Source: an optimization exercise on an open RTL-to-GDS flow (aim: small area). Production flows keep margins and buffers that such runs may drop. In this exercise RTL edits were held to simulation tests only and were not proved equivalent to the original. The series may have gaps, and a smaller design here may also do less where the tests do not look. No driver is modelled on the clock port, so clocking that relies on it looks cheaper here than on a real chip.

==> flow/run.sh <==
#!/bin/bash
# synth_recipe.tcl (not shown) runs the flow's synth.tcl, then flattens the netlist and writes it again
# the make line also repeats each setting of config.mk as NAME=value (left out here)
make -C /OpenROAD-flow-scripts/flow DESIGN_CONFIG=/design/flow/config.mk WORK_HOME=/design/flow/orfs CLKGATE_MAP_FILE= SYNTH_SCRIPT=/design/flow/synth_recipe.tcl finish
==> flow/config.mk <==
export PLATFORM = sky130hd
export DESIGN_NAME = rv32i_core
export DESIGN_NICKNAME = rv32i_core
export VERILOG_FILES = /design/flow/design.v
export SDC_FILE = /design/flow/constraint.sdc
export NUM_CORES = 8
export LEC_CHECK = 0
export CAP_MARGIN = 30
export CORE_MARGIN = 2
export CORE_UTILIZATION = 40
export SETUP_SLACK_MARGIN = 0.5
export SLEW_MARGIN = 20
==> flow/constraint.sdc <==
create_clock -name core_clock -period 15.0 [get_ports {Clk}]
set_input_delay 3.0000 -clock core_clock [delete_from_list [all_inputs] [get_ports {Clk}]]
set_output_delay 3.0000 -clock core_clock [all_outputs]
set_load 0.01 [all_outputs]
==> flow/design.v <==
module ALU (
    input logic [31:0] inA,
    input logic [31:0] inB,
    input logic [3:0] ALUCtrlOut,
    output logic [31:0] ALUOut,
    output logic Zero
);
    logic signed [31:0] sa, sb;
    always_comb begin
        sa = $signed(inA);
        sb = $signed(inB);
        ALUOut = 0;
        case(ALUCtrlOut)
            4'b0000: ALUOut = sa + sb;
            4'b0001: ALUOut = sa - sb;
            4'b0010: ALUOut = inA & inB;
            4'b0011: ALUOut = inA | inB;
            4'b0100: ALUOut = inA ^ inB;
            4'b0101: ALUOut = inA << inB[4:0];
            4'b0110: ALUOut = inA >> inB[4:0];
            4'b0111: ALUOut = sa >>> inB[4:0];
            4'b1000: ALUOut = (sa < sb) ? 32'h1 : 32'h0;
            4'b1001: ALUOut = (inA < inB) ? 32'h1 : 32'h0;
            default begin end
        endcase
        Zero = (inA - inB == 32'h0) ? 1'b1 : 1'b0;
    end
endmodule
module ALUCtrl (
    input logic [1:0] ALUOp,
    input logic [2:0] funct3,
    input logic [6:0] funct7,
    output logic [3:0] ALUCtrlOut
);
    always_comb begin
        ALUCtrlOut = 4'b0000;
        case(ALUOp)
            2'b00: ALUCtrlOut = 4'b0000;
            2'b01: begin
                case(funct3)
                    3'b000: ALUCtrlOut = 4'b0001;
                    3'b100: ALUCtrlOut = 4'b1000;
                    3'b101: ALUCtrlOut = 4'b1000;
                    3'b110: ALUCtrlOut = 4'b1001;
                    3'b111: ALUCtrlOut = 4'b1001;
                    default begin
                    end
                endcase
            end
            2'b10: begin
                case(funct3)
                    3'b000: ALUCtrlOut = (funct7 == 7'b0100000) ? 4'b0001 : 4'b0000;
                    3'b111: ALUCtrlOut = 4'b0010;
                    3'b110: ALUCtrlOut = 4'b0011;
                    3'b100: ALUCtrlOut = 4'b0100;
                    3'b001: ALUCtrlOut = 4'b0101;
                    3'b101: ALUCtrlOut = (funct7 == 7'b0100000) ? 4'b0111 : 4'b0110;
                    3'b010: ALUCtrlOut = 4'b1000;
                    3'b011: ALUCtrlOut = 4'b1001;
                    default begin
                    end
                endcase
            end
            2'b11: begin
                case(funct3)
                    3'b000: ALUCtrlOut = 4'b0000;
                    3'b111: ALUCtrlOut = 4'b0010;
                    3'b110: ALUCtrlOut = 4'b0011;
                    3'b100: ALUCtrlOut = 4'b0100;
                    3'b001: ALUCtrlOut = 4'b0101;
                    3'b101: ALUCtrlOut = (funct7 == 7'b0100000) ? 4'b0111 : 4'b0110;
                    3'b010: ALUCtrlOut = 4'b1000;
                    3'b011: ALUCtrlOut = 4'b1001;
                    default begin
                    end
                endcase
            end
            default begin
            end
        endcase
    end
endmodule
module BranchConditionUnit (
    input logic Zero, Branch,
    input logic [31:0] ALUResult,
    input logic [2:0] funct3,
    output logic TakeBranch
);
    always_comb begin
        TakeBranch = 1'b0;
        case(funct3)
            3'b000: TakeBranch = Zero & Branch;
            3'b001: TakeBranch = ~Zero & Branch;
            3'b100: TakeBranch = ALUResult[0] & Branch;
            3'b101: TakeBranch = ~ALUResult[0] & Branch;
            3'b110: TakeBranch = ALUResult[0] & Branch;
            3'b111: TakeBranch = ~ALUResult[0] & Branch;
            default begin end
        endcase
    end
endmodule
module CtrlUnit (
    input logic [6:0] OpCode,
    output logic RegWrite, MemRead, MemWrite, Branch, Jump, JumpReg, ALUSrcA, ALUSrcB,
    output logic [1:0] ResultSrc, ALUOp,
    output logic [2:0] immSrc
);
    always_comb begin
        RegWrite = 1'b0;
        MemRead = 1'b0;
        MemWrite = 1'b0;
        Branch = 1'b0;
        Jump = 1'b0;
        JumpReg = 1'b0;
        ALUSrcA = 1'b0;
        ALUSrcB = 1'b0;
        ResultSrc = 2'b00; 
        ALUOp = 2'b00;
        immSrc = 3'b000;
        case(OpCode)
            7'h33: begin
                RegWrite = 1'b1;
                ALUSrcB = 1'b1;
                ALUOp = 2'b10;
            end
            7'h13: begin
                RegWrite = 1'b1;
                ALUOp = 2'b11;
            end
            7'h03: begin
                RegWrite = 1'b1;
                MemRead = 1'b1;
                ResultSrc = 2'b01;
            end
            7'h23: begin
                MemWrite = 1'b1;
                immSrc = 3'b001;
            end
            7'h63: begin
                Branch = 1'b1;
                ALUSrcB = 1'b1;
                ALUOp = 2'b01;
                immSrc = 3'b010;
            end
            7'h6f: begin
                RegWrite = 1'b1;
                Jump = 1'b1;
                ALUSrcA = 1'b1;
                ResultSrc = 2'b10;
                immSrc = 3'b100;
            end
            7'h67: begin
                RegWrite = 1'b1;
                JumpReg = 1'b1;
                ResultSrc = 2'b10;
            end
            7'h37: begin
                RegWrite = 1'b1;
                ResultSrc = 2'b11;
                immSrc = 3'b011;
            end
            7'h17: begin
                RegWrite = 1'b1;
                ALUSrcA = 1'b1;
                immSrc = 3'b011;
            end
            default begin
            end
        endcase
    end
endmodule
module Decoder1 (
    input logic [31:0] Inst,
    output logic [6:0] OpCode,
    output logic [4:0] rd,
    output logic [2:0] funct3,
    output logic [4:0] rs1,
    output logic [4:0] rs2,
    output logic [6:0] funct7,
    output logic [31:0] immI,
    output logic [31:0] immS,
    output logic [31:0] immB,
    output logic [31:0] immU,
    output logic [31:0] immJ
);
    assign OpCode = Inst[6:0];
    assign rd = Inst[11:7];
    assign funct3 = Inst[14:12];
    assign rs1 = Inst[19:15];
    assign rs2 = Inst[24:20];
    assign funct7 = Inst[31:25];
    assign immI = {{20{Inst[31]}}, Inst[31:20]};
    assign immS = {{20{Inst[31]}}, Inst[31:25], Inst[11:7]};
    assign immB = {{19{Inst[31]}}, Inst[31], Inst[7], Inst[30:25], Inst[11:8], 1'b0};
    assign immU = {Inst[31:12], {12{1'b0}}};
    assign immJ = {{11{Inst[31]}}, Inst[31], Inst[19:12], Inst[20], Inst[30:21], 1'b0};
endmodule
module LoadStoreUnit (
    input logic [31:0] rs,
    input logic [1:0] size, whichbit,
    output logic [3:0] wmask,
    output logic [31:0] WMemData
);
    always_comb begin
        WMemData = {4{rs[7:0]}};
        wmask = 4'b0000;
        case(size)
            2'b00: begin
                WMemData = {4{rs[7:0]}};
                case(whichbit)
                    2'b00: wmask = 4'b0001;
                    2'b01: wmask = 4'b0010;
                    2'b10: wmask = 4'b0100;
                    2'b11: wmask = 4'b1000;
                endcase
            end
            2'b01: begin
                WMemData = {2{rs[15:8], rs[7:0]}};
                case(whichbit[1])
                    1'b0: wmask = 4'b0011;
                    1'b1: wmask = 4'b1100;
                endcase
            end
            2'b10: begin
                WMemData = rs;
                wmask = 4'b1111;
            end
            default begin end
        endcase
    end
endmodule
module LoadExtend (
    input  logic SiUned,
    input  logic MemRead,
    input  logic [1:0]  size,
    input  logic [31:0] RawData,
    output logic [31:0] DataRead
);
    always_comb begin
        DataRead = 32'b0;
        if (MemRead) begin
            case(size)
                2'b00: begin
                    case(SiUned)
                        1'b0: DataRead = { {24{RawData[7]}}, RawData[7:0] };
                        1'b1: DataRead = { 24'b0, RawData[7:0] };
                    endcase
                end
                2'b01: begin
                    case(SiUned)
                        1'b0: DataRead = { {16{RawData[15]}}, RawData[15:0] };
                        1'b1: DataRead = { 16'b0, RawData[15:0] };
                    endcase
                end
                2'b10: DataRead = RawData;
                default: DataRead = 32'b0;
            endcase
        end
    end
endmodule
module PC32Bit (
    input logic Clk,
    input logic Rst,
    input logic [31:0] NewPC,
    output logic [31:0] CurPC
);
    always_ff @(posedge Clk or posedge Rst) begin
        if (Rst) begin
            CurPC <= 32'h0;
        end
        else begin
            CurPC <= NewPC;
        end
    end
endmodule
module PCCtrl (
    input logic [31:0] CurPC, immB, immJ, immI, ReadVal1,
    input logic Branch, Jump, JumpReg,
    output logic [31:0] CurPC4, NewPC
);
    logic [1:0] sel;
    always_comb begin
        if (JumpReg)
            sel = 2'b11;
        else if (Jump)
            sel = 2'b10;
        else if (Branch)
            sel = 2'b01;
        else
            sel = 2'b00;
        case(sel)
            2'b00: NewPC = CurPC + 32'h4;
            2'b01: NewPC = CurPC + (immB);
            2'b10: NewPC = CurPC + (immJ);
            2'b11: NewPC = (ReadVal1) + (immI);
            default begin end
        endcase
        CurPC4 = CurPC + 32'h4;
    end
endmodule
module RegisterFile (
    input logic Clk, Rst, RegWrite,
    input logic [31:0] wdata,
    input logic [4:0] rd, rs1, rs2,
    output logic [31:0] ReadVal1, ReadVal2
);
    logic [31:0] regs [31:0];
    assign ReadVal1 = (rs1 != 0) ? regs[rs1] : 32'b0;  
    assign ReadVal2 = (rs2 != 0) ? regs[rs2] : 32'b0;
    always_ff @(posedge Clk or posedge Rst) begin
        if (Rst) begin
            for (int i = 0; i < 32; i++) begin
                regs[i] <= 32'b0;
            end
        end else if (RegWrite && (rd != 0)) begin
            regs[rd] <= wdata;
        end
    end
endmodule
module rv32i_core (
    input  logic Rst,
    input  logic Clk,
    output logic [31:0] imem_addr,
    input  logic [31:0] imem_rdata,
    output logic        dmem_re,
    output logic        dmem_we,
    output logic [1:0]  dmem_size,
    output logic [31:0] dmem_addr,
    output logic [31:0] dmem_wdata,
    input  logic [31:0] dmem_rdata,
    output logic        retire_valid,
    output logic [31:0] retire_pc,
    output logic        retire_we,
    output logic [4:0]  retire_rd,
    output logic [31:0] retire_wdata
);
    logic [31:0] tNewPC, tCurPC, tCurPC4, tInst, timmI, timmB, timmJ, timmU, timmS, tReadVal1, tReadVal2, tA, tB;
    logic [31:0] tALUOut;
    logic [31:0] tWMemData, tDataRead, timm, twdata;
    logic [6:0] tOpCode, tfunct7;
    logic [4:0] trd, trs1, trs2;
    logic [3:0] tALUCtrlOut, twmask;
    logic [2:0] tfunct3, timmSrc;
    logic [1:0] tResultSrc, tALUOp;
    logic tBranch, tJump, tJumpReg, tRegWrite, tMemWrite, tMemRead, tALUSrcA, tALUSrcB, tZero, tTakeBranch;
    always_comb begin
        timm  = 32'b0;
        tA    = 32'b0;
        tB    = 32'b0;
        twdata = 32'b0;
        case(timmSrc)
            3'b000: timm = timmI;
            3'b001: timm = timmS;
            3'b010: timm = timmB;
            3'b011: timm = timmU;
            3'b100: timm = timmJ;
            default: timm = 32'b0;
        endcase
        case(tResultSrc)
            2'b00: twdata = tALUOut;
            2'b01: twdata = tDataRead;
            2'b10: twdata = tCurPC4;
            2'b11: twdata = timm;
            default: twdata = 32'b0;
        endcase
        case(tALUSrcA)
            1'b0: tA = tReadVal1;
            1'b1: tA = tCurPC;
            default: tA = 32'b0;
        endcase
        case(tALUSrcB)
            1'b0: tB = timm;
            1'b1: tB = tReadVal2;
            default: tB = 32'b0;
        endcase
    end
    assign imem_addr = tCurPC;
    assign tInst     = imem_rdata;
    assign dmem_re    = tMemRead & ~Rst;
    assign dmem_we    = tMemWrite & ~Rst;
    assign dmem_size  = tfunct3[1:0];
    assign dmem_addr  = tALUOut;
    assign dmem_wdata = tWMemData;
    assign retire_valid = ~Rst;
    assign retire_pc    = tCurPC;
    assign retire_we    = tRegWrite && (trd != 0);
    assign retire_rd    = trd;
    assign retire_wdata = twdata;
    PC32Bit Programm_Counter(
        .Clk(Clk),
        .Rst(Rst),
        .NewPC(tNewPC),
        .CurPC(tCurPC)
    );
    PCCtrl Next_PC(
        .CurPC(tCurPC),
        .immI(timmI),
        .immB(timmB),
        .immJ(timmJ),
        .ReadVal1(tReadVal1),
        .Branch(tTakeBranch),
        .Jump(tJump),
        .JumpReg(tJumpReg),
        .NewPC(tNewPC),
        .CurPC4(tCurPC4)
    );
    Decoder1 Decode1(
        .Inst(tInst),
        .OpCode(tOpCode),
        .rd(trd),
        .funct3(tfunct3),
        .rs1(trs1),
        .rs2(trs2),
        .funct7(tfunct7),
        .immI(timmI),
        .immS(timmS),
        .immB(timmB),
        .immU(timmU),
        .immJ(timmJ)
    );
    RegisterFile RegFile(
        .Clk(Clk),
        .Rst(Rst),
        .RegWrite(tRegWrite),
        .wdata(twdata),
        .rd(trd),
        .rs1(trs1),
        .rs2(trs2),
        .ReadVal1(tReadVal1),
        .ReadVal2(tReadVal2)
    );
    CtrlUnit CtrlU(
        .OpCode(tOpCode),
        .RegWrite(tRegWrite),
        .MemWrite(tMemWrite),
        .MemRead(tMemRead),
        .Branch(tBranch),
        .Jump(tJump),
        .JumpReg(tJumpReg),
        .ALUSrcA(tALUSrcA),
        .ALUSrcB(tALUSrcB),
        .ResultSrc(tResultSrc),
        .immSrc(timmSrc),
        .ALUOp(tALUOp)
    );
    ALUCtrl ALUControl(
        .ALUOp(tALUOp),
        .funct3(tfunct3),
        .funct7(tfunct7),
        .ALUCtrlOut(tALUCtrlOut)
    );
    ALU ALU1(
        .inA(tA),
        .inB(tB),
        .ALUCtrlOut(tALUCtrlOut),
        .ALUOut(tALUOut),
        .Zero(tZero)
    );
    BranchConditionUnit BCU(
        .Zero(tZero),
        .Branch(tBranch),
        .ALUResult(tALUOut),
        .funct3(tfunct3),
        .TakeBranch(tTakeBranch)
    );
    LoadStoreUnit LSU(
        .rs(tReadVal2),
        .size(tfunct3[1:0]),
        .whichbit(tALUOut[1:0]),
        .wmask(twmask),
        .WMemData(tWMemData)
    );
    LoadExtend LoadExt(
        .SiUned(tfunct3[2]),
        .MemRead(tMemRead),
        .size(tfunct3[1:0]),
        .RawData(dmem_rdata),
        .DataRead(tDataRead)
    );
endmodule
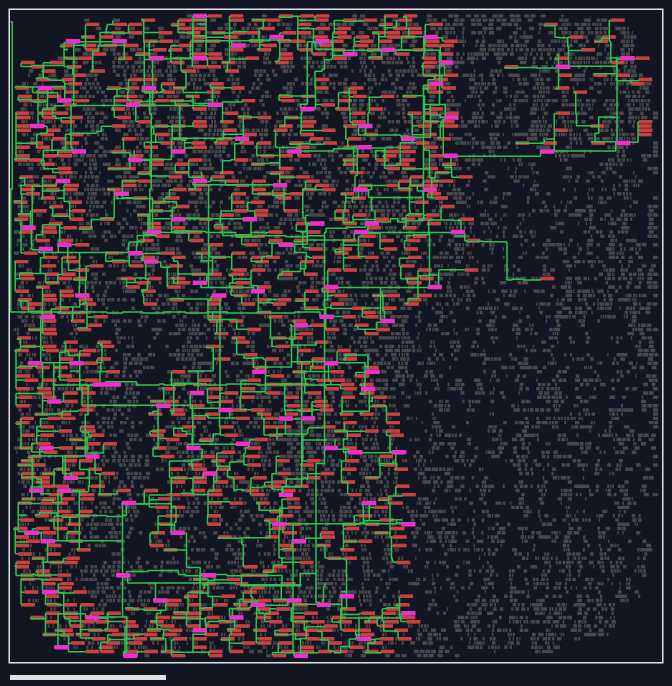
*Clock network drawn from the DEF, run 1*
The bar under the picture is 100 um long.
Key: green = clock wires [length 15100 um]; red = flip-flops [count 1024]; magenta = clock-net drivers [count 113]
There are 114 routed clock nets.
insertion delay of the later-clocked pin in the worst-skew pair: 0.83 ns
Max Clock Skew: 0.06304 ns

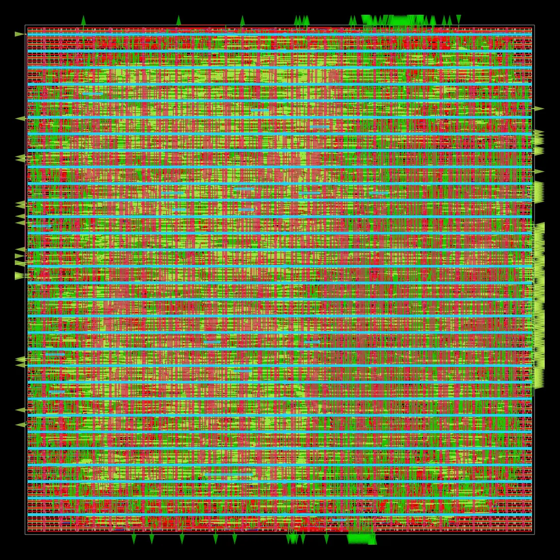
*Top view of the die, run 1*
filler-free cell count of the finished design: 10390
overall die area: 0.1752 mm2
boundary pin count: 237
overall routed net length: 449.1 mm
die height: 418.6 um

==> summary.txt, run 1 <==
Cells and area
  – Sequential portion of the cell area: 0.3198
  – Max-area cell class: multi-input combinational cells
  – Highest-count cells in the layout ignoring fill and taps: dfrtp_1, nand2_1, and3_1
  – Clock buffer count in the final layout: 165
  – Final design instance area without fill: 0.08013 mm2
  – Number of buffers outside the clock class in the layout: 796
  – Proportion of layout cells with a drive suffix above 1: 0.1609
  – Comb_multi_in: 5946
  – Number of sequential cells in the layout: 1024
  – Area fraction of clock buffers and clock inverters: 0.04900
  – Fill cell instance count of the final layout: 16620
  – Antenna cells: 25
  – Non-clock buffer share of cell area: 0.08986
  – Area of combinational cells with multiple inputs: 0.03994 mm2
  – Largest reg by FF count: RegFile.regs
  – Inverter count of the layout excluding clock inverters: 154
  – Final net count: 8270
  – Leading cell type in the layout, fill and taps excluded: dfrtp_1
  – Flip-flop count of the largest register, all copies and words added: 992
  – Area growth syn-to-layout: 16.56%
  – Register cell area after layout: 0.02562 mm2
  – Largest registers: RegFile.regs: 992 flops, Programm_Counter.CurPC: 32 flops
  – Multi-input gate share of the layout cell area: 0.4985

Timing
  – Worst-Margin Slew: 1.170 ns
  – Hold Violations, Final: 0
  – Share of the clock period used by the worst path after layout: 0.9555
  – PnR worst setup slack: 0.6680 ns
  – Max-Slew Margin vs Limit: 0.2175
  – Unrepaired setup endpoints after global routing: no
  – Max-slew violation total from the final report: 0
  – Minimum period implied by the final worst setup slack: 14.33 ns
  – Total negative slack for setup checks: 0 ns
  – Final setup fails: 0
  – Hold WS: 0.4997 ns
  – Fmax: 0.06977 GHz

Critical path
  – Launch instance of the worst register-to-register path: RegFile.regs[24][16]
  – Type of destination of the critical path: output port
  – Critical path data required time: 12.00 ns
  – Sum of buffers and inverters on the critical path: 8
  – Capture instance of the worst register-to-register path: Programm_Counter.CurPC[29]
  – Count of cell instances traversed by the critical path: 27
  – Family with the most delay on the worst path: compound AO/OA/AOI/OAI gates
  – Slowest Stage Delay on Critical Path: 0.68 ns
  – Most used cell along the critical path: buf_4
  – Worst reg-to-reg path cell count: 25
  – Largest fanout on the critical path: 8
  – CP max stage cell: a221oi_1
  – Critical path data arrival time: 11.33 ns
  – Worst setup path start: imem_rdata[22]
  – Setup crit end: retire_wdata[23]
  – Setup Crit Path Kind: in -> out
  – Reg2Reg Setup Slack: 5.54 ns
  – Type of element launching the critical path: input pin

Route
  – Routed via count divided by cell count: 7.333
  – Via count: 76180
  – Metal1 wirelength: 158.3 mm
  – Final routed wire length divided by cell count: 43.23 um
  – Met2 Routed Length: 181.9 mm
  – Post-DRT Antenna Nets: 0
  – Number of detailed-routing iterations run before antenna repair: 10
  – Total met3 wirelength after detailed routing: 61.83 mm
  – Top layer used by detailed routing: met5
  – Initial DRC count: 12660
  – DRC violations left: 0

Placed design
  – Cell count after placement: 10130
  – Placer Congestion: 1.072
  – Post-placement cell area: 0.07584 mm2
  – Pre-CTS WS: 0.7363 ns
  – Post-DP HPWL: 318.5 mm
  – Buffers added on ports: 236

Clock tree
  – Number of buffers inserted for hold repair after clock tree synthesis: 0
  – Count of buffers added by post-CTS timing repair for setup: 0
  – Post-cts gate resize count: 0
  – Clock slew at reported path FFs: 0.06 ns
  – Number of levels the H-tree was split into: 3
  – CTS Buf Count: 113
  – CTS max path bufs: 3
  – Library cell used as clock root buffer: clkbuf_16
  – CTS tree: done
  – Clock sinks: 1024

Yosys
  – Proportion of synthesized chip area in sequential cells: 0.3727
  – Post-synth EDFFs: 0
  – Post-synthesis share of cell area spent on full adders, half adders and majority gates: 0.03119
  – Register bit total from synthesis: 1024
  – Mux contribution to synthesized area: 0.06481
  – Cell area after technology mapping: 0.06875 mm2
  – Largest family of logic cells by synthesized area: compound AO/OA/AOI/OAI gates
  – Synth cell types: 100
  – Most used DFF post-synth: dfrtp_1
  – Post-synthesis compound-gate area fraction: 0.2537
  – Count of warnings emitted by yosys: 11
  – Mean instance size in the synthesized netlist: 8.628 um2
  – Cell count after synthesis: 7968
  – Leading area contributor after synthesis: dfrtp_1
  – Simple-gate portion of the synthesized area: 0.2019
  – Ranking of synthesized cells by area: dfrtp_1, mux2_2, and3_1
  – Library cell with the highest instance count after synthesis: dfrtp_1
  – Yosys top cell area share: 0.3727
  – Post-synthesis async set-or-reset flop share: 1.000
  – Leading post-synthesis cells by instance count: dfrtp_1, nand2_1, clkbuf_1
  – Share of the synthesized netlist area taken by xor and xnor gates: 0.01529

Flow run
  – Max capacitance violation total: 0

Global route
  – Pin count of the biggest net entering global routing: 166
  – First-pass GRT wire length: 605.5 mm
  – Leftover overflow at the end of global routing: 0
  – Via count of the first global-routing pass: 70630
  – Antenna violations before repair: 38
  – Met3 routing resource usage after global routing: 0.1935
  – Met1 track demand over resource in global routing: 0.5927
  – Total global-route track usage: 0.4983
  – Busiest metal layer after global routing: met2
  – Met2 Usage GRT: 0.7077

Floorplan
  – Die Width: 418.6 um
  – Site row count: 152
  – Core area: 0.1712 mm2
  – Effective utilization at floorplan: 0.4017
  – Well tap count: 2233

Hold path
  – Hold Path Class: reg -> reg
  – WHS Path Cells: 2
  – Endpoint, Worst Hold: RegFile.regs[7][26]
  – Worst min-delay path startpoint: RegFile.regs[7][26]

Status
  – Status: finished clean
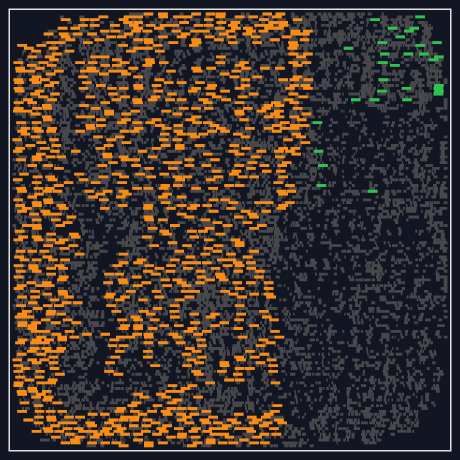
*Flops by top-level scope, run 1*
Key: orange = RegFile [placed flops 992]; green = Programm_Counter [placed flops 32, where north-east]
final core occ: 0.4682

==> run 2: a larger rewrite; changed files in full <==
==> flow/design.v <==
module rv32i_core (
    input  logic Rst,
    input  logic Clk,
    output logic [31:0] imem_addr,
    input  logic [31:0] imem_rdata,
    output logic        dmem_re,
    output logic        dmem_we,
    output logic [1:0]  dmem_size,
    output logic [31:0] dmem_addr,
    output logic [31:0] dmem_wdata,
    input  logic [31:0] dmem_rdata,
    output logic        retire_valid,
    output logic [31:0] retire_pc,
    output logic        retire_we,
    output logic [4:0]  retire_rd,
    output logic [31:0] retire_wdata
);
    logic [4:0]  cnt;      
    logic [1:0]  fr;       
    logic        clr;      
    logic [31:2] pc;
    logic [31:0] adr, dat;
    logic        c;        
    logic        flag;     
    logic [4:0]  k;        
    wire [31:0] I = imem_rdata;
    wire [2:0]  f3 = I[14:12];
    wire [4:0]  rs1 = I[19:15];
    wire [4:0]  rs2 = I[24:20];
    wire [4:0]  rd  = I[11:7];
    wire is_ld    = ~I[6] & ~I[4] & ~I[5];
    wire is_st    = ~I[6] & ~I[4] &  I[5];
    wire is_br    =  I[6] & ~I[2];
    wire is_jalr  =  I[6] &  I[2] & ~I[3];
    wire is_jal   =  I[6] &  I[3];
    wire is_u     = ~I[6] &  I[4] &  I[2];
    wire is_lui   = is_u &  I[5];
    wire is_auipc = is_u & ~I[5];
    wire is_alu   = ~I[6] &  I[4] & ~I[2];
    wire is_op    = is_alu & I[5];
    wire is_sh    = is_alu & ~f3[1] & f3[0];
    wire is_slt   = is_alu & ~f3[2] & f3[1];
    wire left     = ~f3[2];
    wire [1:0] lastfr = is_sh ? 2'd3 : (is_ld | is_jalr | is_slt) ? 2'd2 : 2'd1;
    wire f1   = (fr == 2'd0) & ~clr;
    wire f2   = (fr == 2'd1);
    wire f3r  = (fr == 2'd2);
    wire pf   = (fr == lastfr) & ~clr;
    wire c0   = (cnt == 5'd0);
    wire c31  = (cnt == 5'd31);
    always_ff @(posedge Clk or posedge Rst)
        if (Rst) begin
            cnt <= 5'd0;
            fr  <= 2'd0;
            clr <= 1'b1;
        end else begin
            cnt <= cnt + 5'd1;
            if (c31) begin
                clr <= 1'b0;
                fr  <= (clr | pf) ? 2'd0 : fr + 2'd1;
            end
        end
    logic [31:0] rb0;                       
    logic        wbit;
    wire [4:0] ra1 = (is_sh & f3r) ? rd : rs1;
    wire r1 = rb0[ra1];
    wire r2 = rb0[rs2];
    wire rf_we = (f1 & ((is_alu & ~is_sh & ~is_slt) | is_u | is_jal)) |
                 (f2 & (is_slt | is_jalr | is_ld | is_sh));
    wire wb = wbit & ~clr;
    assign rb0[0] = 1'b0;
    for (genvar r = 1; r < 32; r++) begin : g_reg
        logic [31:0] q;
        wire sel = clr | (rf_we & (rd == r));
        always_ff @(posedge Clk)
            q <= {sel ? wb : q[0], q[31:1]};
        assign rb0[r] = q[0];
    end
    wire [31:0] pcw  = {pc, 2'b00};
    wire        pcbit = pcw[cnt];
    wire        four  = (cnt == 5'd2);
    wire [31:0] immI = {{20{I[31]}}, I[31:20]};
    wire [31:0] immS = {{20{I[31]}}, I[31:25], I[11:7]};
    wire [31:0] immB = {{19{I[31]}}, I[31], I[7], I[30:25], I[11:8], 1'b0};
    wire [31:0] immU = {I[31:12], 12'b0};
    wire [31:0] immJ = {{11{I[31]}}, I[31], I[19:12], I[20], I[30:21], 1'b0};
    logic a, b, sub;
    always_comb begin
        if (f1) begin
            a   = (is_lui | is_sh) ? 1'b0 : (is_auipc | is_jal) ? pcbit : r1;
            b   = is_jal ? four : is_u ? immU[cnt] : is_st ? immS[cnt] :
                  (is_op | is_br) ? r2 : immI[cnt];
            sub = is_br | is_slt | (is_sh & left) | (is_op & (f3 == 3'b000) & I[30]);
        end else begin
            a   = pcbit;
            b   = (pf & is_jal) ? immJ[cnt] : (pf & is_br & flag) ? immB[cnt] : four;
            sub = 1'b0;
        end
    end
    wire bx   = b ^ sub;
    wire cin  = c0 ? sub : c;
    wire sum  = a ^ bx ^ cin;
    wire cout = (a & bx) | (a & cin) | (bx & cin);
    logic res;
    always_comb
        case ({is_alu, f3})
            4'b1100: res = a ^ b;
            4'b1110: res = a | b;
            4'b1111: res = a & b;
            default: res = sum;
        endcase
    wire acc  = ~c0 & flag;
    wire neq  = acc | sum;
    wire lt_u = ~cout;
    wire lt_s = (a ^ b) ? a : sum;
    wire taken = f3[0] ^ (f3[2] ? (f3[1] ? lt_u : lt_s) : ~neq);
    wire sltv  = f3[0] ? lt_u : lt_s;
    wire kz  = (k == 5'd0);
    wire tap = dat[k];
    wire ldin = f3[1] | (f3[0] ? ~cnt[4] : (cnt[4:3] == 2'b00));
    wire ldbit = c0 ? dmem_rdata[0] : ldin ? dat[0] : (~f3[2] & dat[31]);
    wire shbit = (left & kz) ? r1 : tap;
    always_comb
        if (f1) wbit = res;
        else if (is_slt) wbit = c0 & flag;
        else if (is_jalr) wbit = sum;
        else if (is_ld) wbit = ldbit;
        else wbit = shbit;
    logic dat_in;
    always_comb
        if (is_sh) begin
            if (f3r) dat_in = r1;
            else if (f1) dat_in = ~left & r1;
            else dat_in = left ? r1 : (I[30] & dat[31]);
        end else if (f1 & is_st) dat_in = r2;
        else dat_in = wbit;
    wire dat_ld = f2 & is_ld & c0;
    wire adr_in = clr ? 1'b0 : (is_jalr & ~f1) ? adr[0] : sum;
    always_ff @(posedge Clk) begin
        c   <= cout;
        adr <= {adr_in, adr[31:1]};
        if (dat_ld) dat <= {dmem_rdata[0], dmem_rdata[31:1]};
        else dat <= {dat_in, dat[31:1]};
        if (f1) flag <= c31 ? (is_br ? taken : sltv) : neq;
        if (f1 & is_sh & (cnt < 5'd5)) k <= {sum, k[4:1]};
        if (c31 & (pf | clr)) pc <= {adr_in, adr[31:3]};
    end
    assign imem_addr    = pcw;
    assign dmem_re      = f2 & is_ld & c0;
    assign dmem_we      = pf & is_st & c0;
    assign dmem_size    = f3[1:0];
    assign dmem_addr    = adr;
    assign dmem_wdata   = dat;
    assign retire_valid = pf & c0;
    assign retire_pc    = pcw;
    assign retire_we    = ~is_br & ~is_st & (rd != 5'd0);
    assign retire_rd    = rd;
    assign retire_wdata = dat;
endmodule
==> summary.txt, run 2 <==
Cells and area
  – Max-area cell class: registers
  – Register cell area after layout: 0.02244 mm2 (-12%)
  – Clock buffer count in the final layout: 138 (-16%)
  – Number of sequential cells in the layout: 1101 (+7.5%)
  – Inverter count of the layout excluding clock inverters: 17 (-89%)
  – Area fraction of clock buffers and clock inverters: 0.09873 (+0.04974)
  – Proportion of layout cells with a drive suffix above 1: 0.1224 (-0.03849)
  – Sequential portion of the cell area: 0.6765 (+0.3567)
  – Non-clock buffer share of cell area: 0.07196 (-0.01790)

Clock tree
  – Clock sinks: 1101 (+7.5%)
  – Number of levels the H-tree was split into: 3 (unchanged)
  – CTS Buf Count: 95 (-16%)
  – Clock slew at reported path FFs: 0.06 ns (about the same)
  – Library cell used as clock root buffer: clkbuf_16
  – Count of buffers added by post-CTS timing repair for setup: 0 (unchanged)

Placed design
  – Cell count after placement: 2749 (-73%)
  – Placer Congestion: 0.8650 (-19%)
  – Post-DP HPWL: 32.69 mm (-90%)

Yosys
  – Count of warnings emitted by yosys: 1 (-10)
  – Mux contribution to synthesized area: 0.04674 (-0.01807)
  – Post-synthesis share of cell area spent on full adders, half adders and majority gates: 0.004140 (-0.02705)
  – Post-synthesis async set-or-reset flop share: 0.007266 (-0.9927)
  – Proportion of synthesized chip area in sequential cells: 0.8252 (+0.4525)
  – Most used DFF post-synth: dfxtp_1

Timing
  – Minimum period implied by the final worst setup slack: 9.090 ns (-5.242 ns)
  – Max-Slew Margin vs Limit: 0.4342 (+0.2167)
  – Share of the clock period used by the worst path after layout: 0.6060 (-0.3494)
  – Max Clock Skew: 0.02061 ns (-0.04243 ns)
  – Fmax: 0.1100 GHz (+58%)
  – Worst-Margin Slew: 0.8461 ns (-0.3241 ns)
  – PnR worst setup slack: 5.910 ns (+5.242 ns)
  – Max-slew violation total from the final report: 0 (unchanged)
  – Unrepaired setup endpoints after global routing: no

Status
  – Status: finished clean

Route
  – Number of detailed-routing iterations run before antenna repair: 5 (-5)
  – Post-DRT Antenna Nets: 0 (unchanged)
  – Total met3 wirelength after detailed routing: 2.140 mm (-97%)
  – Met2 Routed Length: 21.93 mm (-88%)
  – Initial DRC count: 722 (-94%)

Critical path
  – Sum of buffers and inverters on the critical path: 2 (-6)
  – Worst reg-to-reg path cell count: 17 (-32%)
  – Capture instance of the worst register-to-register path: g_reg[4].q[31]
  – Worst setup path start: imem_rdata[6]
  – Family with the most delay on the worst path: simple AND/OR/NAND/NOR gates
  – Launch instance of the worst register-to-register path: fr[0]

Global route
  – Antenna violations before repair: 1 (-97%)
  – Via count of the first global-routing pass: 13030 (-82%)
  – Leftover overflow at the end of global routing: 0 (unchanged)
  – Met2 Usage GRT: 0.2117 (-0.4960)
  – Busiest metal layer after global routing: met2

Floorplan
  – Effective utilization at floorplan: 0.4043 (+0.002607)
  – Site row count: 95 (-38%)
  – Overall die area: 0.07010 mm2 (-60%)

Flow run
  – Max capacitance violation total: 0 (unchanged)
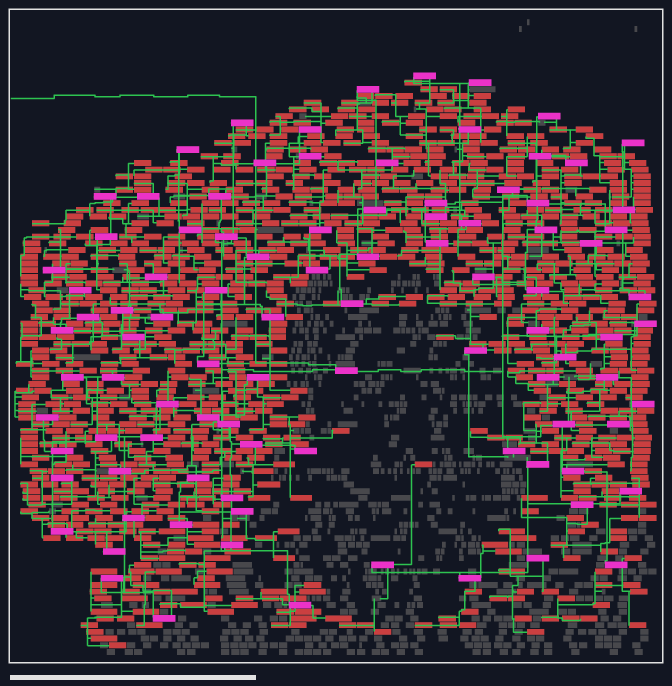
*Clock network drawn from the DEF, run 2*
The bar under the picture is 100 um long.
Key: magenta = clock-net drivers [count 95]; red = flip-flops [count 1101]; green = clock wires [length 10200 um]
There are 96 routed clock nets.
insertion delay of the later-clocked pin in the worst-skew pair: 0.64 ns

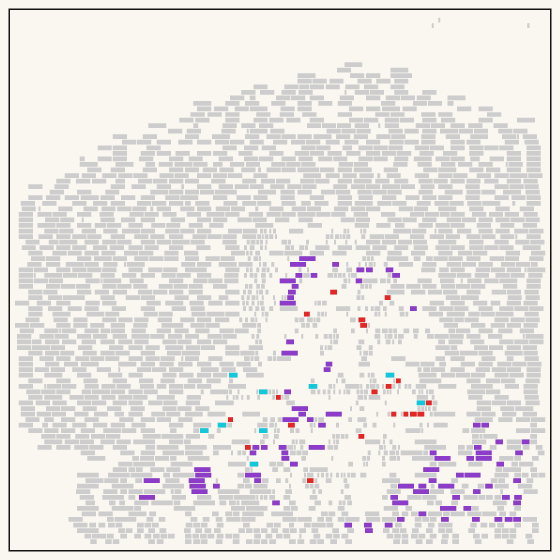
*Selected gate families, run 2*
Key: red = non-inverting ao/oa cells [cells 19]; purple = mux cells [cells 88, most used mux2_2]; cyan = fa/ha/maj cells [cells 9, most used ha_1, where south]
multi-input gate share of the layout cell area: 0.1179
leading cell type in the layout, fill and taps excluded: dfxtp_1
filler-free cell count of the finished design: 2926

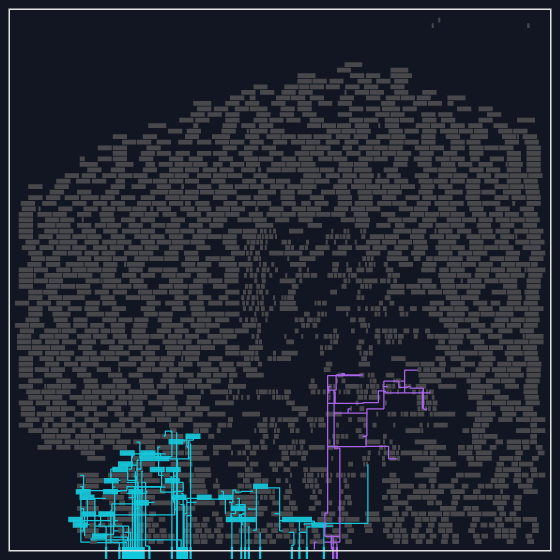
*I/O nets highlighted, run 2*
Key: cyan = dmem_addr [bits 32, direction output, edge south, end cells 32, wire 1660 um]; purple = dmem_size [bits 2, direction output, edge south, end cells 0, wire 474 um]
buffers added on ports: 230

--- run 3 (changed files replaced; the others as in run 2) ---
removed: flow/run.sh
==> flow/design.v <==
module rv32i_core (
    input  logic Rst,
    input  logic Clk,
    output logic [31:0] imem_addr,
    input  logic [31:0] imem_rdata,
    output logic        dmem_re,
    output logic        dmem_we,
    output logic [1:0]  dmem_size,
    output logic [31:0] dmem_addr,
    output logic [31:0] dmem_wdata,
    input  logic [31:0] dmem_rdata,
    output logic        retire_valid,
    output logic [31:0] retire_pc,
    output logic        retire_we,
    output logic [4:0]  retire_rd,
    output logic [31:0] retire_wdata
);
    logic [4:0]  cnt;      
    logic [1:0]  fr;       
    logic        clr;      
    logic [31:2] pc;
    logic [31:0] adr, dat;
    logic        c;        
    logic        flag;     
    logic [4:0]  k;        
    wire [31:0] I = imem_rdata;
    wire [2:0]  f3 = I[14:12];
    wire [4:0]  rs1 = I[19:15];
    wire [4:0]  rs2 = I[24:20];
    wire [4:0]  rd  = I[11:7];
    wire is_ld    = ~I[6] & ~I[4] & ~I[5];
    wire is_st    = ~I[6] & ~I[4] &  I[5];
    wire is_br    =  I[6] & ~I[2];
    wire is_jalr  =  I[6] &  I[2] & ~I[3];
    wire is_jal   =  I[6] &  I[3];
    wire is_u     = ~I[6] &  I[4] &  I[2];
    wire is_lui   = is_u &  I[5];
    wire is_auipc = is_u & ~I[5];
    wire is_alu   = ~I[6] &  I[4] & ~I[2];
    wire is_op    = is_alu & I[5];
    wire is_sh    = is_alu & ~f3[1] & f3[0];
    wire is_slt   = is_alu & ~f3[2] & f3[1];
    wire is_calc  = is_alu & ~is_sh & ~is_slt;    
    wire left     = ~f3[2];
    wire [1:0] lastfr = (is_sh | (is_slt & is_op)) ? 2'd3 :
                        ((is_calc & ~is_op) | is_u | is_jal) ? 2'd1 : 2'd2;
    wire f1   = (fr == 2'd0) & ~clr;
    wire f2   = (fr == 2'd1);
    wire f3r  = (fr == 2'd2);
    wire pf   = (fr == lastfr) & ~clr;
    wire c0   = (cnt == 5'd0);
    wire c31  = (cnt == 5'd31);
    always_ff @(posedge Clk or posedge Rst)
        if (Rst) begin
            cnt <= 5'd0;
            fr  <= 2'd0;
            clr <= 1'b1;
        end else begin
            cnt <= cnt + 5'd1;
            if (c31) begin
                clr <= 1'b0;
                fr  <= (clr | pf) ? 2'd0 : fr + 2'd1;
            end
        end
    logic [31:0] rb0;                       
    logic        wbit;
    wire use_rs2 = is_sh ? (fr == 2'd0) : (fr == 2'd1);
    wire [4:0] ra = use_rs2 ? rs2 : rs1;
    wire r = rb0[ra];
    wire rf_we = (f1 & ((is_calc & ~is_op) | is_u | is_jal)) |
                 (f2 & ((is_calc & is_op) | (is_slt & ~is_op) | is_ld | is_jalr)) |
                 (f3r & (is_sh | is_slt));
    wire wb = wbit & ~clr;
    assign rb0[0] = 1'b0;
    for (genvar i = 1; i < 32; i++) begin : g_reg
        logic [31:0] q;
        wire sel = clr | (rf_we & (rd == i));
        always_ff @(posedge Clk)
            q <= {sel ? wb : q[0], q[31:1]};
        assign rb0[i] = q[0];
    end
    wire [31:0] pcw  = {pc, 2'b00};
    wire        pcbit = pcw[cnt];
    wire        four  = (cnt == 5'd2);
    wire [31:0] immI = {{20{I[31]}}, I[31:20]};
    wire [31:0] immS = {{20{I[31]}}, I[31:25], I[11:7]};
    wire [31:0] immB = {{19{I[31]}}, I[31], I[7], I[30:25], I[11:8], 1'b0};
    wire [31:0] immU = {I[31:12], 12'b0};
    wire [31:0] immJ = {{11{I[31]}}, I[31], I[19:12], I[20], I[30:21], 1'b0};
    wire [31:0] immv = is_u ? immU : is_st ? immS : is_br ? immB : is_jal ? immJ : immI;
    wire imm = immv[cnt];
    logic a, b, sub;
    always_comb begin
        a = pcbit;
        b = four;
        sub = 1'b0;
        if (f1) begin
            a   = (is_lui | is_sh) ? 1'b0 : (is_auipc | is_jal) ? pcbit : r;
            b   = is_jal ? four : is_op ? r : imm;
            sub = is_slt | (is_sh & left);
        end else if (f2 & ~pf & (is_alu | is_br)) begin
            a   = dat[0];
            b   = r;
            sub = is_slt | is_br | ((f3 == 3'b000) & I[30]);
        end else if (pf) begin
            b   = (is_jal | (is_br & flag)) ? imm : four;
        end
    end
    wire bx   = b ^ sub;
    wire cin  = c0 ? sub : c;
    wire sum  = a ^ bx ^ cin;
    wire cout = (a & bx) | (a & cin) | (bx & cin);
    logic res;
    always_comb
        case ({is_alu, f3})
            4'b1100: res = a ^ b;
            4'b1110: res = a | b;
            4'b1111: res = a & b;
            default: res = sum;
        endcase
    wire cmpf = (f1 & is_slt & ~is_op) | (f2 & ((is_slt & is_op) | is_br));
    wire acc  = ~c0 & flag;
    wire neq  = acc | sum;
    wire lt_u = ~cout;
    wire lt_s = (a ^ b) ? a : sum;
    wire taken = f3[0] ^ (f3[2] ? (f3[1] ? lt_u : lt_s) : ~neq);
    wire sltv  = f3[0] ? lt_u : lt_s;
    wire kz  = (k == 5'd0);
    wire tap = adr[k];
    wire ldin = f3[1] | (f3[0] ? ~cnt[4] : (cnt[4:3] == 2'b00));
    wire ldbit = c0 ? dmem_rdata[0] : ldin ? dat[0] : (~f3[2] & dat[31]);
    wire shbit = (left & kz) ? r : tap;
    always_comb
        if (f1) wbit = res;
        else if (f2 & is_calc) wbit = res;
        else if (is_slt) wbit = c0 & flag;
        else if (is_jalr) wbit = sum;
        else if (is_ld) wbit = ldbit;
        else wbit = shbit;
    logic dat_in;
    always_comb
        if (f1 & (is_op | is_br)) dat_in = r;          
        else if (f2 & is_st) dat_in = r;               
        else if (f1 & is_ld) dat_in = 1'b0;            
        else dat_in = wbit;
    logic adr_in;
    always_comb
        if (clr) adr_in = 1'b0;
        else if (is_sh & f2) adr_in = ~left & r;
        else if (is_sh & f3r) adr_in = left ? r : (I[30] & adr[31]);
        else if ((f2 & is_st) | (~f1 & is_jalr)) adr_in = adr[0];
        else adr_in = sum;
    wire dat_ld = f2 & is_ld & c0;
    always_ff @(posedge Clk) begin
        c   <= cout;
        adr <= {adr_in, adr[31:1]};
        dat <= {dat_in | (dat_ld & dmem_rdata[0]), dat[31:1] | ({31{dat_ld}} & dmem_rdata[31:1])};
        if (cmpf) flag <= c31 ? (is_br ? taken : sltv) : neq;
        if (f1 & is_sh & (cnt < 5'd5)) k <= {sum, k[4:1]};
        if (c31 & (pf | clr)) pc <= {adr_in, adr[31:3]};
    end
    assign imem_addr    = pcw;
    assign dmem_re      = f2 & is_ld & c0;
    assign dmem_we      = pf & is_st & c0;
    assign dmem_size    = f3[1:0];
    assign dmem_addr    = adr;
    assign dmem_wdata   = dat;
    assign retire_valid = pf & c0;
    assign retire_pc    = pcw;
    assign retire_we    = ~is_br & ~is_st & (rd != 5'd0);
    assign retire_rd    = rd;
    assign retire_wdata = dat;
endmodule
==> flow/flow/run.sh <==
#!/bin/bash
# Standard ORFS layout with two changes: ports are buffered with the smallest
# buffer (buf_1) instead of clkdlybuf4s50_1, and CTS clusters more sinks per
# clock buffer and inserts no dummy loads.
set -euo pipefail
bash standard.sh \
  "BUFFER_PORTS_ARGS=-buffer_cell sky130_fd_sc_hd__buf_1" \
  "CTS_ARGS=-sink_clustering_enable -repair_clock_nets -dont_use_dummy_load -sink_clustering_size 25 -sink_clustering_max_diameter 100" \
  finish > standard_flow.log 2>&1
==> flow/standard.sh <==
#!/bin/bash
# synth_recipe.tcl (not shown) runs the flow's synth.tcl, then flattens the netlist and writes it again
# the make line also repeats each setting of config.mk as NAME=value (left out here)
make -C /OpenROAD-flow-scripts/flow DESIGN_CONFIG=/design/flow/config.mk WORK_HOME=/design/flow/orfs CLKGATE_MAP_FILE= SYNTH_SCRIPT=/design/flow/synth_recipe.tcl "${@:-finish}"
==> flow/config.mk <==
export PLATFORM = sky130hd
export DESIGN_NAME = rv32i_core
export DESIGN_NICKNAME = rv32i_core
export VERILOG_FILES = /design/flow/design.v
export SDC_FILE = /design/flow/constraint.sdc
export NUM_CORES = 8
export LEC_CHECK = 0
export ABC_AREA = 1
export CAP_MARGIN = 20
export CORE_MARGIN = 2
export CORE_UTILIZATION = 40
export SETUP_SLACK_MARGIN = 0.5
export SLEW_MARGIN = 20
==> summary.txt, run 3 <==
Clock tree
  – Clock sinks: 1101 (unchanged)
  – CTS tree: done
  – CTS Buf Count: 51 (-46%)
  – Library cell used as clock root buffer: clkbuf_16
  – Post-cts gate resize count: 0
  – Number of buffers inserted for hold repair after clock tree synthesis: 0
  – Number of levels the H-tree was split into: 2 (-1)
  – Insertion delay of the later-clocked pin in the worst-skew pair: 0.61 ns (-0.03 ns)
  – Count of buffers added by post-CTS timing repair for setup: 0 (unchanged)
  – Clock slew at reported path FFs: 0.09 ns (+0.03 ns)

Global route
  – Antenna violations before repair: 0 (-1)
  – First-pass GRT wire length: 68.39 mm
  – Met1 track demand over resource in global routing: 0.1783
  – Leftover overflow at the end of global routing: 0 (unchanged)
  – Busiest metal layer after global routing: met2
  – Pin count of the biggest net entering global routing: 40
  – Met2 Usage GRT: 0.2067 (-0.005051)
  – Met3 routing resource usage after global routing: 0.02324
  – Via count of the first global-routing pass: 12220 (-6.2%)

Cells and area
  – Leading cell type in the layout, fill and taps excluded: dfxtp_1
  – Inverter count of the layout excluding clock inverters: 88 (+71)
  – Sequential portion of the cell area: 0.7681 (+0.09169)
  – Area fraction of clock buffers and clock inverters: 0.04368 (-0.05505)
  – Highest-count cells in the layout ignoring fill and taps: dfxtp_1, buf_1, nand2_1
  – Flip-flop count of the largest register, all copies and words added: 992
  – Largest registers: g.q: 992 flops, adr: 32 flops, dat: 32 flops
  – Clock buffer count in the final layout: 51 (-63%)
  – Non-clock buffer share of cell area: 0.03101 (-0.04095)
  – Area of combinational cells with multiple inputs: 0.003166 mm2
  – Fill cell instance count of the final layout: 5946
  – Max-area cell class: registers
  – Final core occ: 0.4436
  – Largest reg by FF count: g.q
  – Antenna cells: 6
  – Area growth syn-to-layout: 9.763%
  – Proportion of layout cells with a drive suffix above 1: 0.05547 (-0.06690)
  – Final net count: 2132
  – Number of sequential cells in the layout: 1101 (unchanged)
  – Comb_multi_in: 582
  – Number of buffers outside the clock class in the layout: 233
  – Register cell area after layout: 0.02244 mm2 (unchanged)

Timing
  – Unrepaired setup endpoints after global routing: no
  – Total negative slack for setup checks: 0 ns
  – Final setup fails: 0
  – Worst-Margin Slew: 0.9910 ns (+0.1449 ns)
  – Max-slew violation total from the final report: 0 (unchanged)
  – Max Clock Skew: 0.06228 ns (+0.04166 ns)
  – Hold WS: 0.2867 ns
  – Max-Slew Margin vs Limit: 0.3393 (-0.09485)
  – Hold Violations, Final: 0
  – Minimum period implied by the final worst setup slack: 8.268 ns (-0.8225 ns)
  – Share of the clock period used by the worst path after layout: 0.5512 (-0.05483)
  – Fmax: 0.1210 GHz (+9.9%)
  – PnR worst setup slack: 6.732 ns (+0.8225 ns)

Floorplan
  – Effective utilization at floorplan: 0.4041 (about the same)
  – Die height: 262.0 um
  – Core area: 0.06586 mm2
  – Overall die area: 0.06863 mm2 (-2.1%)
  – Site row count: 94 (-1.1%)

Yosys
  – Proportion of synthesized chip area in sequential cells: 0.8431 (+0.01796)
  – Largest family of logic cells by synthesized area: simple AND/OR/NAND/NOR gates
  – Simple-gate portion of the synthesized area: 0.06134
  – Library cell with the highest instance count after synthesis: dfxtp_1
  – Share of the synthesized netlist area taken by xor and xnor gates: 0.0006581
  – Leading area contributor after synthesis: dfxtp_1
  – Cell area after technology mapping: 0.02662 mm2
  – Post-synthesis share of cell area spent on full adders, half adders and majority gates: 0.004513 (+0.0003721)
  – Most used DFF post-synth: dfxtp_1
  – Post-synth EDFFs: 36
  – Cell count after synthesis: 1871
  – Count of warnings emitted by yosys: 1 (unchanged)
  – Ranking of synthesized cells by area: dfxtp_1, edfxtp_1, buf_4
  – Register bit total from synthesis: 1101
  – Mean instance size in the synthesized netlist: 14.23 um2
  – Post-synthesis async set-or-reset flop share: 0.007266 (unchanged)
  – Mux contribution to synthesized area: 0 (-0.04674)

Flow run
  – Max capacitance violation total: 0 (unchanged)

Critical path
  – Setup crit end: retire_we
  – Type of element launching the critical path: input pin
  – Most used cell along the critical path: buf_1
  – Worst reg-to-reg path cell count: 22 (+5)
  – Capture instance of the worst register-to-register path: g_reg[5].q[31]
  – Launch instance of the worst register-to-register path: fr[1]
  – Slowest Stage Delay on Critical Path: 0.82 ns
  – Worst setup path start: imem_rdata[11]
  – Critical path data arrival time: 5.27 ns
  – Series of cell instances along the critical path: buf_1 -> clkinv_1 -> a31oi_1 -> buf_1
  – Count of cell instances traversed by the critical path: 4
  – Sum of buffers and inverters on the critical path: 3 (+1)
  – Largest fanout on the critical path: 18
  – Family with the most delay on the worst path: buffers and inverters
  – CP max stage cell: clkinv_1
  – Reg2Reg Setup Slack: 9.81 ns

Placed design
  – Placer Congestion: 0.8858 (+2.4%)
  – Post-DP HPWL: 30.23 mm (-7.5%)
  – Cell count after placement: 2868 (+4.3%)
  – Pre-CTS WS: 6.698 ns
  – Buffers added on ports: 230 (unchanged)

Status
  – Status: finished clean

Route
  – Number of detailed-routing iterations run before antenna repair: 6 (+1)
  – Met2 Routed Length: 19.76 mm (-9.9%)
  – Total met3 wirelength after detailed routing: 2.491 mm (+16%)
  – Initial DRC count: 839 (+16%)
  – DRC violations left: 0
  – Overall routed net length: 45.12 mm
  – Via count: 12770
  – Post-DRT Antenna Nets: 0 (unchanged)
  – Metal1 wirelength: 21.68 mm
  – Routed via count divided by cell count: 4.367

Hold path
  – Endpoint, Worst Hold: g_reg[16].q[27]
  – Hold Path Class: reg -> reg
  – Worst min-delay path startpoint: g_reg[16].q[28]
  – WHS Path Cells: 0
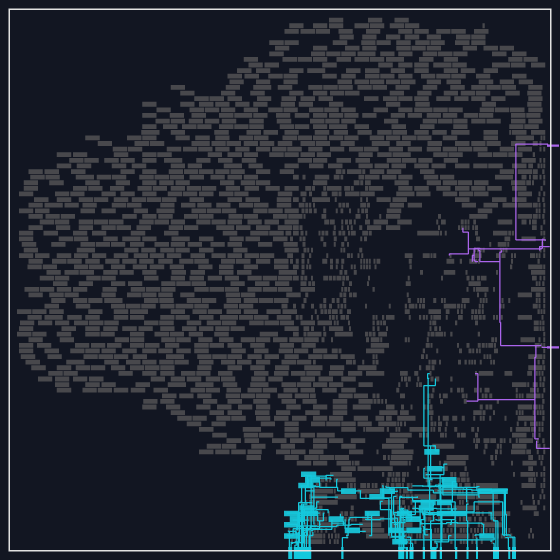
*I/O nets highlighted, run 3*
Key: cyan = dmem_addr [bits 32, direction output, edge south, end cells 32, wire 1920 um]; purple = dmem_size [bits 2, direction output, edge east, end cells 0, wire 358 um]

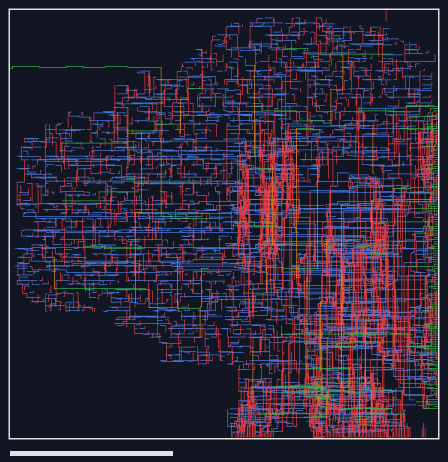
*Metal layers overlaid, run 3*
The bar under the picture is 100 um long.
Key: orange = M4 [wire length 1190 um]; green = M3 [wire length 2490 um]; red = M2 [wire length 19800 um]; blue = M1 [wire length 21.7 mm]
final routed wire length divided by cell count: 15.43 um
total global-route track usage: 0.1295

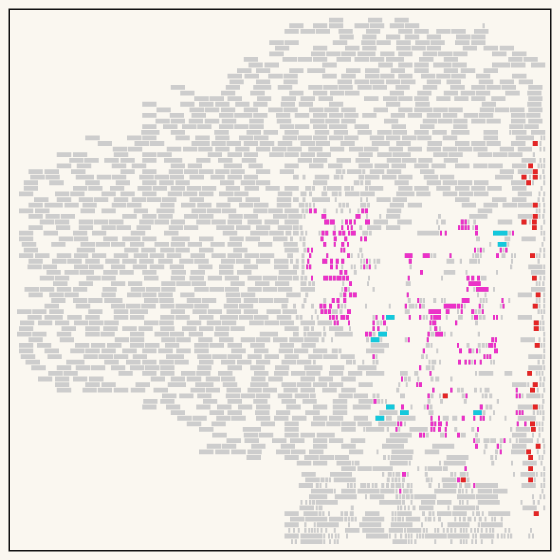
*Selected gate families, run 3*
Key: magenta = nand cells [cells 222, most used nand2_1, where east]; cyan = fa/ha/maj cells [cells 9, most used ha_1]; red = non-inverting ao/oa cells [cells 32, most used a21o_1]
multi-input gate share of the layout cell area: 0.1083
filler-free cell count of the finished design: 2925

## Run 4: what changed since run 3
==> flow/flow/run.sh (replaced) <==
#!/bin/bash
# Layout flow: the standard ORFS flow with three changes.
#  1. Synthesis is the standard synthesis (same passes, same registers)
#     but Yosys's abc call uses an area-oriented ABC script (flow/area.abc)
#     without a delay target.
#  2. Ports are buffered with the smallest buffer (buf_1).
#  3. CTS clusters more sinks per clock buffer and inserts no dummy loads.
set -euo pipefail
H=$(pwd)
VARS=(
  "SYNTH_SCRIPT=$H/flow/my_synth.tcl"
  "BUFFER_PORTS_ARGS=-buffer_cell sky130_fd_sc_hd__buf_1"
  "CTS_ARGS=-sink_clustering_enable -repair_clock_nets -dont_use_dummy_load -sink_clustering_size 30 -sink_clustering_max_diameter 100"
)
bash standard.sh "${VARS[@]}" synth > synth.log 2>&1
bash standard.sh "${VARS[@]}" finish > layout.log 2>&1
==> flow/flow/area.abc (new file) <==
strash
&get -n
&deepsyn -T 60
&dch -f
&nf -R 1000
&put
==> flow/flow/my_synth.tcl (new file) <==
# The standard synthesis (synth_recipe.tcl), with Yosys's abc call given an
# area-oriented ABC script and no delay target.
proc synth {args} { yosys synth -nofsm -noshare {*}$args }
set ::my_abc_script [file join [file dirname [file normalize [info script]]] area.abc]
proc abc {args} {
  set out {}
  set skip 0
  foreach a $args {
    if {$skip} { set skip 0; continue }
    if {$a in {-script -constr -D}} { set skip 1; continue }
    lappend out $a
  }
  yosys abc -script $::my_abc_script {*}$out
}
source $::env(SCRIPTS_DIR)/synth.tcl
# left out here: clear keep_hierarchy, flatten, clean up, hide names made inside functions, write 1_2_yosys.v
==> summary.txt, run 4 <==
Route
  – Post-DRT Antenna Nets: 0 (unchanged)
  – Initial DRC count: 770 (-8.2%)
  – Number of detailed-routing iterations run before antenna repair: 5 (-1)
  – Routed via count divided by cell count: 4.343 (-0.56%)
  – Metal1 wirelength: 21.59 mm (-0.42%)
  – DRC violations left: 0 (unchanged)

Global route
  – Pin count of the biggest net entering global routing: 33 (-18%)
  – Via count of the first global-routing pass: 11260 (-7.9%)
  – Leftover overflow at the end of global routing: 0 (unchanged)
  – Met3 routing resource usage after global routing: 0.02610 (+0.002853)
  – First-pass GRT wire length: 65.03 mm (-4.9%)
  – Met2 Usage GRT: 0.1838 (-0.02290)
  – Met1 track demand over resource in global routing: 0.1874 (+0.009069)
  – Busiest metal layer after global routing: met1
  – Total global-route track usage: 0.1267 (-0.002856)
  – Antenna violations before repair: 4 (+4)

Floorplan
  – Site row count: 92 (-2.1%)
  – Core area: 0.06308 mm2 (-4.2%)

Timing
  – Max Clock Skew: 0.04887 ns (-0.01341 ns)
  – Share of the clock period used by the worst path after layout: 0.6761 (+0.1249)
  – Hold Violations, Final: 0 (unchanged)
  – Worst-Margin Slew: 1.137 ns (+0.1461 ns)
  – Fmax: 0.09861 GHz (-18%)
  – Final setup fails: 0 (unchanged)
  – Hold WS: 0.3055 ns (+0.01878 ns)
  – Unrepaired setup endpoints after global routing: no
  – Max-Slew Margin vs Limit: 0.2391 (-0.1002)
  – Total negative slack for setup checks: 0 ns (unchanged)

Yosys
  – Leading area contributor after synthesis: dfxtp_1
  – Post-synthesis async set-or-reset flop share: 0.007266 (unchanged)
  – Post-synthesis share of cell area spent on full adders, half adders and majority gates: 0.004702 (+0.0001890)
  – Largest family of logic cells by synthesized area: compound AO/OA/AOI/OAI gates
  – Cell area after technology mapping: 0.02555 mm2 (-4.0%)
  – Share of the synthesized netlist area taken by xor and xnor gates: 0.001371 (+0.0007132)
  – Count of warnings emitted by yosys: 1 (unchanged)
  – Post-synth EDFFs: 36 (unchanged)
  – Cell count after synthesis: 1610 (-14%)
  – Library cell with the highest instance count after synthesis: dfxtp_1
  – Ranking of synthesized cells by area: dfxtp_1, edfxtp_1, buf_4
  – Mux contribution to synthesized area: 0.003624 (+0.003624)
  – Register bit total from synthesis: 1101 (unchanged)
  – Most used DFF post-synth: dfxtp_1
  – Mean instance size in the synthesized netlist: 15.87 um2 (+12%)
  – Proportion of synthesized chip area in sequential cells: 0.8784 (+0.03530)
  – Simple-gate portion of the synthesized area: 0.03159 (-0.02975)

Critical path
  – Count of cell instances traversed by the critical path: 21 (+17)
  – Sum of buffers and inverters on the critical path: 2 (-1)
  – Series of cell instances along the critical path: buf_1 -> nor3b_1 -> nor3b_1 -> mux2i_1 -> mux2i_1 -> nor2_1 -> a222oi_1 -> nand2_1 -> a21oi_1 -> a31oi_1 -> a21oi_1 -> nor4_1 -> nor3_1 -> clkinv_1 -> fa_1 -> o21ai_0 -> a31oi_1 -> o21ai_0 -> or2_0 -> or3_1 -> o21ai_0
  – CP max stage cell: nor3b_1
  – Reg2Reg Setup Slack: 8.30 ns (-1.51 ns)
  – Worst setup path start: imem_rdata[6]
  – Slowest Stage Delay on Critical Path: 0.82 ns (about the same)
  – Worst reg-to-reg path cell count: 20 (-9.1%)
  – Largest fanout on the critical path: 8 (-10)
  – Launch instance of the worst register-to-register path: fr[1]
  – Family with the most delay on the worst path: simple AND/OR/NAND/NOR gates
  – Most used cell along the critical path: o21ai_0
  – Type of element launching the critical path: input pin
  – Critical path data arrival time: 10.66 ns (+5.39 ns)
  – Capture instance of the worst register-to-register path: g_reg[23].q[31]

Clock tree
  – CTS Buf Count: 42 (-18%)
  – Library cell used as clock root buffer: clkbuf_16
  – Clock sinks: 1101 (unchanged)
  – Number of levels the H-tree was split into: 2 (unchanged)
  – Post-cts gate resize count: 0 (unchanged)
  – CTS max path bufs: 3
  – CTS tree: done
  – Clock slew at reported path FFs: 0.11 ns (+0.02 ns)
  – Count of buffers added by post-CTS timing repair for setup: 0 (unchanged)

Cells and area
  – Antenna cells: 2 (-4)
  – Area of combinational cells with multiple inputs: 0.002517 mm2 (-20%)
  – Fill cell instance count of the final layout: 5653 (-4.9%)
  – Final net count: 1892 (-11%)
  – Area fraction of clock buffers and clock inverters: 0.03751 (-0.006168)
  – Flip-flop count of the largest register, all copies and words added: 992 (unchanged)
  – Area growth syn-to-layout: 9.663% (about the same)
  – Leading cell type in the layout, fill and taps excluded: dfxtp_1
  – Multi-input gate share of the layout cell area: 0.08985 (-0.01849)
  – Highest-count cells in the layout ignoring fill and taps: dfxtp_1, buf_1, o21ai_0
  – Number of buffers outside the clock class in the layout: 233 (unchanged)
  – Number of sequential cells in the layout: 1101 (unchanged)
  – Comb_multi_in: 424 (-27%)
  – Register cell area after layout: 0.02244 mm2 (unchanged)
  – Non-clock buffer share of cell area: 0.03162 (+0.0006133)
  – Sequential portion of the cell area: 0.8010 (+0.03290)
  – Largest reg by FF count: g.q
  – Proportion of layout cells with a drive suffix above 1: 0.02645 (-0.02903)
  – Filler-free cell count of the finished design: 2663 (-9.0%)
  – Max-area cell class: registers

Placed design
  – Post-DP HPWL: 28.78 mm (-4.8%)
  – Pre-CTS WS: 4.417 ns (-2.280 ns)
  – Cell count after placement: 2619 (-8.7%)
  – Placer Congestion: 0.8393 (-5.2%)

Hold path
  – Worst min-delay path startpoint: g_reg[27].q[1]
  – Hold Path Class: reg -> reg
  – WHS Path Cells: 0 (unchanged)
  – Endpoint, Worst Hold: g_reg[27].q[0]

Status
  – Status: finished clean
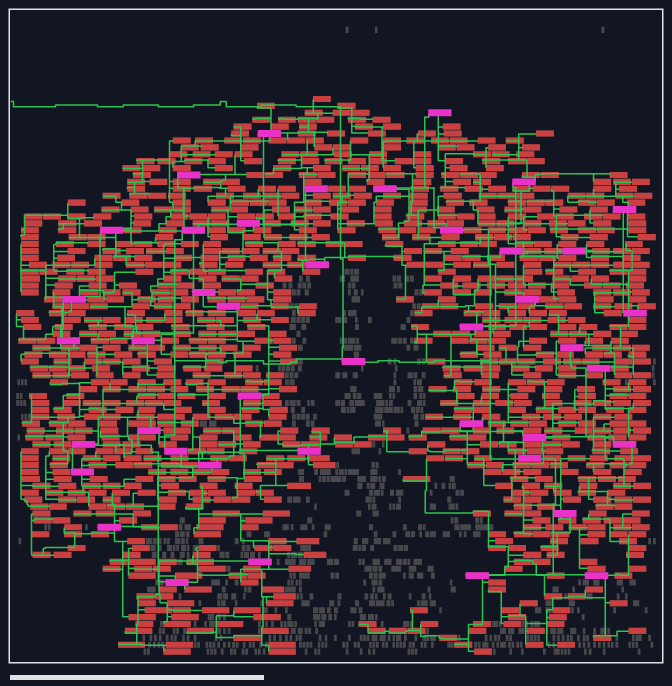
*Clock network drawn from the DEF, run 4*
The bar under the picture is 100 um long.
Key: green = clock wires [length 9080 um]; magenta = clock-net drivers [count 42]; red = flip-flops [count 1101]
There are 43 routed clock nets.
insertion delay of the later-clocked pin in the worst-skew pair: 0.60 ns

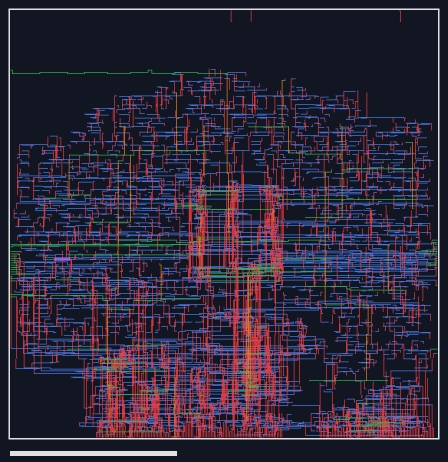
*Metal layers overlaid, run 4*
The bar under the picture is 100 um long.
Key: red = M2 [wire length 18000 um]; blue = M1 [wire length 21.6 mm]; purple = M5 [wire length 8.30 um]; green = M3 [wire length 2300 um]; orange = M4 [wire length 995 um]
final routed wire length divided by cell count: 16.09 um
overall routed net length: 42.84 mm
via count: 11570

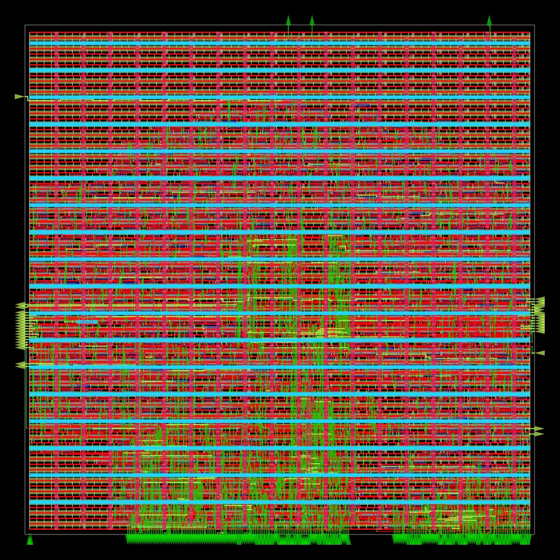
*Top view of the die, run 4*
die height: 256.7 um
Die Width: 256.7 um
final core occ: 0.4441
overall die area: 0.06591 mm2
final design instance area without fill: 0.02802 mm2

--- run 5 (changed files replaced; the others as in run 4) ---
==> flow/design.v <==
module rv32i_core (
    input  logic Rst,
    input  logic Clk,
    output logic [31:0] imem_addr,
    input  logic [31:0] imem_rdata,
    output logic        dmem_re,
    output logic        dmem_we,
    output logic [1:0]  dmem_size,
    output logic [31:0] dmem_addr,
    output logic [31:0] dmem_wdata,
    input  logic [31:0] dmem_rdata,
    output logic        retire_valid,
    output logic [31:0] retire_pc,
    output logic        retire_we,
    output logic [4:0]  retire_rd,
    output logic [31:0] retire_wdata
);
    logic [4:0]  cnt;      
    logic [1:0]  fr;       
    logic        clr;      
    logic [31:2] pc;
    logic [31:0] adr, dat;
    logic        c;        
    logic        flag;     
    logic [4:0]  k;        
    wire [31:0] I = imem_rdata;
    wire [2:0]  f3 = I[14:12];
    wire [4:0]  rs1 = I[19:15];
    wire [4:0]  rs2 = I[24:20];
    wire [4:0]  rd  = I[11:7];
    wire is_ld    = ~I[6] & ~I[4] & ~I[5];
    wire is_st    = ~I[6] & ~I[4] &  I[5];
    wire is_br    =  I[6] & ~I[2];
    wire is_jalr  =  I[6] &  I[2] & ~I[3];
    wire is_jal   =  I[6] &  I[3];
    wire is_u     = ~I[6] &  I[4] &  I[2];
    wire is_lui   = is_u &  I[5];
    wire is_alu   = ~I[6] &  I[4] & ~I[2];
    wire is_op    = is_alu & I[5];
    wire is_sh    = is_alu & ~f3[1] & f3[0];
    wire is_slt   = is_alu & ~f3[2] & f3[1];
    wire is_calc  = is_alu & ~is_sh & ~is_slt;    
    wire left     = ~f3[2];
    wire [1:0] lastw = (is_sh | (is_slt & is_op)) ? 2'd2 :
                       ((is_calc & ~is_op) | is_u) ? 2'd0 : 2'd1;
    wire f1   = (fr == 2'd0) & ~clr;
    wire f2   = (fr == 2'd1);
    wire f3r  = (fr == 2'd2);
    wire pf   = (fr == 2'd3);
    wire c0   = (cnt == 5'd0);
    wire c31  = (cnt == 5'd31);
    wire pcsh = (pf | clr) & (cnt[4:1] != 4'd0);    
    always_ff @(posedge Clk or posedge Rst)
        if (Rst) begin
            cnt <= 5'd0;
            fr  <= 2'd0;
            clr <= 1'b1;
        end else begin
            cnt <= cnt + 5'd1;
            if (c31) begin
                clr <= 1'b0;
                fr  <= (clr | pf) ? 2'd0 : (fr == lastw) ? 2'd3 : fr + 2'd1;
            end
        end
    logic [31:0] rb0;                       
    logic        wbit;
    wire use_rs2 = is_sh ? (fr == 2'd0) : ((fr == 2'd1) & (is_op | is_br | is_st));
    wire [4:0] ra = use_rs2 ? rs2 : rs1;
    wire r = rb0[ra];
    wire rf_we = (f1 & ((is_calc & ~is_op) | is_u | is_jal)) |
                 (f2 & ((is_calc & is_op) | (is_slt & ~is_op) | is_ld | is_jalr)) |
                 (f3r & (is_sh | (is_slt & is_op)));
    wire wb = wbit & ~clr;
    assign rb0[0] = 1'b0;
    for (genvar i = 1; i < 32; i++) begin : g_reg
        logic [31:0] q;
        wire sel = clr | (rf_we & (rd == i));
        always_ff @(posedge Clk)
            q <= {sel ? wb : q[0], q[31:1]};
        assign rb0[i] = q[0];
    end
    wire        four  = (cnt == 5'd2);
    wire [31:0] immI = {{20{I[31]}}, I[31:20]};
    wire [31:0] immS = {{20{I[31]}}, I[31:25], I[11:7]};
    wire [31:0] immB = {{19{I[31]}}, I[31], I[7], I[30:25], I[11:8], 1'b0};
    wire [31:0] immU = {I[31:12], 12'b0};
    wire [31:0] immJ = {{11{I[31]}}, I[31], I[19:12], I[20], I[30:21], 1'b0};
    wire [31:0] immv = is_u ? immU : is_st ? immS : is_br ? immB : is_jal ? immJ : immI;
    wire imm = immv[cnt];
    wire kz  = (k == 5'd0);
    wire tap = adr[k];
    wire ldin = f3[1] | (f3[0] ? ~cnt[4] : (cnt[4:3] == 2'b00));
    wire ldbit = c0 ? dmem_rdata[0] : ldin ? dat[0] : (~f3[2] & dat[31]);
    wire shbit = (left & kz) ? r : tap;
    wire cmpf = (f1 & is_slt & ~is_op) | (f2 & ((is_slt & is_op) | is_br));
    logic a, b, sub;
    always_comb begin
        a = adr[0];                         
        b = four;
        sub = 1'b0;
        if (pf) begin
            a   = pc[2] & (cnt[4:1] != 4'd0);
        end else if (f1) begin
            a   = (is_lui | is_sh) ? 1'b0 : (is_u | is_jal | is_br | is_jalr) ? adr[0] : r;
            b   = (is_jal | is_jalr) ? four : is_op ? r : imm;
            sub = is_slt | (is_sh & left);
        end else if (f2 & (is_op | is_br)) begin
            a   = dat[0];
            b   = r;
            sub = is_slt | is_br | ((f3 == 3'b000) & I[30]);
        end else if (f2 & (is_jal | is_jalr)) begin
            a   = is_jal ? adr[0] : r;
            b   = imm;
        end else if (is_slt) begin
            a   = 1'b0;
            b   = c0 & flag;
        end else if (is_ld) begin
            a   = 1'b0;
            b   = ldbit;
        end else if (is_sh) begin
            a   = 1'b0;
            b   = shbit;
        end
    end
    wire sgn  = c31 & cmpf & (is_br ? ~f3[1] : ~f3[0]);
    wire ax   = a ^ sgn;
    wire bx   = b ^ sub ^ sgn;
    wire cin  = c0 ? sub : c;
    wire sum  = ax ^ bx ^ cin;
    wire cout = (ax & bx) | (ax & cin) | (bx & cin);
    logic res;
    always_comb
        case ({is_alu & ~pf, f3})
            4'b1100: res = a ^ b;
            4'b1110: res = a | b;
            4'b1111: res = a & b;
            default: res = sum;
        endcase
    wire acc  = ~c0 & flag;
    wire neq  = acc | sum;
    wire taken = f3[0] ^ (f3[2] ? ~cout : ~neq);
    assign wbit = (f2 & is_jalr) ? dat[0] : res;
    wire npc = (clr | (cnt[4:1] == 4'd0)) ? 1'b0 : flag ? adr[0] : sum;
    logic dat_in;
    always_comb
        if (f1 & (is_op | is_br)) dat_in = r;          
        else if (f2 & is_st) dat_in = r;               
        else if (f1 & is_ld) dat_in = 1'b0;            
        else if (f2 & (is_jal | is_jalr)) dat_in = dat[0];
        else dat_in = wbit;
    logic adr_in;
    always_comb
        if (pf | clr) adr_in = npc;
        else if (is_sh & f2) adr_in = ~left & r;
        else if (is_sh & f3r) adr_in = left ? r : (I[30] & adr[31]);
        else if ((f1 & (is_ld | is_st | is_br)) | (f2 & (is_jal | is_jalr))) adr_in = sum;
        else adr_in = adr[0];
    wire dat_ld = f2 & is_ld & c0;
    always_ff @(posedge Clk) begin
        c   <= cout;
        adr <= {adr_in, adr[31:1]};
        dat <= {dat_in | (dat_ld & dmem_rdata[0]), dat[31:1] | ({31{dat_ld}} & dmem_rdata[31:1])};
        if (cmpf) flag <= c31 ? (is_br ? taken : ~cout) : neq;
        else if (pf & c0) flag <= is_jal | is_jalr | (is_br & flag);
        if (f1 & is_sh & (cnt < 5'd5)) k <= {sum, k[4:1]};
        if (pcsh) pc <= {npc, pc[31:3]};
    end
    assign imem_addr    = {pc, 2'b00};
    assign dmem_re      = f2 & is_ld & c0;
    assign dmem_we      = pf & is_st & c0;
    assign dmem_size    = f3[1:0];
    assign dmem_addr    = adr;
    assign dmem_wdata   = dat;
    assign retire_valid = pf & c0;
    assign retire_pc    = {pc, 2'b00};
    assign retire_we    = ~is_br & ~is_st & (rd != 5'd0);
    assign retire_rd    = rd;
    assign retire_wdata = dat;
endmodule
==> flow/flow/run.sh <==
#!/bin/bash
# Layout flow: the standard ORFS flow with three changes.
#  1. Synthesis is the standard synthesis (same passes, same registers)
#     but Yosys's abc call uses an area-oriented ABC script (flow/area.abc)
#     without a delay target.
#  2. Ports are buffered with the smallest buffer (buf_1).
#  3. CTS clusters more sinks per clock buffer and inserts no dummy loads.
set -euo pipefail
H=$(pwd)
VARS=(
  "SYNTH_SCRIPT=$H/flow/my_synth.tcl"
  "BUFFER_PORTS_ARGS=-buffer_cell sky130_fd_sc_hd__buf_1"
  "CTS_ARGS=-sink_clustering_enable -repair_clock_nets -dont_use_dummy_load -sink_clustering_size 30 -sink_clustering_max_diameter 100 -root_buf sky130_fd_sc_hd__clkbuf_8 -tree_buf sky130_fd_sc_hd__clkbuf_8"
)
bash standard.sh "${VARS[@]}" synth > synth.log 2>&1
bash standard.sh "${VARS[@]}" finish > layout.log 2>&1
==> flow/flow/area.abc <==
strash
&get -n
&deepsyn -J 50
&dch -f
&nf -R 1000
&put
==> summary.txt, run 5 <==
Clock tree
  – CTS tree: done
  – CTS max path bufs: 3 (unchanged)
  – Count of buffers added by post-CTS timing repair for setup: 0 (unchanged)
  – Library cell used as clock root buffer: clkbuf_8
  – Clock slew at reported path FFs: 0.10 ns (about the same)
  – Post-cts gate resize count: 0 (unchanged)
  – Number of levels the H-tree was split into: 2 (unchanged)
  – Clock sinks: 1101 (unchanged)
  – CTS Buf Count: 45 (+7.1%)

Global route
  – Met1 track demand over resource in global routing: 0.1638 (-0.02356)
  – Met2 Usage GRT: 0.1963 (+0.01247)
  – Via count of the first global-routing pass: 10910 (-3.1%)
  – First-pass GRT wire length: 62.35 mm (-4.1%)
  – Leftover overflow at the end of global routing: 0 (unchanged)
  – Pin count of the biggest net entering global routing: 33 (unchanged)
  – Met3 routing resource usage after global routing: 0.02337 (-0.002726)
  – Busiest metal layer after global routing: met2
  – Antenna violations before repair: 3 (-1)

Cells and area
  – Number of buffers outside the clock class in the layout: 235 (+0.86%)
  – Fill cell instance count of the final layout: 5617 (-0.64%)
  – Max-area cell class: registers
  – Area of combinational cells with multiple inputs: 0.002394 mm2 (-4.9%)
  – Comb_multi_in: 407 (-4.0%)
  – Multi-input gate share of the layout cell area: 0.08571 (-0.004145)
  – Final design instance area without fill: 0.02793 mm2 (-0.32%)
  – Area growth syn-to-layout: 9.832%
  – Leading cell type in the layout, fill and taps excluded: dfxtp_1
  – Area fraction of clock buffers and clock inverters: 0.03831 (+0.0007931)
  – Final core occ: 0.4435 (-0.0006190)
  – Inverter count of the layout excluding clock inverters: 15
  – Proportion of layout cells with a drive suffix above 1: 0.02884 (+0.002395)
  – Highest-count cells in the layout ignoring fill and taps: dfxtp_1, buf_1, o21ai_0
  – Number of sequential cells in the layout: 1101 (unchanged)
  – Antenna cells: 2 (unchanged)
  – Register cell area after layout: 0.02244 mm2 (unchanged)
  – Largest reg by FF count: g.q
  – Sequential portion of the cell area: 0.8036 (+0.002584)
  – Non-clock buffer share of cell area: 0.03226 (+0.0006396)
  – Final net count: 1882 (-0.53%)
  – Flip-flop count of the largest register, all copies and words added: 992 (unchanged)

Flow run
  – Max capacitance violation total: 0

Placed design
  – Post-DP HPWL: 28.11 mm (-2.3%)
  – Post-placement cell area: 0.02685 mm2
  – Placer Congestion: 0.9556 (+14%)
  – Pre-CTS WS: 4.085 ns (-0.3322 ns)
  – Buffers added on ports: 230
  – Cell count after placement: 2604 (-0.57%)

Critical path
  – Count of cell instances traversed by the critical path: 29 (+38%)
  – Family with the most delay on the worst path: compound AO/OA/AOI/OAI gates
  – Worst setup path start: imem_rdata[4]
  – Critical path data required time: 15.58 ns
  – Critical path data arrival time: 10.92 ns (+0.26 ns)
  – Slowest Stage Delay on Critical Path: 0.70 ns (-0.12 ns)
  – Most used cell along the critical path: nor2_1
  – Largest fanout on the critical path: 11 (+3)
  – Reg2Reg Setup Slack: 7.52 ns (-0.78 ns)
  – Worst reg-to-reg path cell count: 27 (+35%)
  – Setup crit end: g_reg[23].q[31]
  – Type of element launching the critical path: input pin
  – CP max stage cell: fa_1
  – Type of destination of the critical path: flip-flop
  – Setup Crit Path Kind: in -> reg
  – Sum of buffers and inverters on the critical path: 1 (-1)
  – Capture instance of the worst register-to-register path: g_reg[23].q[31]
  – Launch instance of the worst register-to-register path: fr[1]

Timing
  – Final setup fails: 0 (unchanged)
  – Share of the clock period used by the worst path after layout: 0.6891 (+0.01302)
  – PnR worst setup slack: 4.664 ns
  – Max-Slew Margin vs Limit: 0.3753 (+0.1362)
  – Fmax: 0.09675 GHz (-1.9%)
  – Hold Violations, Final: 0 (unchanged)
  – Minimum period implied by the final worst setup slack: 10.34 ns
  – Hold WS: 0.2669 ns (-0.03852 ns)
  – Total negative slack for setup checks: 0 ns (unchanged)
  – Unrepaired setup endpoints after global routing: no
  – Max-slew violation total from the final report: 0
  – Worst-Margin Slew: 0.9285 ns (-0.2086 ns)

Status
  – Status: finished clean

Floorplan
  – Core area: 0.06297 mm2 (-0.18%)
  – Site row count: 92 (unchanged)
  – Effective utilization at floorplan: 0.4038
  – Die Width: 256.1 um (-0.23%)

Hold path
  – Endpoint, Worst Hold: g_reg[31].q[17]
  – Hold Path Class: reg -> reg
  – WHS Path Cells: 0 (unchanged)
  – Worst min-delay path startpoint: g_reg[31].q[18]

Yosys
  – Count of warnings emitted by yosys: 1 (unchanged)
  – Cell area after technology mapping: 0.02543 mm2 (-0.48%)
  – Post-synthesis compound-gate area fraction: 0.05762
  – Proportion of synthesized chip area in sequential cells: 0.8826 (+0.004193)
  – Post-synthesis async set-or-reset flop share: 0.007266 (unchanged)
  – Library cell with the highest instance count after synthesis: dfxtp_1
  – Share of the synthesized netlist area taken by xor and xnor gates: 0.001722 (+0.0003510)
  – Ranking of synthesized cells by area: dfxtp_1, edfxtp_1, buf_4
  – Post-synth EDFFs: 36 (unchanged)
  – Simple-gate portion of the synthesized area: 0.02505 (-0.006541)
  – Leading area contributor after synthesis: dfxtp_1
  – Cell count after synthesis: 1593 (-1.1%)
  – Post-synthesis share of cell area spent on full adders, half adders and majority gates: 0.005708 (+0.001007)
  – Register bit total from synthesis: 1101 (unchanged)
  – Mux contribution to synthesized area: 0.003346 (-0.0002779)
  – Largest family of logic cells by synthesized area: compound AO/OA/AOI/OAI gates
  – Mean instance size in the synthesized netlist: 15.96 um2 (+0.59%)
  – Most used DFF post-synth: dfxtp_1

Route
  – Total met3 wirelength after detailed routing: 2.493 mm
  – Metal1 wirelength: 19.29 mm (-11%)
  – DRC violations left: 0 (unchanged)
  – Number of detailed-routing iterations run before antenna repair: 4 (-1)
  – Initial DRC count: 689 (-11%)
  – Routed via count divided by cell count: 4.293 (-1.2%)
  – Post-DRT Antenna Nets: 0 (unchanged)
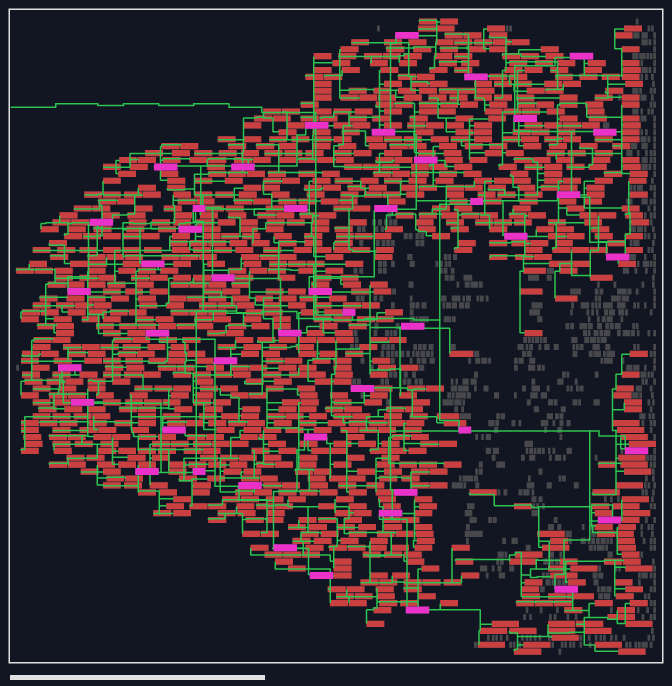
*Clock network drawn from the DEF, run 5*
The bar under the picture is 100 um long.
Key: green = clock wires [length 9130 um]; magenta = clock-net drivers [count 45]; red = flip-flops [count 1101]
There are 46 routed clock nets.
insertion delay of the later-clocked pin in the worst-skew pair: 0.73 ns
Max Clock Skew: 0.09126 ns

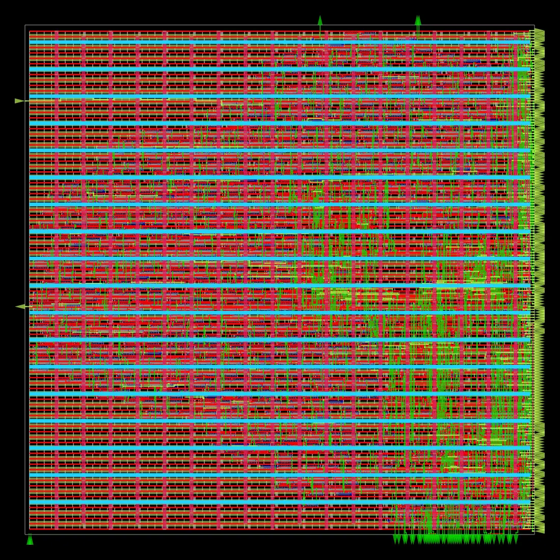
*Top view of the die, run 5*
die height: 256.1 um
filler-free cell count of the finished design: 2651
overall die area: 0.06560 mm2

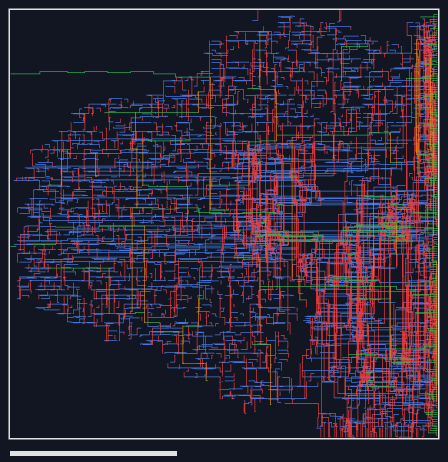
*Metal layers overlaid, run 5*
The bar under the picture is 100 um long.
Key: blue = M1 [wire length 19300 um]; red = M2 [wire length 18000 um]; green = M3 [wire length 2490 um]; orange = M4 [wire length 1310 um]
final routed wire length divided by cell count: 15.51 um
overall routed net length: 41.11 mm
total global-route track usage: 0.1223
via count: 11380

## Run 6: what changed since run 5
--- a/flow/design.v
+++ b/flow/design.v
@@ -165,14 +165,14 @@
         if (f1 & is_sh & (cnt < 5'd5)) k <= {sum, k[4:1]};
         if (pcsh) pc <= {npc, pc[31:3]};
     end
-    assign imem_addr    = {pc, 2'b00};
+    assign imem_addr    = {pc, cnt[1:0]};
     assign dmem_re      = f2 & is_ld & c0;
     assign dmem_we      = pf & is_st & c0;
     assign dmem_size    = f3[1:0];
     assign dmem_addr    = adr;
     assign dmem_wdata   = dat;
     assign retire_valid = pf & c0;
-    assign retire_pc    = {pc, 2'b00};
+    assign retire_pc    = {pc, cnt[1:0]};
     assign retire_we    = ~is_br & ~is_st & (rd != 5'd0);
     assign retire_rd    = rd;
     assign retire_wdata = dat;
--- a/flow/flow/run.sh
+++ b/flow/flow/run.sh
@@ -10,7 +10,7 @@
 VARS=(
   "SYNTH_SCRIPT=$H/flow/my_synth.tcl"
   "BUFFER_PORTS_ARGS=-buffer_cell sky130_fd_sc_hd__buf_1"
-  "CTS_ARGS=-sink_clustering_enable -repair_clock_nets -dont_use_dummy_load -sink_clustering_size 30 -sink_clustering_max_diameter 100 -root_buf sky130_fd_sc_hd__clkbuf_8 -tree_buf sky130_fd_sc_hd__clkbuf_8"
+  "CTS_ARGS=-sink_clustering_enable -repair_clock_nets -dont_use_dummy_load -sink_clustering_size 34 -sink_clustering_max_diameter 100 -apply_ndr full -root_buf sky130_fd_sc_hd__clkbuf_8 -tree_buf sky130_fd_sc_hd__clkbuf_8"
 )
 bash standard.sh "${VARS[@]}" synth > synth.log 2>&1
 bash standard.sh "${VARS[@]}" finish > layout.log 2>&1
--- a/flow/config.mk
+++ b/flow/config.mk
@@ -8,6 +8,7 @@
 export ABC_AREA = 1
 export CAP_MARGIN = 20
 export CORE_MARGIN = 2
-export CORE_UTILIZATION = 40
+export CORE_UTILIZATION = 65
+export PLACE_DENSITY = 0.8
 export SETUP_SLACK_MARGIN = 0.5
 export SLEW_MARGIN = 20
==> summary.txt, run 6 <==
Global route
  – First-pass GRT wire length: 71.99 mm (+15%)
  – Via count of the first global-routing pass: 11850 (+8.6%)
  – Leftover overflow at the end of global routing: 0 (unchanged)
  – Busiest metal layer after global routing: met2
  – Met1 track demand over resource in global routing: 0.3050 (+0.1412)
  – Met2 Usage GRT: 0.4208 (+0.2246)
  – Pin count of the biggest net entering global routing: 35 (+6.1%)
  – Antenna violations before repair: 3 (unchanged)
  – Met3 routing resource usage after global routing: 0.04176 (+0.01839)
  – Total global-route track usage: 0.2384 (+0.1161)

Yosys
  – Post-synthesis async set-or-reset flop share: 0.007266 (unchanged)
  – Share of the synthesized netlist area taken by xor and xnor gates: 0.001723 (about the same)
  – Register bit total from synthesis: 1101 (unchanged)
  – Mux contribution to synthesized area: 0.003347 (about the same)
  – Post-synthesis compound-gate area fraction: 0.05763 (about the same)
  – Ranking of synthesized cells by area: dfxtp_1, edfxtp_1, buf_4
  – Post-synthesis share of cell area spent on full adders, half adders and majority gates: 0.005709 (about the same)
  – Proportion of synthesized chip area in sequential cells: 0.8828 (about the same)
  – Largest family of logic cells by synthesized area: compound AO/OA/AOI/OAI gates
  – Simple-gate portion of the synthesized area: 0.02505 (about the same)
  – Most used DFF post-synth: dfxtp_1
  – Mean instance size in the synthesized netlist: 15.97 um2 (about the same)
  – Cell count after synthesis: 1592 (-0.063%)
  – Cell area after technology mapping: 0.02542 mm2 (about the same)
  – Library cell with the highest instance count after synthesis: dfxtp_1
  – Count of warnings emitted by yosys: 1 (unchanged)
  – Post-synth EDFFs: 36 (unchanged)

Status
  – Status: finished clean

Floorplan
  – Core area: 0.03865 mm2 (-39%)
  – Die Width: 201.8 um (-21%)
  – Boundary pin count: 237
  – Effective utilization at floorplan: 0.6578 (+0.2540)
  – Die height: 201.8 um (-21%)

Cells and area
  – Flip-flop count of the largest register, all copies and words added: 992 (unchanged)
  – Number of buffers outside the clock class in the layout: 237 (+0.85%)
  – Fill cell instance count of the final layout: 2411 (-57%)
  – Register cell area after layout: 0.02244 mm2 (unchanged)
  – Inverter count of the layout excluding clock inverters: 15 (unchanged)
  – Leading cell type in the layout, fill and taps excluded: dfxtp_1
  – Area fraction of clock buffers and clock inverters: 0.03274 (-0.005571)
  – Proportion of layout cells with a drive suffix above 1: 0.02397 (-0.004872)
  – Final net count: 1873 (-0.48%)
  – Area of combinational cells with multiple inputs: 0.002379 mm2 (-0.63%)
  – Largest registers: g.q: 992 flops, adr: 32 flops, dat: 32 flops
  – Largest reg by FF count: g.q
  – Highest-count cells in the layout ignoring fill and taps: dfxtp_1, buf_1, o21ai_0
  – Comb_multi_in: 403 (-0.98%)
  – Antenna cells: 3 (+1)
  – Number of sequential cells in the layout: 1101 (unchanged)
  – Max-area cell class: registers
  – Non-clock buffer share of cell area: 0.03296 (+0.0007060)
  – Area growth syn-to-layout: 7.495%
  – Multi-input gate share of the layout cell area: 0.08703 (+0.001326)

Critical path
  – Count of cell instances traversed by the critical path: 28 (-3.4%)
  – Setup Crit Path Kind: in -> reg
  – Type of destination of the critical path: flip-flop
  – CP max stage cell: a211oi_1
  – Setup crit end: g_reg[6].q[31]
  – Type of element launching the critical path: input pin
  – Slowest Stage Delay on Critical Path: 0.90 ns (+0.20 ns)
  – Largest fanout on the critical path: 11 (unchanged)
  – Family with the most delay on the worst path: compound AO/OA/AOI/OAI gates
  – Worst reg-to-reg path cell count: 26 (-3.7%)
  – Most used cell along the critical path: nor2_1
  – Launch instance of the worst register-to-register path: fr[1]
  – Sum of buffers and inverters on the critical path: 1 (unchanged)
  – Critical path data required time: 15.59 ns (about the same)
  – Critical path data arrival time: 11.25 ns (+0.33 ns)
  – Capture instance of the worst register-to-register path: g_reg[6].q[31]
  – Reg2Reg Setup Slack: 7.29 ns (-0.23 ns)
  – Worst setup path start: imem_rdata[4]

Timing
  – Final setup fails: 0 (unchanged)
  – Worst-Margin Slew: 1.011 ns (+0.08231 ns)
  – Unrepaired setup endpoints after global routing: no
  – Fmax: 0.09387 GHz (-3.0%)
  – PnR worst setup slack: 4.347 ns (-0.3170 ns)
  – Max-slew violation total from the final report: 0 (unchanged)
  – Max-Slew Margin vs Limit: 0.3221 (-0.05323)
  – Hold WS: 0.2980 ns (+0.03105 ns)
  – Total negative slack for setup checks: 0 ns (unchanged)
  – Hold Violations, Final: 0 (unchanged)
  – Share of the clock period used by the worst path after layout: 0.7102 (+0.02113)

Clock tree
  – CTS Buf Count: 38 (-16%)
  – Number of levels the H-tree was split into: 2 (unchanged)
  – CTS tree: done
  – Clock sinks: 1101 (unchanged)
  – Post-cts gate resize count: 0 (unchanged)
  – Clock slew at reported path FFs: 0.11 ns (about the same)
  – CTS max path bufs: 3 (unchanged)
  – Count of buffers added by post-CTS timing repair for setup: 0 (unchanged)
  – Library cell used as clock root buffer: clkbuf_8

Placed design
  – Cell count after placement: 2274 (-13%)
  – Post-placement cell area: 0.02643 mm2 (-1.6%)
  – Placer Congestion: 0.9398 (-1.7%)
  – Pre-CTS WS: 3.796 ns (-0.2893 ns)
  – Post-DP HPWL: 32.02 mm (+14%)

Route
  – Routed via count divided by cell count: 5.049 (+18%)
  – DRC violations left: 0 (unchanged)
  – Number of detailed-routing iterations run before antenna repair: 5 (+1)
  – Overall routed net length: 48.38 mm (+18%)
  – Final routed wire length divided by cell count: 20.90 um (+35%)
  – Total met3 wirelength after detailed routing: 2.584 mm (+3.7%)
  – Post-DRT Antenna Nets: 0 (unchanged)
  – Initial DRC count: 739 (+7.3%)
  – Metal1 wirelength: 20.26 mm (+5.0%)

Hold path
  – Hold Path Class: reg -> reg
  – Endpoint, Worst Hold: g_reg[9].q[2]
  – WHS Path Cells: 0 (unchanged)
  – Worst min-delay path startpoint: g_reg[9].q[3]

Flow run
  – Max capacitance violation total: 0 (unchanged)
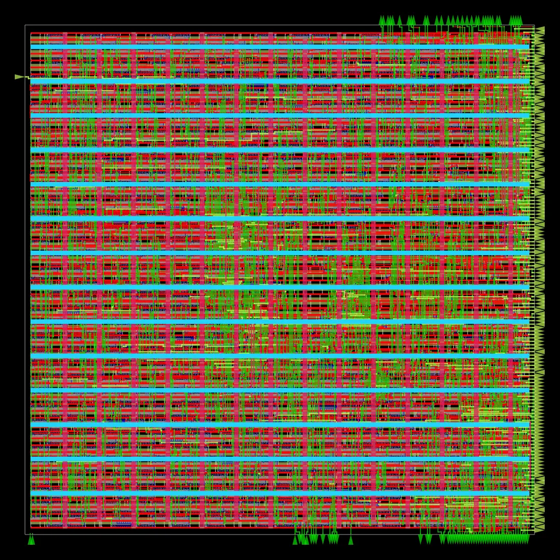
*Top view of the die, run 6*
site row count: 72
final design instance area without fill: 0.02733 mm2
overall die area: 0.04071 mm2
filler-free cell count of the finished design: 2315

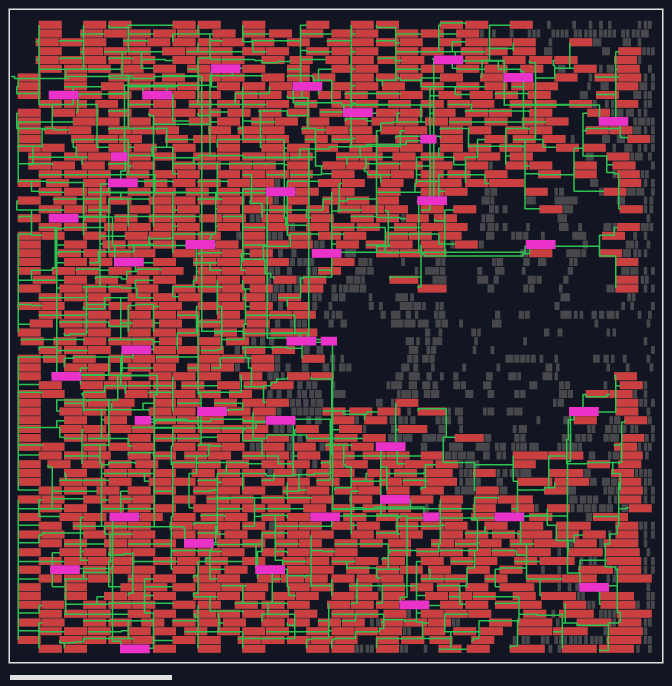
*Clock network drawn from the DEF, run 6*
The bar under the picture is 50 um long.
Key: green = clock wires [length 8750 um]; magenta = clock-net drivers [count 38]; red = flip-flops [count 1101]
Position of the flops: all over the die. There are 39 routed clock nets.
insertion delay of the later-clocked pin in the worst-skew pair: 0.69 ns
Max Clock Skew: 0.06066 ns

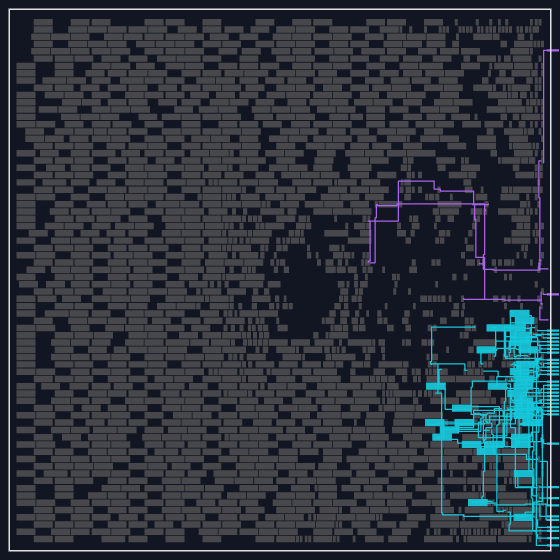
*I/O nets highlighted, run 6*
Key: purple = dmem_size [bits 2, direction output, edge east, end cells 0, wire 375 um]; cyan = dmem_addr [bits 32, direction output, edge east, end cells 32, wire 1620 um]
buffers added on ports: 234

## Run 7: what changed since run 6
--- a/flow/flow/run.sh
+++ b/flow/flow/run.sh
@@ -10,7 +10,7 @@
 VARS=(
   "SYNTH_SCRIPT=$H/flow/my_synth.tcl"
   "BUFFER_PORTS_ARGS=-buffer_cell sky130_fd_sc_hd__buf_1"
-  "CTS_ARGS=-sink_clustering_enable -repair_clock_nets -dont_use_dummy_load -sink_clustering_size 34 -sink_clustering_max_diameter 100 -apply_ndr full -root_buf sky130_fd_sc_hd__clkbuf_8 -tree_buf sky130_fd_sc_hd__clkbuf_8"
+  "CTS_ARGS=-sink_clustering_enable -repair_clock_nets -dont_use_dummy_load -sink_clustering_size 36 -sink_clustering_max_diameter 100 -apply_ndr full -root_buf sky130_fd_sc_hd__clkbuf_4 -tree_buf sky130_fd_sc_hd__clkbuf_4"
 )
 bash standard.sh "${VARS[@]}" synth > synth.log 2>&1
 bash standard.sh "${VARS[@]}" finish > layout.log 2>&1
==> summary.txt, run 7 <==
Cells and area
  – Highest-count cells in the layout ignoring fill and taps: dfxtp_1, buf_1, o21ai_0
  – Register cell area after layout: 0.02244 mm2 (unchanged)
  – Max-area cell class: registers
  – Final design instance area without fill: 0.02725 mm2 (-0.28%)
  – Area of combinational cells with multiple inputs: 0.002379 mm2 (unchanged)
  – Flip-flop count of the largest register, all copies and words added: 992 (unchanged)
  – Fill cell instance count of the final layout: 2391 (-0.83%)
  – Leading cell type in the layout, fill and taps excluded: dfxtp_1
  – Filler-free cell count of the finished design: 2315 (unchanged)
  – Comb_multi_in: 403 (unchanged)
  – Area growth syn-to-layout: 7.195%
  – Sequential portion of the cell area: 0.8235
  – Number of buffers outside the clock class in the layout: 237 (unchanged)
  – Final core occ: 0.7052
  – Largest registers: g.q: 992 flops, adr: 32 flops, dat: 32 flops
  – Non-clock buffer share of cell area: 0.03306 (+0.00009229)
  – Largest reg by FF count: g.q
  – Inverter count of the layout excluding clock inverters: 15 (unchanged)
  – Number of sequential cells in the layout: 1101 (unchanged)
  – Area fraction of clock buffers and clock inverters: 0.02984 (-0.002893)
  – Clock buffer count in the final layout: 36
  – Final net count: 1871 (-0.11%)
  – Antenna cells: 5 (+2)
  – Proportion of layout cells with a drive suffix above 1: 0.02288 (-0.001089)

Timing
  – Total negative slack for setup checks: 0 ns (unchanged)
  – Max-Slew Margin vs Limit: 0.3743 (+0.05218)
  – Unrepaired setup endpoints after global routing: no
  – Share of the clock period used by the worst path after layout: 0.6988 (-0.01144)
  – Max Clock Skew: 0.07916 ns (+0.01850 ns)
  – Final setup fails: 0 (unchanged)
  – Minimum period implied by the final worst setup slack: 10.48 ns
  – Hold WS: 0.3013 ns (+0.003284 ns)
  – PnR worst setup slack: 4.518 ns (+0.1716 ns)
  – Hold Violations, Final: 0 (unchanged)
  – Worst-Margin Slew: 0.9256 ns (-0.08521 ns)
  – Fmax: 0.09540 GHz (+1.6%)
  – Max-slew violation total from the final report: 0 (unchanged)

Global route
  – Antenna violations before repair: 5 (+2)
  – Met2 Usage GRT: 0.4151 (-0.005665)
  – Pin count of the biggest net entering global routing: 37 (+5.7%)
  – Met3 routing resource usage after global routing: 0.03338 (-0.008384)
  – Leftover overflow at the end of global routing: 0 (unchanged)
  – Via count of the first global-routing pass: 11830 (-0.19%)
  – Met1 track demand over resource in global routing: 0.3077 (+0.002768)
  – First-pass GRT wire length: 71.97 mm (about the same)
  – Busiest metal layer after global routing: met2

Route
  – Total met3 wirelength after detailed routing: 2.171 mm (-16%)
  – Post-DRT Antenna Nets: 0 (unchanged)
  – Initial DRC count: 713 (-3.5%)
  – Metal1 wirelength: 20.63 mm (+1.8%)
  – Number of detailed-routing iterations run before antenna repair: 5 (unchanged)
  – DRC violations left: 0 (unchanged)
  – Met2 Routed Length: 24.11 mm
  – Top layer used by detailed routing: met5
  – Routed via count divided by cell count: 5.056 (+0.14%)

Yosys
  – Post-synthesis share of cell area spent on full adders, half adders and majority gates: 0.005709 (unchanged)
  – Mean instance size in the synthesized netlist: 15.97 um2 (unchanged)
  – Most used DFF post-synth: dfxtp_1
  – Synth cell types: 51
  – Library cell with the highest instance count after synthesis: dfxtp_1
  – Post-synth EDFFs: 36 (unchanged)
  – Proportion of synthesized chip area in sequential cells: 0.8828 (unchanged)
  – Simple-gate portion of the synthesized area: 0.02505 (unchanged)
  – Largest family of logic cells by synthesized area: compound AO/OA/AOI/OAI gates
  – Cell count after synthesis: 1592 (unchanged)
  – Count of warnings emitted by yosys: 1 (unchanged)
  – Mux contribution to synthesized area: 0.003347 (unchanged)
  – Register bit total from synthesis: 1101 (unchanged)
  – Ranking of synthesized cells by area: dfxtp_1, edfxtp_1, buf_4
  – Yosys top cell area share: 0.8323
  – Leading post-synthesis cells by instance count: dfxtp_1, o21ai_0, buf_4
  – Leading area contributor after synthesis: dfxtp_1
  – Post-synthesis async set-or-reset flop share: 0.007266 (unchanged)
  – Share of the synthesized netlist area taken by xor and xnor gates: 0.001723 (unchanged)
  – Post-synthesis compound-gate area fraction: 0.05763 (unchanged)
  – Cell area after technology mapping: 0.02542 mm2 (unchanged)

Critical path
  – Slowest Stage Delay on Critical Path: 0.84 ns (-0.06 ns)
  – Largest fanout on the critical path: 11 (unchanged)
  – Count of cell instances traversed by the critical path: 28 (unchanged)
  – Sum of buffers and inverters on the critical path: 1 (unchanged)
  – Type of destination of the critical path: flip-flop
  – Worst reg-to-reg path cell count: 26 (unchanged)
  – Setup Crit Path Kind: in -> reg
  – CP max stage cell: a211oi_1
  – Worst setup path start: imem_rdata[4]
  – Critical path data arrival time: 11.18 ns (-0.07 ns)
  – Most used cell along the critical path: nor2_1
  – Reg2Reg Setup Slack: 7.34 ns (+0.05 ns)
  – Capture instance of the worst register-to-register path: g_reg[10].q[31]
  – Launch instance of the worst register-to-register path: fr[1]
  – Family with the most delay on the worst path: compound AO/OA/AOI/OAI gates
  – Critical path data required time: 15.70 ns (+0.11 ns)
  – Type of element launching the critical path: input pin
  – Setup crit end: g_reg[10].q[31]

Placed design
  – Placer Congestion: 0.9398 (unchanged)
  – Cell count after placement: 2274 (unchanged)
  – Buffers added on ports: 234 (unchanged)
  – Post-DP HPWL: 32.02 mm (unchanged)
  – Pre-CTS WS: 3.796 ns (unchanged)
  – Post-placement cell area: 0.02643 mm2 (unchanged)

Hold path
  – Worst min-delay path startpoint: g_reg[2].q[21]
  – WHS Path Cells: 0 (unchanged)
  – Endpoint, Worst Hold: g_reg[2].q[20]
  – Hold Path Class: reg -> reg

Clock tree
  – Clock slew at reported path FFs: 0.12 ns (about the same)
  – Insertion delay of the later-clocked pin in the worst-skew pair: 0.83 ns (+0.14 ns)
  – Number of buffers inserted for hold repair after clock tree synthesis: 0
  – Number of levels the H-tree was split into: 2 (unchanged)
  – Post-cts gate resize count: 0 (unchanged)
  – Library cell used as clock root buffer: clkbuf_4
  – CTS Buf Count: 36 (-5.3%)
  – Count of buffers added by post-CTS timing repair for setup: 0 (unchanged)
  – CTS tree: done
  – Clock sinks: 1101 (unchanged)
  – CTS max path bufs: 3 (unchanged)

Floorplan
  – Overall die area: 0.04071 mm2 (unchanged)
  – Effective utilization at floorplan: 0.6578 (unchanged)
  – Core area: 0.03865 mm2 (unchanged)
  – Boundary pin count: 237 (unchanged)
  – Well tap count: 518
  – Die height: 201.8 um (unchanged)
  – Site row count: 72 (unchanged)
  – Die Width: 201.8 um (unchanged)

Flow run
  – Max capacitance violation total: 0 (unchanged)

Status
  – Status: finished clean
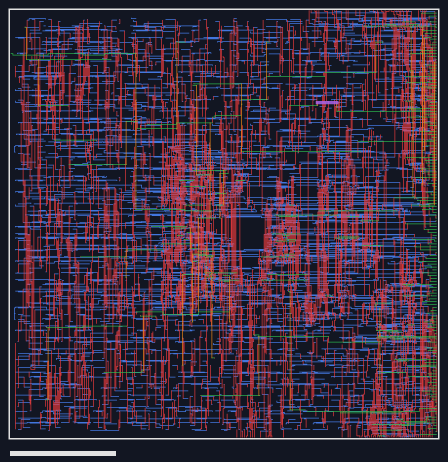
*Metal layers overlaid, run 7*
The bar under the picture is 50 um long.
Key: blue = M1 [wire length 20.6 mm]; purple = M5 [wire length 9.20 um]; green = M3 [wire length 2170 um]; orange = M4 [wire length 1080 um]; red = M2 [wire length 24.1 mm]
final routed wire length divided by cell count: 20.74 um
overall routed net length: 48.00 mm
via count: 11710
total global-route track usage: 0.2353

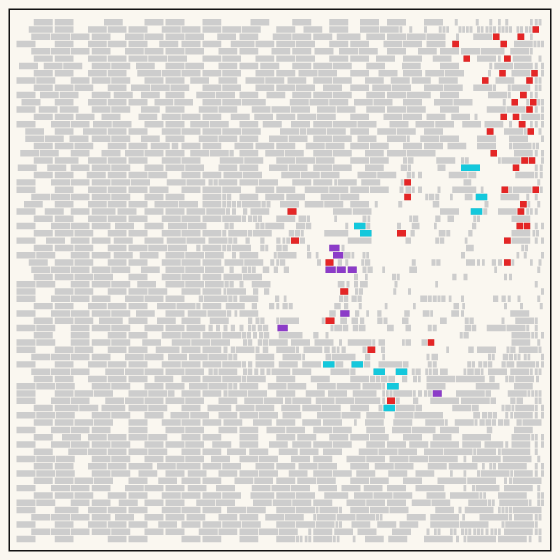
*Selected gate families, run 7*
Key: purple = mux cells [cells 8, where centre]; cyan = fa/ha/maj cells [cells 11, most used ha_1]; red = non-inverting ao/oa cells [cells 43, most used a21o_1]
multi-input gate share of the layout cell area: 0.08728

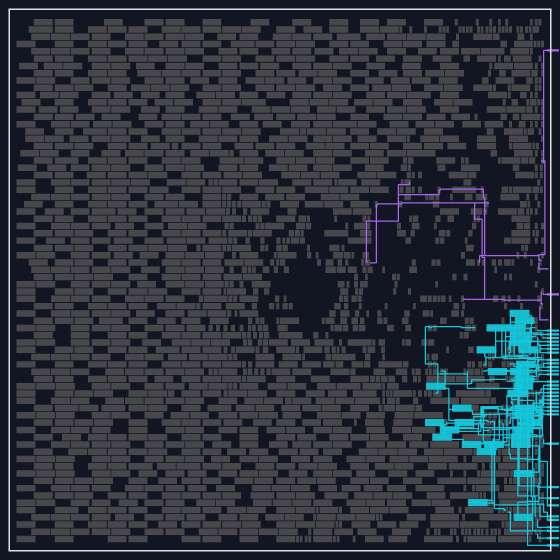
*I/O nets highlighted, run 7*
Key: purple = dmem_size [bits 2, direction output, edge east, end cells 0, wire 373 um]; cyan = dmem_addr [bits 32, direction output, edge east, end cells 32, wire 1620 um]

## Run 8: what changed since run 7
--- a/flow/flow/run.sh
+++ b/flow/flow/run.sh
@@ -10,7 +10,7 @@
 VARS=(
   "SYNTH_SCRIPT=$H/flow/my_synth.tcl"
   "BUFFER_PORTS_ARGS=-buffer_cell sky130_fd_sc_hd__buf_1"
-  "CTS_ARGS=-sink_clustering_enable -repair_clock_nets -dont_use_dummy_load -sink_clustering_size 36 -sink_clustering_max_diameter 100 -apply_ndr full -root_buf sky130_fd_sc_hd__clkbuf_4 -tree_buf sky130_fd_sc_hd__clkbuf_4"
+  "CTS_ARGS=-sink_clustering_enable -repair_clock_nets -dont_use_dummy_load -sink_clustering_size 32 -sink_clustering_max_diameter 100 -root_buf sky130_fd_sc_hd__clkbuf_8 -tree_buf sky130_fd_sc_hd__clkbuf_8"
 )
 bash standard.sh "${VARS[@]}" synth > synth.log 2>&1
 bash standard.sh "${VARS[@]}" finish > layout.log 2>&1
==> summary.txt, run 8 <==
Placed design
  – Post-placement cell area: 0.02643 mm2 (unchanged)
  – Placer Congestion: 0.9398 (unchanged)
  – Pre-CTS WS: 3.796 ns (unchanged)
  – Buffers added on ports: 234 (unchanged)
  – Cell count after placement: 2274 (unchanged)
  – Post-DP HPWL: 32.02 mm (unchanged)

Critical path
  – Worst setup path start: imem_rdata[4]
  – Type of element launching the critical path: input pin
  – Critical path data arrival time: 11.25 ns (+0.07 ns)
  – Launch instance of the worst register-to-register path: fr[1]
  – Worst reg-to-reg path cell count: 26 (unchanged)
  – Family with the most delay on the worst path: compound AO/OA/AOI/OAI gates
  – Critical path data required time: 15.57 ns (-0.13 ns)
  – Setup crit end: g_reg[3].q[31]
  – CP max stage cell: a211oi_1
  – Most used cell along the critical path: nor2_1
  – Sum of buffers and inverters on the critical path: 1 (unchanged)
  – Largest fanout on the critical path: 11 (unchanged)
  – Reg2Reg Setup Slack: 7.24 ns (-0.10 ns)

Yosys
  – Leading area contributor after synthesis: dfxtp_1
  – Post-synthesis async set-or-reset flop share: 0.007266 (unchanged)
  – Post-synth EDFFs: 36 (unchanged)
  – Share of the synthesized netlist area taken by xor and xnor gates: 0.001723 (unchanged)
  – Mux contribution to synthesized area: 0.003347 (unchanged)
  – Ranking of synthesized cells by area: dfxtp_1, edfxtp_1, buf_4
  – Simple-gate portion of the synthesized area: 0.02505 (unchanged)
  – Register bit total from synthesis: 1101 (unchanged)
  – Synth cell types: 51 (unchanged)
  – Post-synthesis share of cell area spent on full adders, half adders and majority gates: 0.005709 (unchanged)
  – Mean instance size in the synthesized netlist: 15.97 um2 (unchanged)
  – Count of warnings emitted by yosys: 1 (unchanged)
  – Largest family of logic cells by synthesized area: compound AO/OA/AOI/OAI gates
  – Yosys top cell area share: 0.8323 (unchanged)
  – Library cell with the highest instance count after synthesis: dfxtp_1
  – Proportion of synthesized chip area in sequential cells: 0.8828 (unchanged)
  – Post-synthesis compound-gate area fraction: 0.05763 (unchanged)

Cells and area
  – Area fraction of clock buffers and clock inverters: 0.03450 (+0.004654)
  – Leading cell type in the layout, fill and taps excluded: dfxtp_1
  – Number of buffers outside the clock class in the layout: 237 (unchanged)
  – Proportion of layout cells with a drive suffix above 1: 0.02506 (+0.002176)
  – Area of combinational cells with multiple inputs: 0.002379 mm2 (unchanged)
  – Antenna cells: 5 (unchanged)
  – Sequential portion of the cell area: 0.8196 (-0.003952)
  – Register cell area after layout: 0.02244 mm2 (unchanged)
  – Largest reg by FF count: g.q
  – Final core occ: 0.7086 (+0.003399)
  – Flip-flop count of the largest register, all copies and words added: 992 (unchanged)
  – Non-clock buffer share of cell area: 0.03290 (-0.0001586)
  – Highest-count cells in the layout ignoring fill and taps: dfxtp_1, buf_1, o21ai_0
  – Final design instance area without fill: 0.02738 mm2 (+0.48%)
  – Inverter count of the layout excluding clock inverters: 15 (unchanged)
  – Multi-input gate share of the layout cell area: 0.08686 (-0.0004188)
  – Comb_multi_in: 403 (unchanged)
  – Number of sequential cells in the layout: 1101 (unchanged)
  – Largest registers: g.q: 992 flops, adr: 32 flops, dat: 32 flops
  – Final net count: 1875 (+0.21%)

Floorplan
  – Site row count: 72 (unchanged)
  – Effective utilization at floorplan: 0.6578 (unchanged)
  – Core area: 0.03865 mm2 (unchanged)
  – Overall die area: 0.04071 mm2 (unchanged)
  – Boundary pin count: 237 (unchanged)

Clock tree
  – Library cell used as clock root buffer: clkbuf_8
  – Count of buffers added by post-CTS timing repair for setup: 0 (unchanged)
  – Clock sinks: 1101 (unchanged)
  – Insertion delay of the later-clocked pin in the worst-skew pair: 0.69 ns (-0.14 ns)
  – CTS max path bufs: 3 (unchanged)
  – Clock slew at reported path FFs: 0.11 ns (about the same)
  – Post-cts gate resize count: 0 (unchanged)
  – CTS Buf Count: 40 (+11%)
  – CTS tree: done
  – Number of levels the H-tree was split into: 2 (unchanged)

Status
  – Status: finished clean

Global route
  – Met2 Usage GRT: 0.4234 (+0.008251)
  – Met1 track demand over resource in global routing: 0.3046 (-0.003112)
  – Leftover overflow at the end of global routing: 0 (unchanged)
  – Pin count of the biggest net entering global routing: 34 (-8.1%)
  – First-pass GRT wire length: 72.51 mm (+0.75%)
  – Antenna violations before repair: 3 (-2)
  – Met3 routing resource usage after global routing: 0.03628 (+0.002902)
  – Via count of the first global-routing pass: 11980 (+1.3%)

Route
  – Initial DRC count: 693 (-2.8%)
  – Post-DRT Antenna Nets: 0 (unchanged)
  – Metal1 wirelength: 20.18 mm (-2.2%)
  – Total met3 wirelength after detailed routing: 2.579 mm (+19%)
  – Number of detailed-routing iterations run before antenna repair: 5 (unchanged)
  – Top layer used by detailed routing: met4

Timing
  – Minimum period implied by the final worst setup slack: 10.68 ns (+0.2021 ns)
  – PnR worst setup slack: 4.316 ns (-0.2021 ns)
  – Worst-Margin Slew: 0.9530 ns (+0.02741 ns)
  – Final setup fails: 0 (unchanged)
  – Total negative slack for setup checks: 0 ns (unchanged)
  – Max-slew violation total from the final report: 0 (unchanged)
  – Share of the clock period used by the worst path after layout: 0.7123 (+0.01348)
  – Max-Slew Margin vs Limit: 0.3608 (-0.01341)

Hold path
  – Endpoint, Worst Hold: g_reg[27].q[2]
  – Hold Path Class: reg -> reg
  – WHS Path Cells: 0 (unchanged)
  – Worst min-delay path startpoint: g_reg[27].q[3]

Flow run
  – Max capacitance violation total: 0 (unchanged)
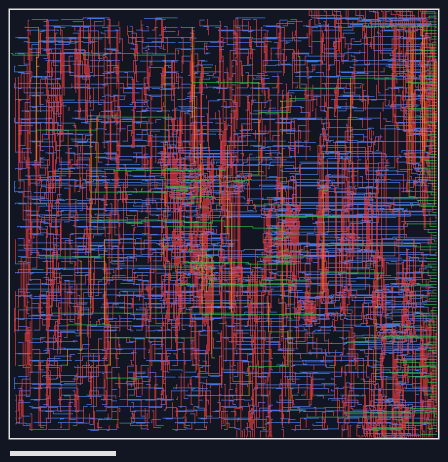
*Metal layers overlaid, run 8*
The bar under the picture is 50 um long.
Key: orange = M4 [wire length 1500 um]; blue = M1 [wire length 20.2 mm]; green = M3 [wire length 2580 um]; red = M2 [wire length 24.5 mm]
final routed wire length divided by cell count: 21.00 um
overall routed net length: 48.71 mm
via count: 11680
total global-route track usage: 0.2408

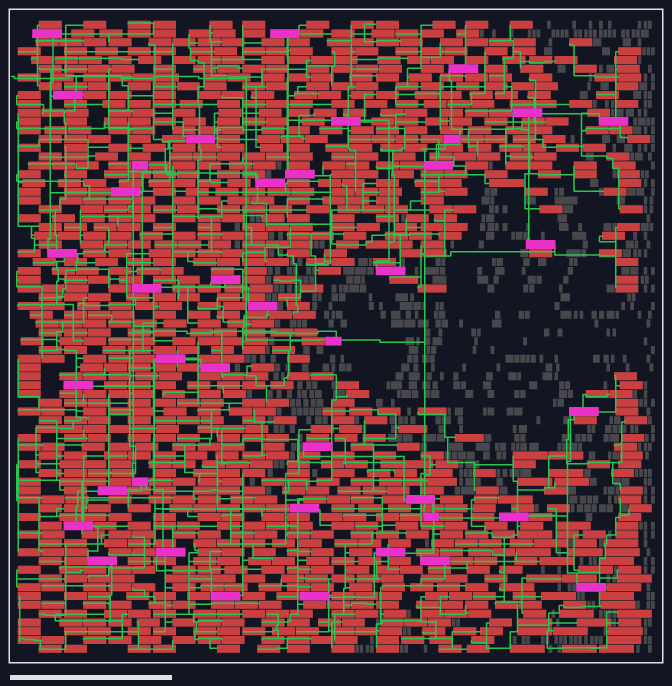
*Clock network drawn from the DEF, run 8*
The bar under the picture is 50 um long.
Key: green = clock wires [length 8960 um]; magenta = clock-net drivers [count 40]; red = flip-flops [count 1101]
Position of the flops: all over the die.
Max Clock Skew: 0.03995 ns

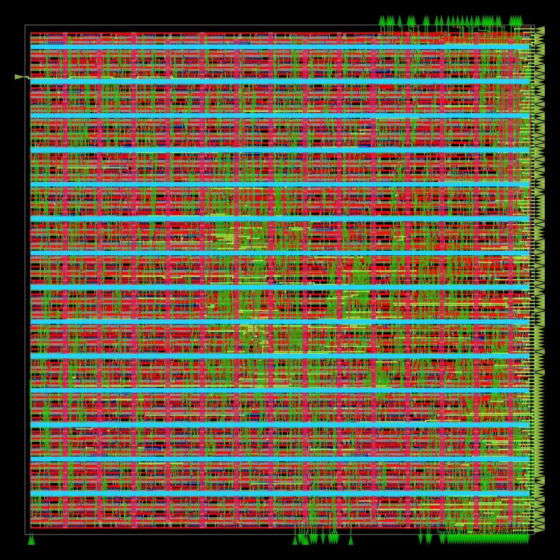
*Top view of the die, run 8*
Die Width: 201.8 um
die height: 201.8 um
filler-free cell count of the finished design: 2319

## Run 9: what changed since run 8
--- a/flow/flow/run.sh
+++ b/flow/flow/run.sh
@@ -10,7 +10,7 @@
 VARS=(
   "SYNTH_SCRIPT=$H/flow/my_synth.tcl"
   "BUFFER_PORTS_ARGS=-buffer_cell sky130_fd_sc_hd__buf_1"
-  "CTS_ARGS=-sink_clustering_enable -repair_clock_nets -dont_use_dummy_load -sink_clustering_size 32 -sink_clustering_max_diameter 100 -root_buf sky130_fd_sc_hd__clkbuf_8 -tree_buf sky130_fd_sc_hd__clkbuf_8"
+  "CTS_ARGS=-sink_clustering_enable -repair_clock_nets -dont_use_dummy_load -sink_clustering_size 36 -sink_clustering_max_diameter 100 -apply_ndr full -root_buf sky130_fd_sc_hd__clkbuf_8 -tree_buf sky130_fd_sc_hd__clkbuf_8"
 )
 bash standard.sh "${VARS[@]}" synth > synth.log 2>&1
 bash standard.sh "${VARS[@]}" finish > layout.log 2>&1
==> summary.txt, run 9 <==
Status
  – Status: finished clean

Cells and area
  – Highest-count cells in the layout ignoring fill and taps: dfxtp_1, buf_1, o21ai_0
  – Sequential portion of the cell area: 0.8227 (+0.003158)
  – Inverter count of the layout excluding clock inverters: 15 (unchanged)
  – Largest registers: g.q: 992 flops, adr: 32 flops, dat: 32 flops
  – Clock buffer count in the final layout: 36
  – Number of sequential cells in the layout: 1101 (unchanged)
  – Antenna cells: 3 (-2)
  – Area growth syn-to-layout: 7.299%
  – Number of buffers outside the clock class in the layout: 237 (unchanged)
  – Area of combinational cells with multiple inputs: 0.002379 mm2 (unchanged)
  – Area fraction of clock buffers and clock inverters: 0.03096 (-0.003536)
  – Fill cell instance count of the final layout: 2410
  – Leading cell type in the layout, fill and taps excluded: dfxtp_1
  – Non-clock buffer share of cell area: 0.03302 (+0.0001267)
  – Proportion of layout cells with a drive suffix above 1: 0.02288 (-0.002176)
  – Comb_multi_in: 403 (unchanged)
  – Flip-flop count of the largest register, all copies and words added: 992 (unchanged)
  – Largest reg by FF count: g.q
  – Register cell area after layout: 0.02244 mm2 (unchanged)
  – Final net count: 1871 (-0.21%)

Placed design
  – Placer Congestion: 0.9398 (unchanged)
  – Post-placement cell area: 0.02643 mm2 (unchanged)
  – Pre-CTS WS: 3.796 ns (unchanged)
  – Cell count after placement: 2274 (unchanged)
  – Post-DP HPWL: 32.02 mm (unchanged)
  – Buffers added on ports: 234 (unchanged)

Route
  – Total met3 wirelength after detailed routing: 2.253 mm (-13%)
  – Via count: 11550 (-1.0%)
  – Final routed wire length divided by cell count: 20.49 um (-2.4%)
  – Met2 Routed Length: 23.60 mm
  – Metal1 wirelength: 20.50 mm (+1.6%)
  – Routed via count divided by cell count: 4.995
  – Top layer used by detailed routing: met5
  – Initial DRC count: 774 (+12%)
  – Post-DRT Antenna Nets: 0 (unchanged)
  – Number of detailed-routing iterations run before antenna repair: 7 (+2)

Global route
  – First-pass GRT wire length: 71.31 mm (-1.6%)
  – Pin count of the biggest net entering global routing: 37 (+8.8%)
  – Busiest metal layer after global routing: met2
  – Via count of the first global-routing pass: 11720 (-2.2%)
  – Met1 track demand over resource in global routing: 0.3068 (+0.002213)
  – Met2 Usage GRT: 0.4096 (-0.01379)
  – Total global-route track usage: 0.2332 (-0.007574)
  – Leftover overflow at the end of global routing: 0 (unchanged)
  – Antenna violations before repair: 3 (unchanged)
  – Met3 routing resource usage after global routing: 0.03434 (-0.001935)

Timing
  – Minimum period implied by the final worst setup slack: 10.69 ns (+0.004970 ns)
  – Max-Slew Margin vs Limit: 0.3602 (-0.0006840)
  – Total negative slack for setup checks: 0 ns (unchanged)
  – Max Clock Skew: 0.06653 ns (+0.02658 ns)
  – Hold WS: 0.3134 ns
  – PnR worst setup slack: 4.311 ns (-0.004970 ns)
  – Final setup fails: 0 (unchanged)
  – Share of the clock period used by the worst path after layout: 0.7126 (about the same)
  – Max-slew violation total from the final report: 0 (unchanged)
  – Worst-Margin Slew: 0.9464 ns (-0.006559 ns)

Floorplan
  – Core area: 0.03865 mm2 (unchanged)
  – Die Width: 201.8 um (unchanged)
  – Well tap count: 518
  – Die height: 201.8 um (unchanged)
  – Boundary pin count: 237 (unchanged)
  – Effective utilization at floorplan: 0.6578 (unchanged)
  – Site row count: 72 (unchanged)
  – Overall die area: 0.04071 mm2 (unchanged)

Yosys
  – Mean instance size in the synthesized netlist: 15.97 um2 (unchanged)
  – Cell area after technology mapping: 0.02542 mm2
  – Leading area contributor after synthesis: dfxtp_1
  – Count of warnings emitted by yosys: 1 (unchanged)
  – Register bit total from synthesis: 1101 (unchanged)
  – Most used DFF post-synth: dfxtp_1
  – Post-synthesis compound-gate area fraction: 0.05763 (unchanged)
  – Synth cell types: 51 (unchanged)
  – Proportion of synthesized chip area in sequential cells: 0.8828 (unchanged)
  – Mux contribution to synthesized area: 0.003347 (unchanged)
  – Library cell with the highest instance count after synthesis: dfxtp_1
  – Simple-gate portion of the synthesized area: 0.02505 (unchanged)
  – Post-synthesis async set-or-reset flop share: 0.007266 (unchanged)
  – Post-synth EDFFs: 36 (unchanged)
  – Post-synthesis share of cell area spent on full adders, half adders and majority gates: 0.005709 (unchanged)
  – Leading post-synthesis cells by instance count: dfxtp_1, o21ai_0, buf_4
  – Yosys top cell area share: 0.8323 (unchanged)
  – Cell count after synthesis: 1592
  – Ranking of synthesized cells by area: dfxtp_1, edfxtp_1, buf_4
  – Share of the synthesized netlist area taken by xor and xnor gates: 0.001723 (unchanged)
  – Largest family of logic cells by synthesized area: compound AO/OA/AOI/OAI gates

Critical path
  – Setup Crit Path Kind: in -> reg
  – Most used cell along the critical path: nor2_1
  – Worst reg-to-reg path cell count: 26 (unchanged)
  – Launch instance of the worst register-to-register path: fr[1]
  – Setup crit end: g_reg[10].q[31]
  – Family with the most delay on the worst path: compound AO/OA/AOI/OAI gates
  – CP max stage cell: a211oi_1
  – Worst setup path start: imem_rdata[4]
  – Sum of buffers and inverters on the critical path: 1 (unchanged)
  – Critical path data required time: 15.54 ns (-0.03 ns)
  – Capture instance of the worst register-to-register path: g_reg[10].q[31]
  – Type of element launching the critical path: input pin
  – Type of destination of the critical path: flip-flop
  – Reg2Reg Setup Slack: 7.26 ns (+0.02 ns)
  – Critical path data arrival time: 11.23 ns (-0.02 ns)
  – Largest fanout on the critical path: 11 (unchanged)

Clock tree
  – Count of buffers added by post-CTS timing repair for setup: 0 (unchanged)
  – CTS max path bufs: 3 (unchanged)
  – Clock slew at reported path FFs: 0.12 ns (about the same)
  – Clock sinks: 1101 (unchanged)
  – Number of levels the H-tree was split into: 2 (unchanged)
  – Insertion delay of the later-clocked pin in the worst-skew pair: 0.66 ns (-0.03 ns)
  – CTS tree: done
  – Library cell used as clock root buffer: clkbuf_8
  – Post-cts gate resize count: 0 (unchanged)
  – CTS Buf Count: 36 (-10%)

Hold path
  – Endpoint, Worst Hold: g_reg[11].q[3]
  – WHS Path Cells: 0 (unchanged)
  – Hold Path Class: reg -> reg
  – Worst min-delay path startpoint: g_reg[11].q[4]

Flow run
  – Max capacitance violation total: 0 (unchanged)
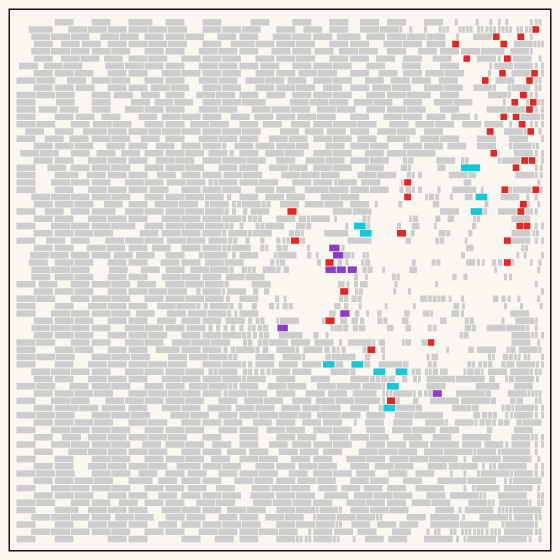
*Selected gate families, run 9*
Key: red = non-inverting ao/oa cells [cells 43, most used a21o_1]; cyan = fa/ha/maj cells [cells 11, most used ha_1]; purple = mux cells [cells 8, where centre]
multi-input gate share of the layout cell area: 0.08719
filler-free cell count of the finished design: 2313

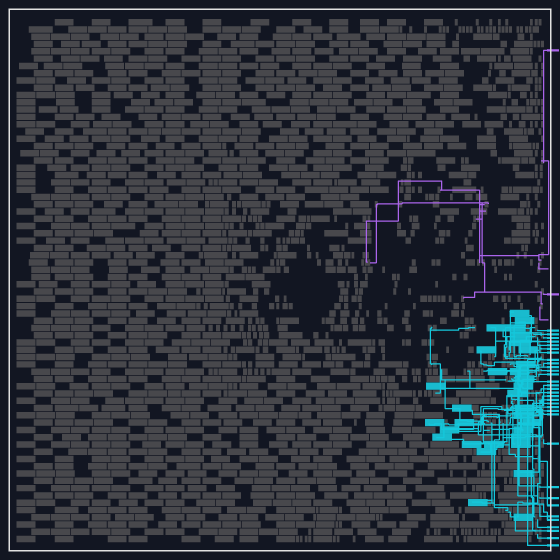
*I/O nets highlighted, run 9*
Key: purple = dmem_size [bits 2, direction output, edge east, end cells 0, wire 374 um]; cyan = dmem_addr [bits 32, direction output, edge east, end cells 32, wire 1610 um]

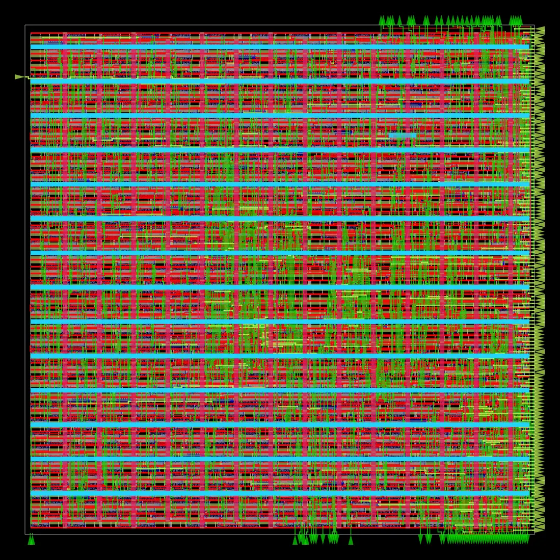
*Top view of the die, run 9*
overall routed net length: 47.40 mm
final design instance area without fill: 0.02728 mm2
final core occ: 0.7058

==> static timing again, ports no longer ideal <==
No port has a modelled driver above. Below, the same layouts with a new extraction and two added sets of constraints.
Step 1 (the two cells are an assumption about what drives the block):
set clk [get_ports {Clk}]
set_driving_cell -lib_cell sky130_fd_sc_hd__clkbuf_16 $clk
set_driving_cell -lib_cell sky130_fd_sc_hd__buf_2 [delete_from_list [all_inputs] $clk]
Step 2 also shifts input and output timing later by t, the mid clock arrival at the registers, as if the neighbouring blocks saw the same clock.
a / b / c = ideal / step 1 / step 2; a / b = the first two.
run	t, ns	setup WS [ns]	worst register clock-pin slew, ns
run 1	0.885	0.668 / 0.645 / 0.645	0.07 / 0.07
run 2	0.681	5.910 / 5.882 / 5.882	0.07 / 0.07
run 3	0.632	6.732 / 6.701 / 6.701	0.09 / 0.09
run 4	0.631	4.859 / 4.894 / 4.263	0.11 / 0.11
run 5	0.732	4.664 / 4.646 / 3.914	0.11 / 0.11
run 6	0.712	4.347 / 4.335 / 3.623	0.12 / 0.12
run 7	0.839	4.518 / 4.509 / 3.670	0.13 / 0.13
run 8	0.722	4.316 / 4.309 / 3.587	0.12 / 0.12
run 9	0.677	4.311 / 4.300 / 3.623	0.12 / 0.12
After both steps every run listed still meets setup and hold. The setup slack of run 7, which loses most, moves by -0.009 ns with the drivers and by -0.848 ns with both steps.
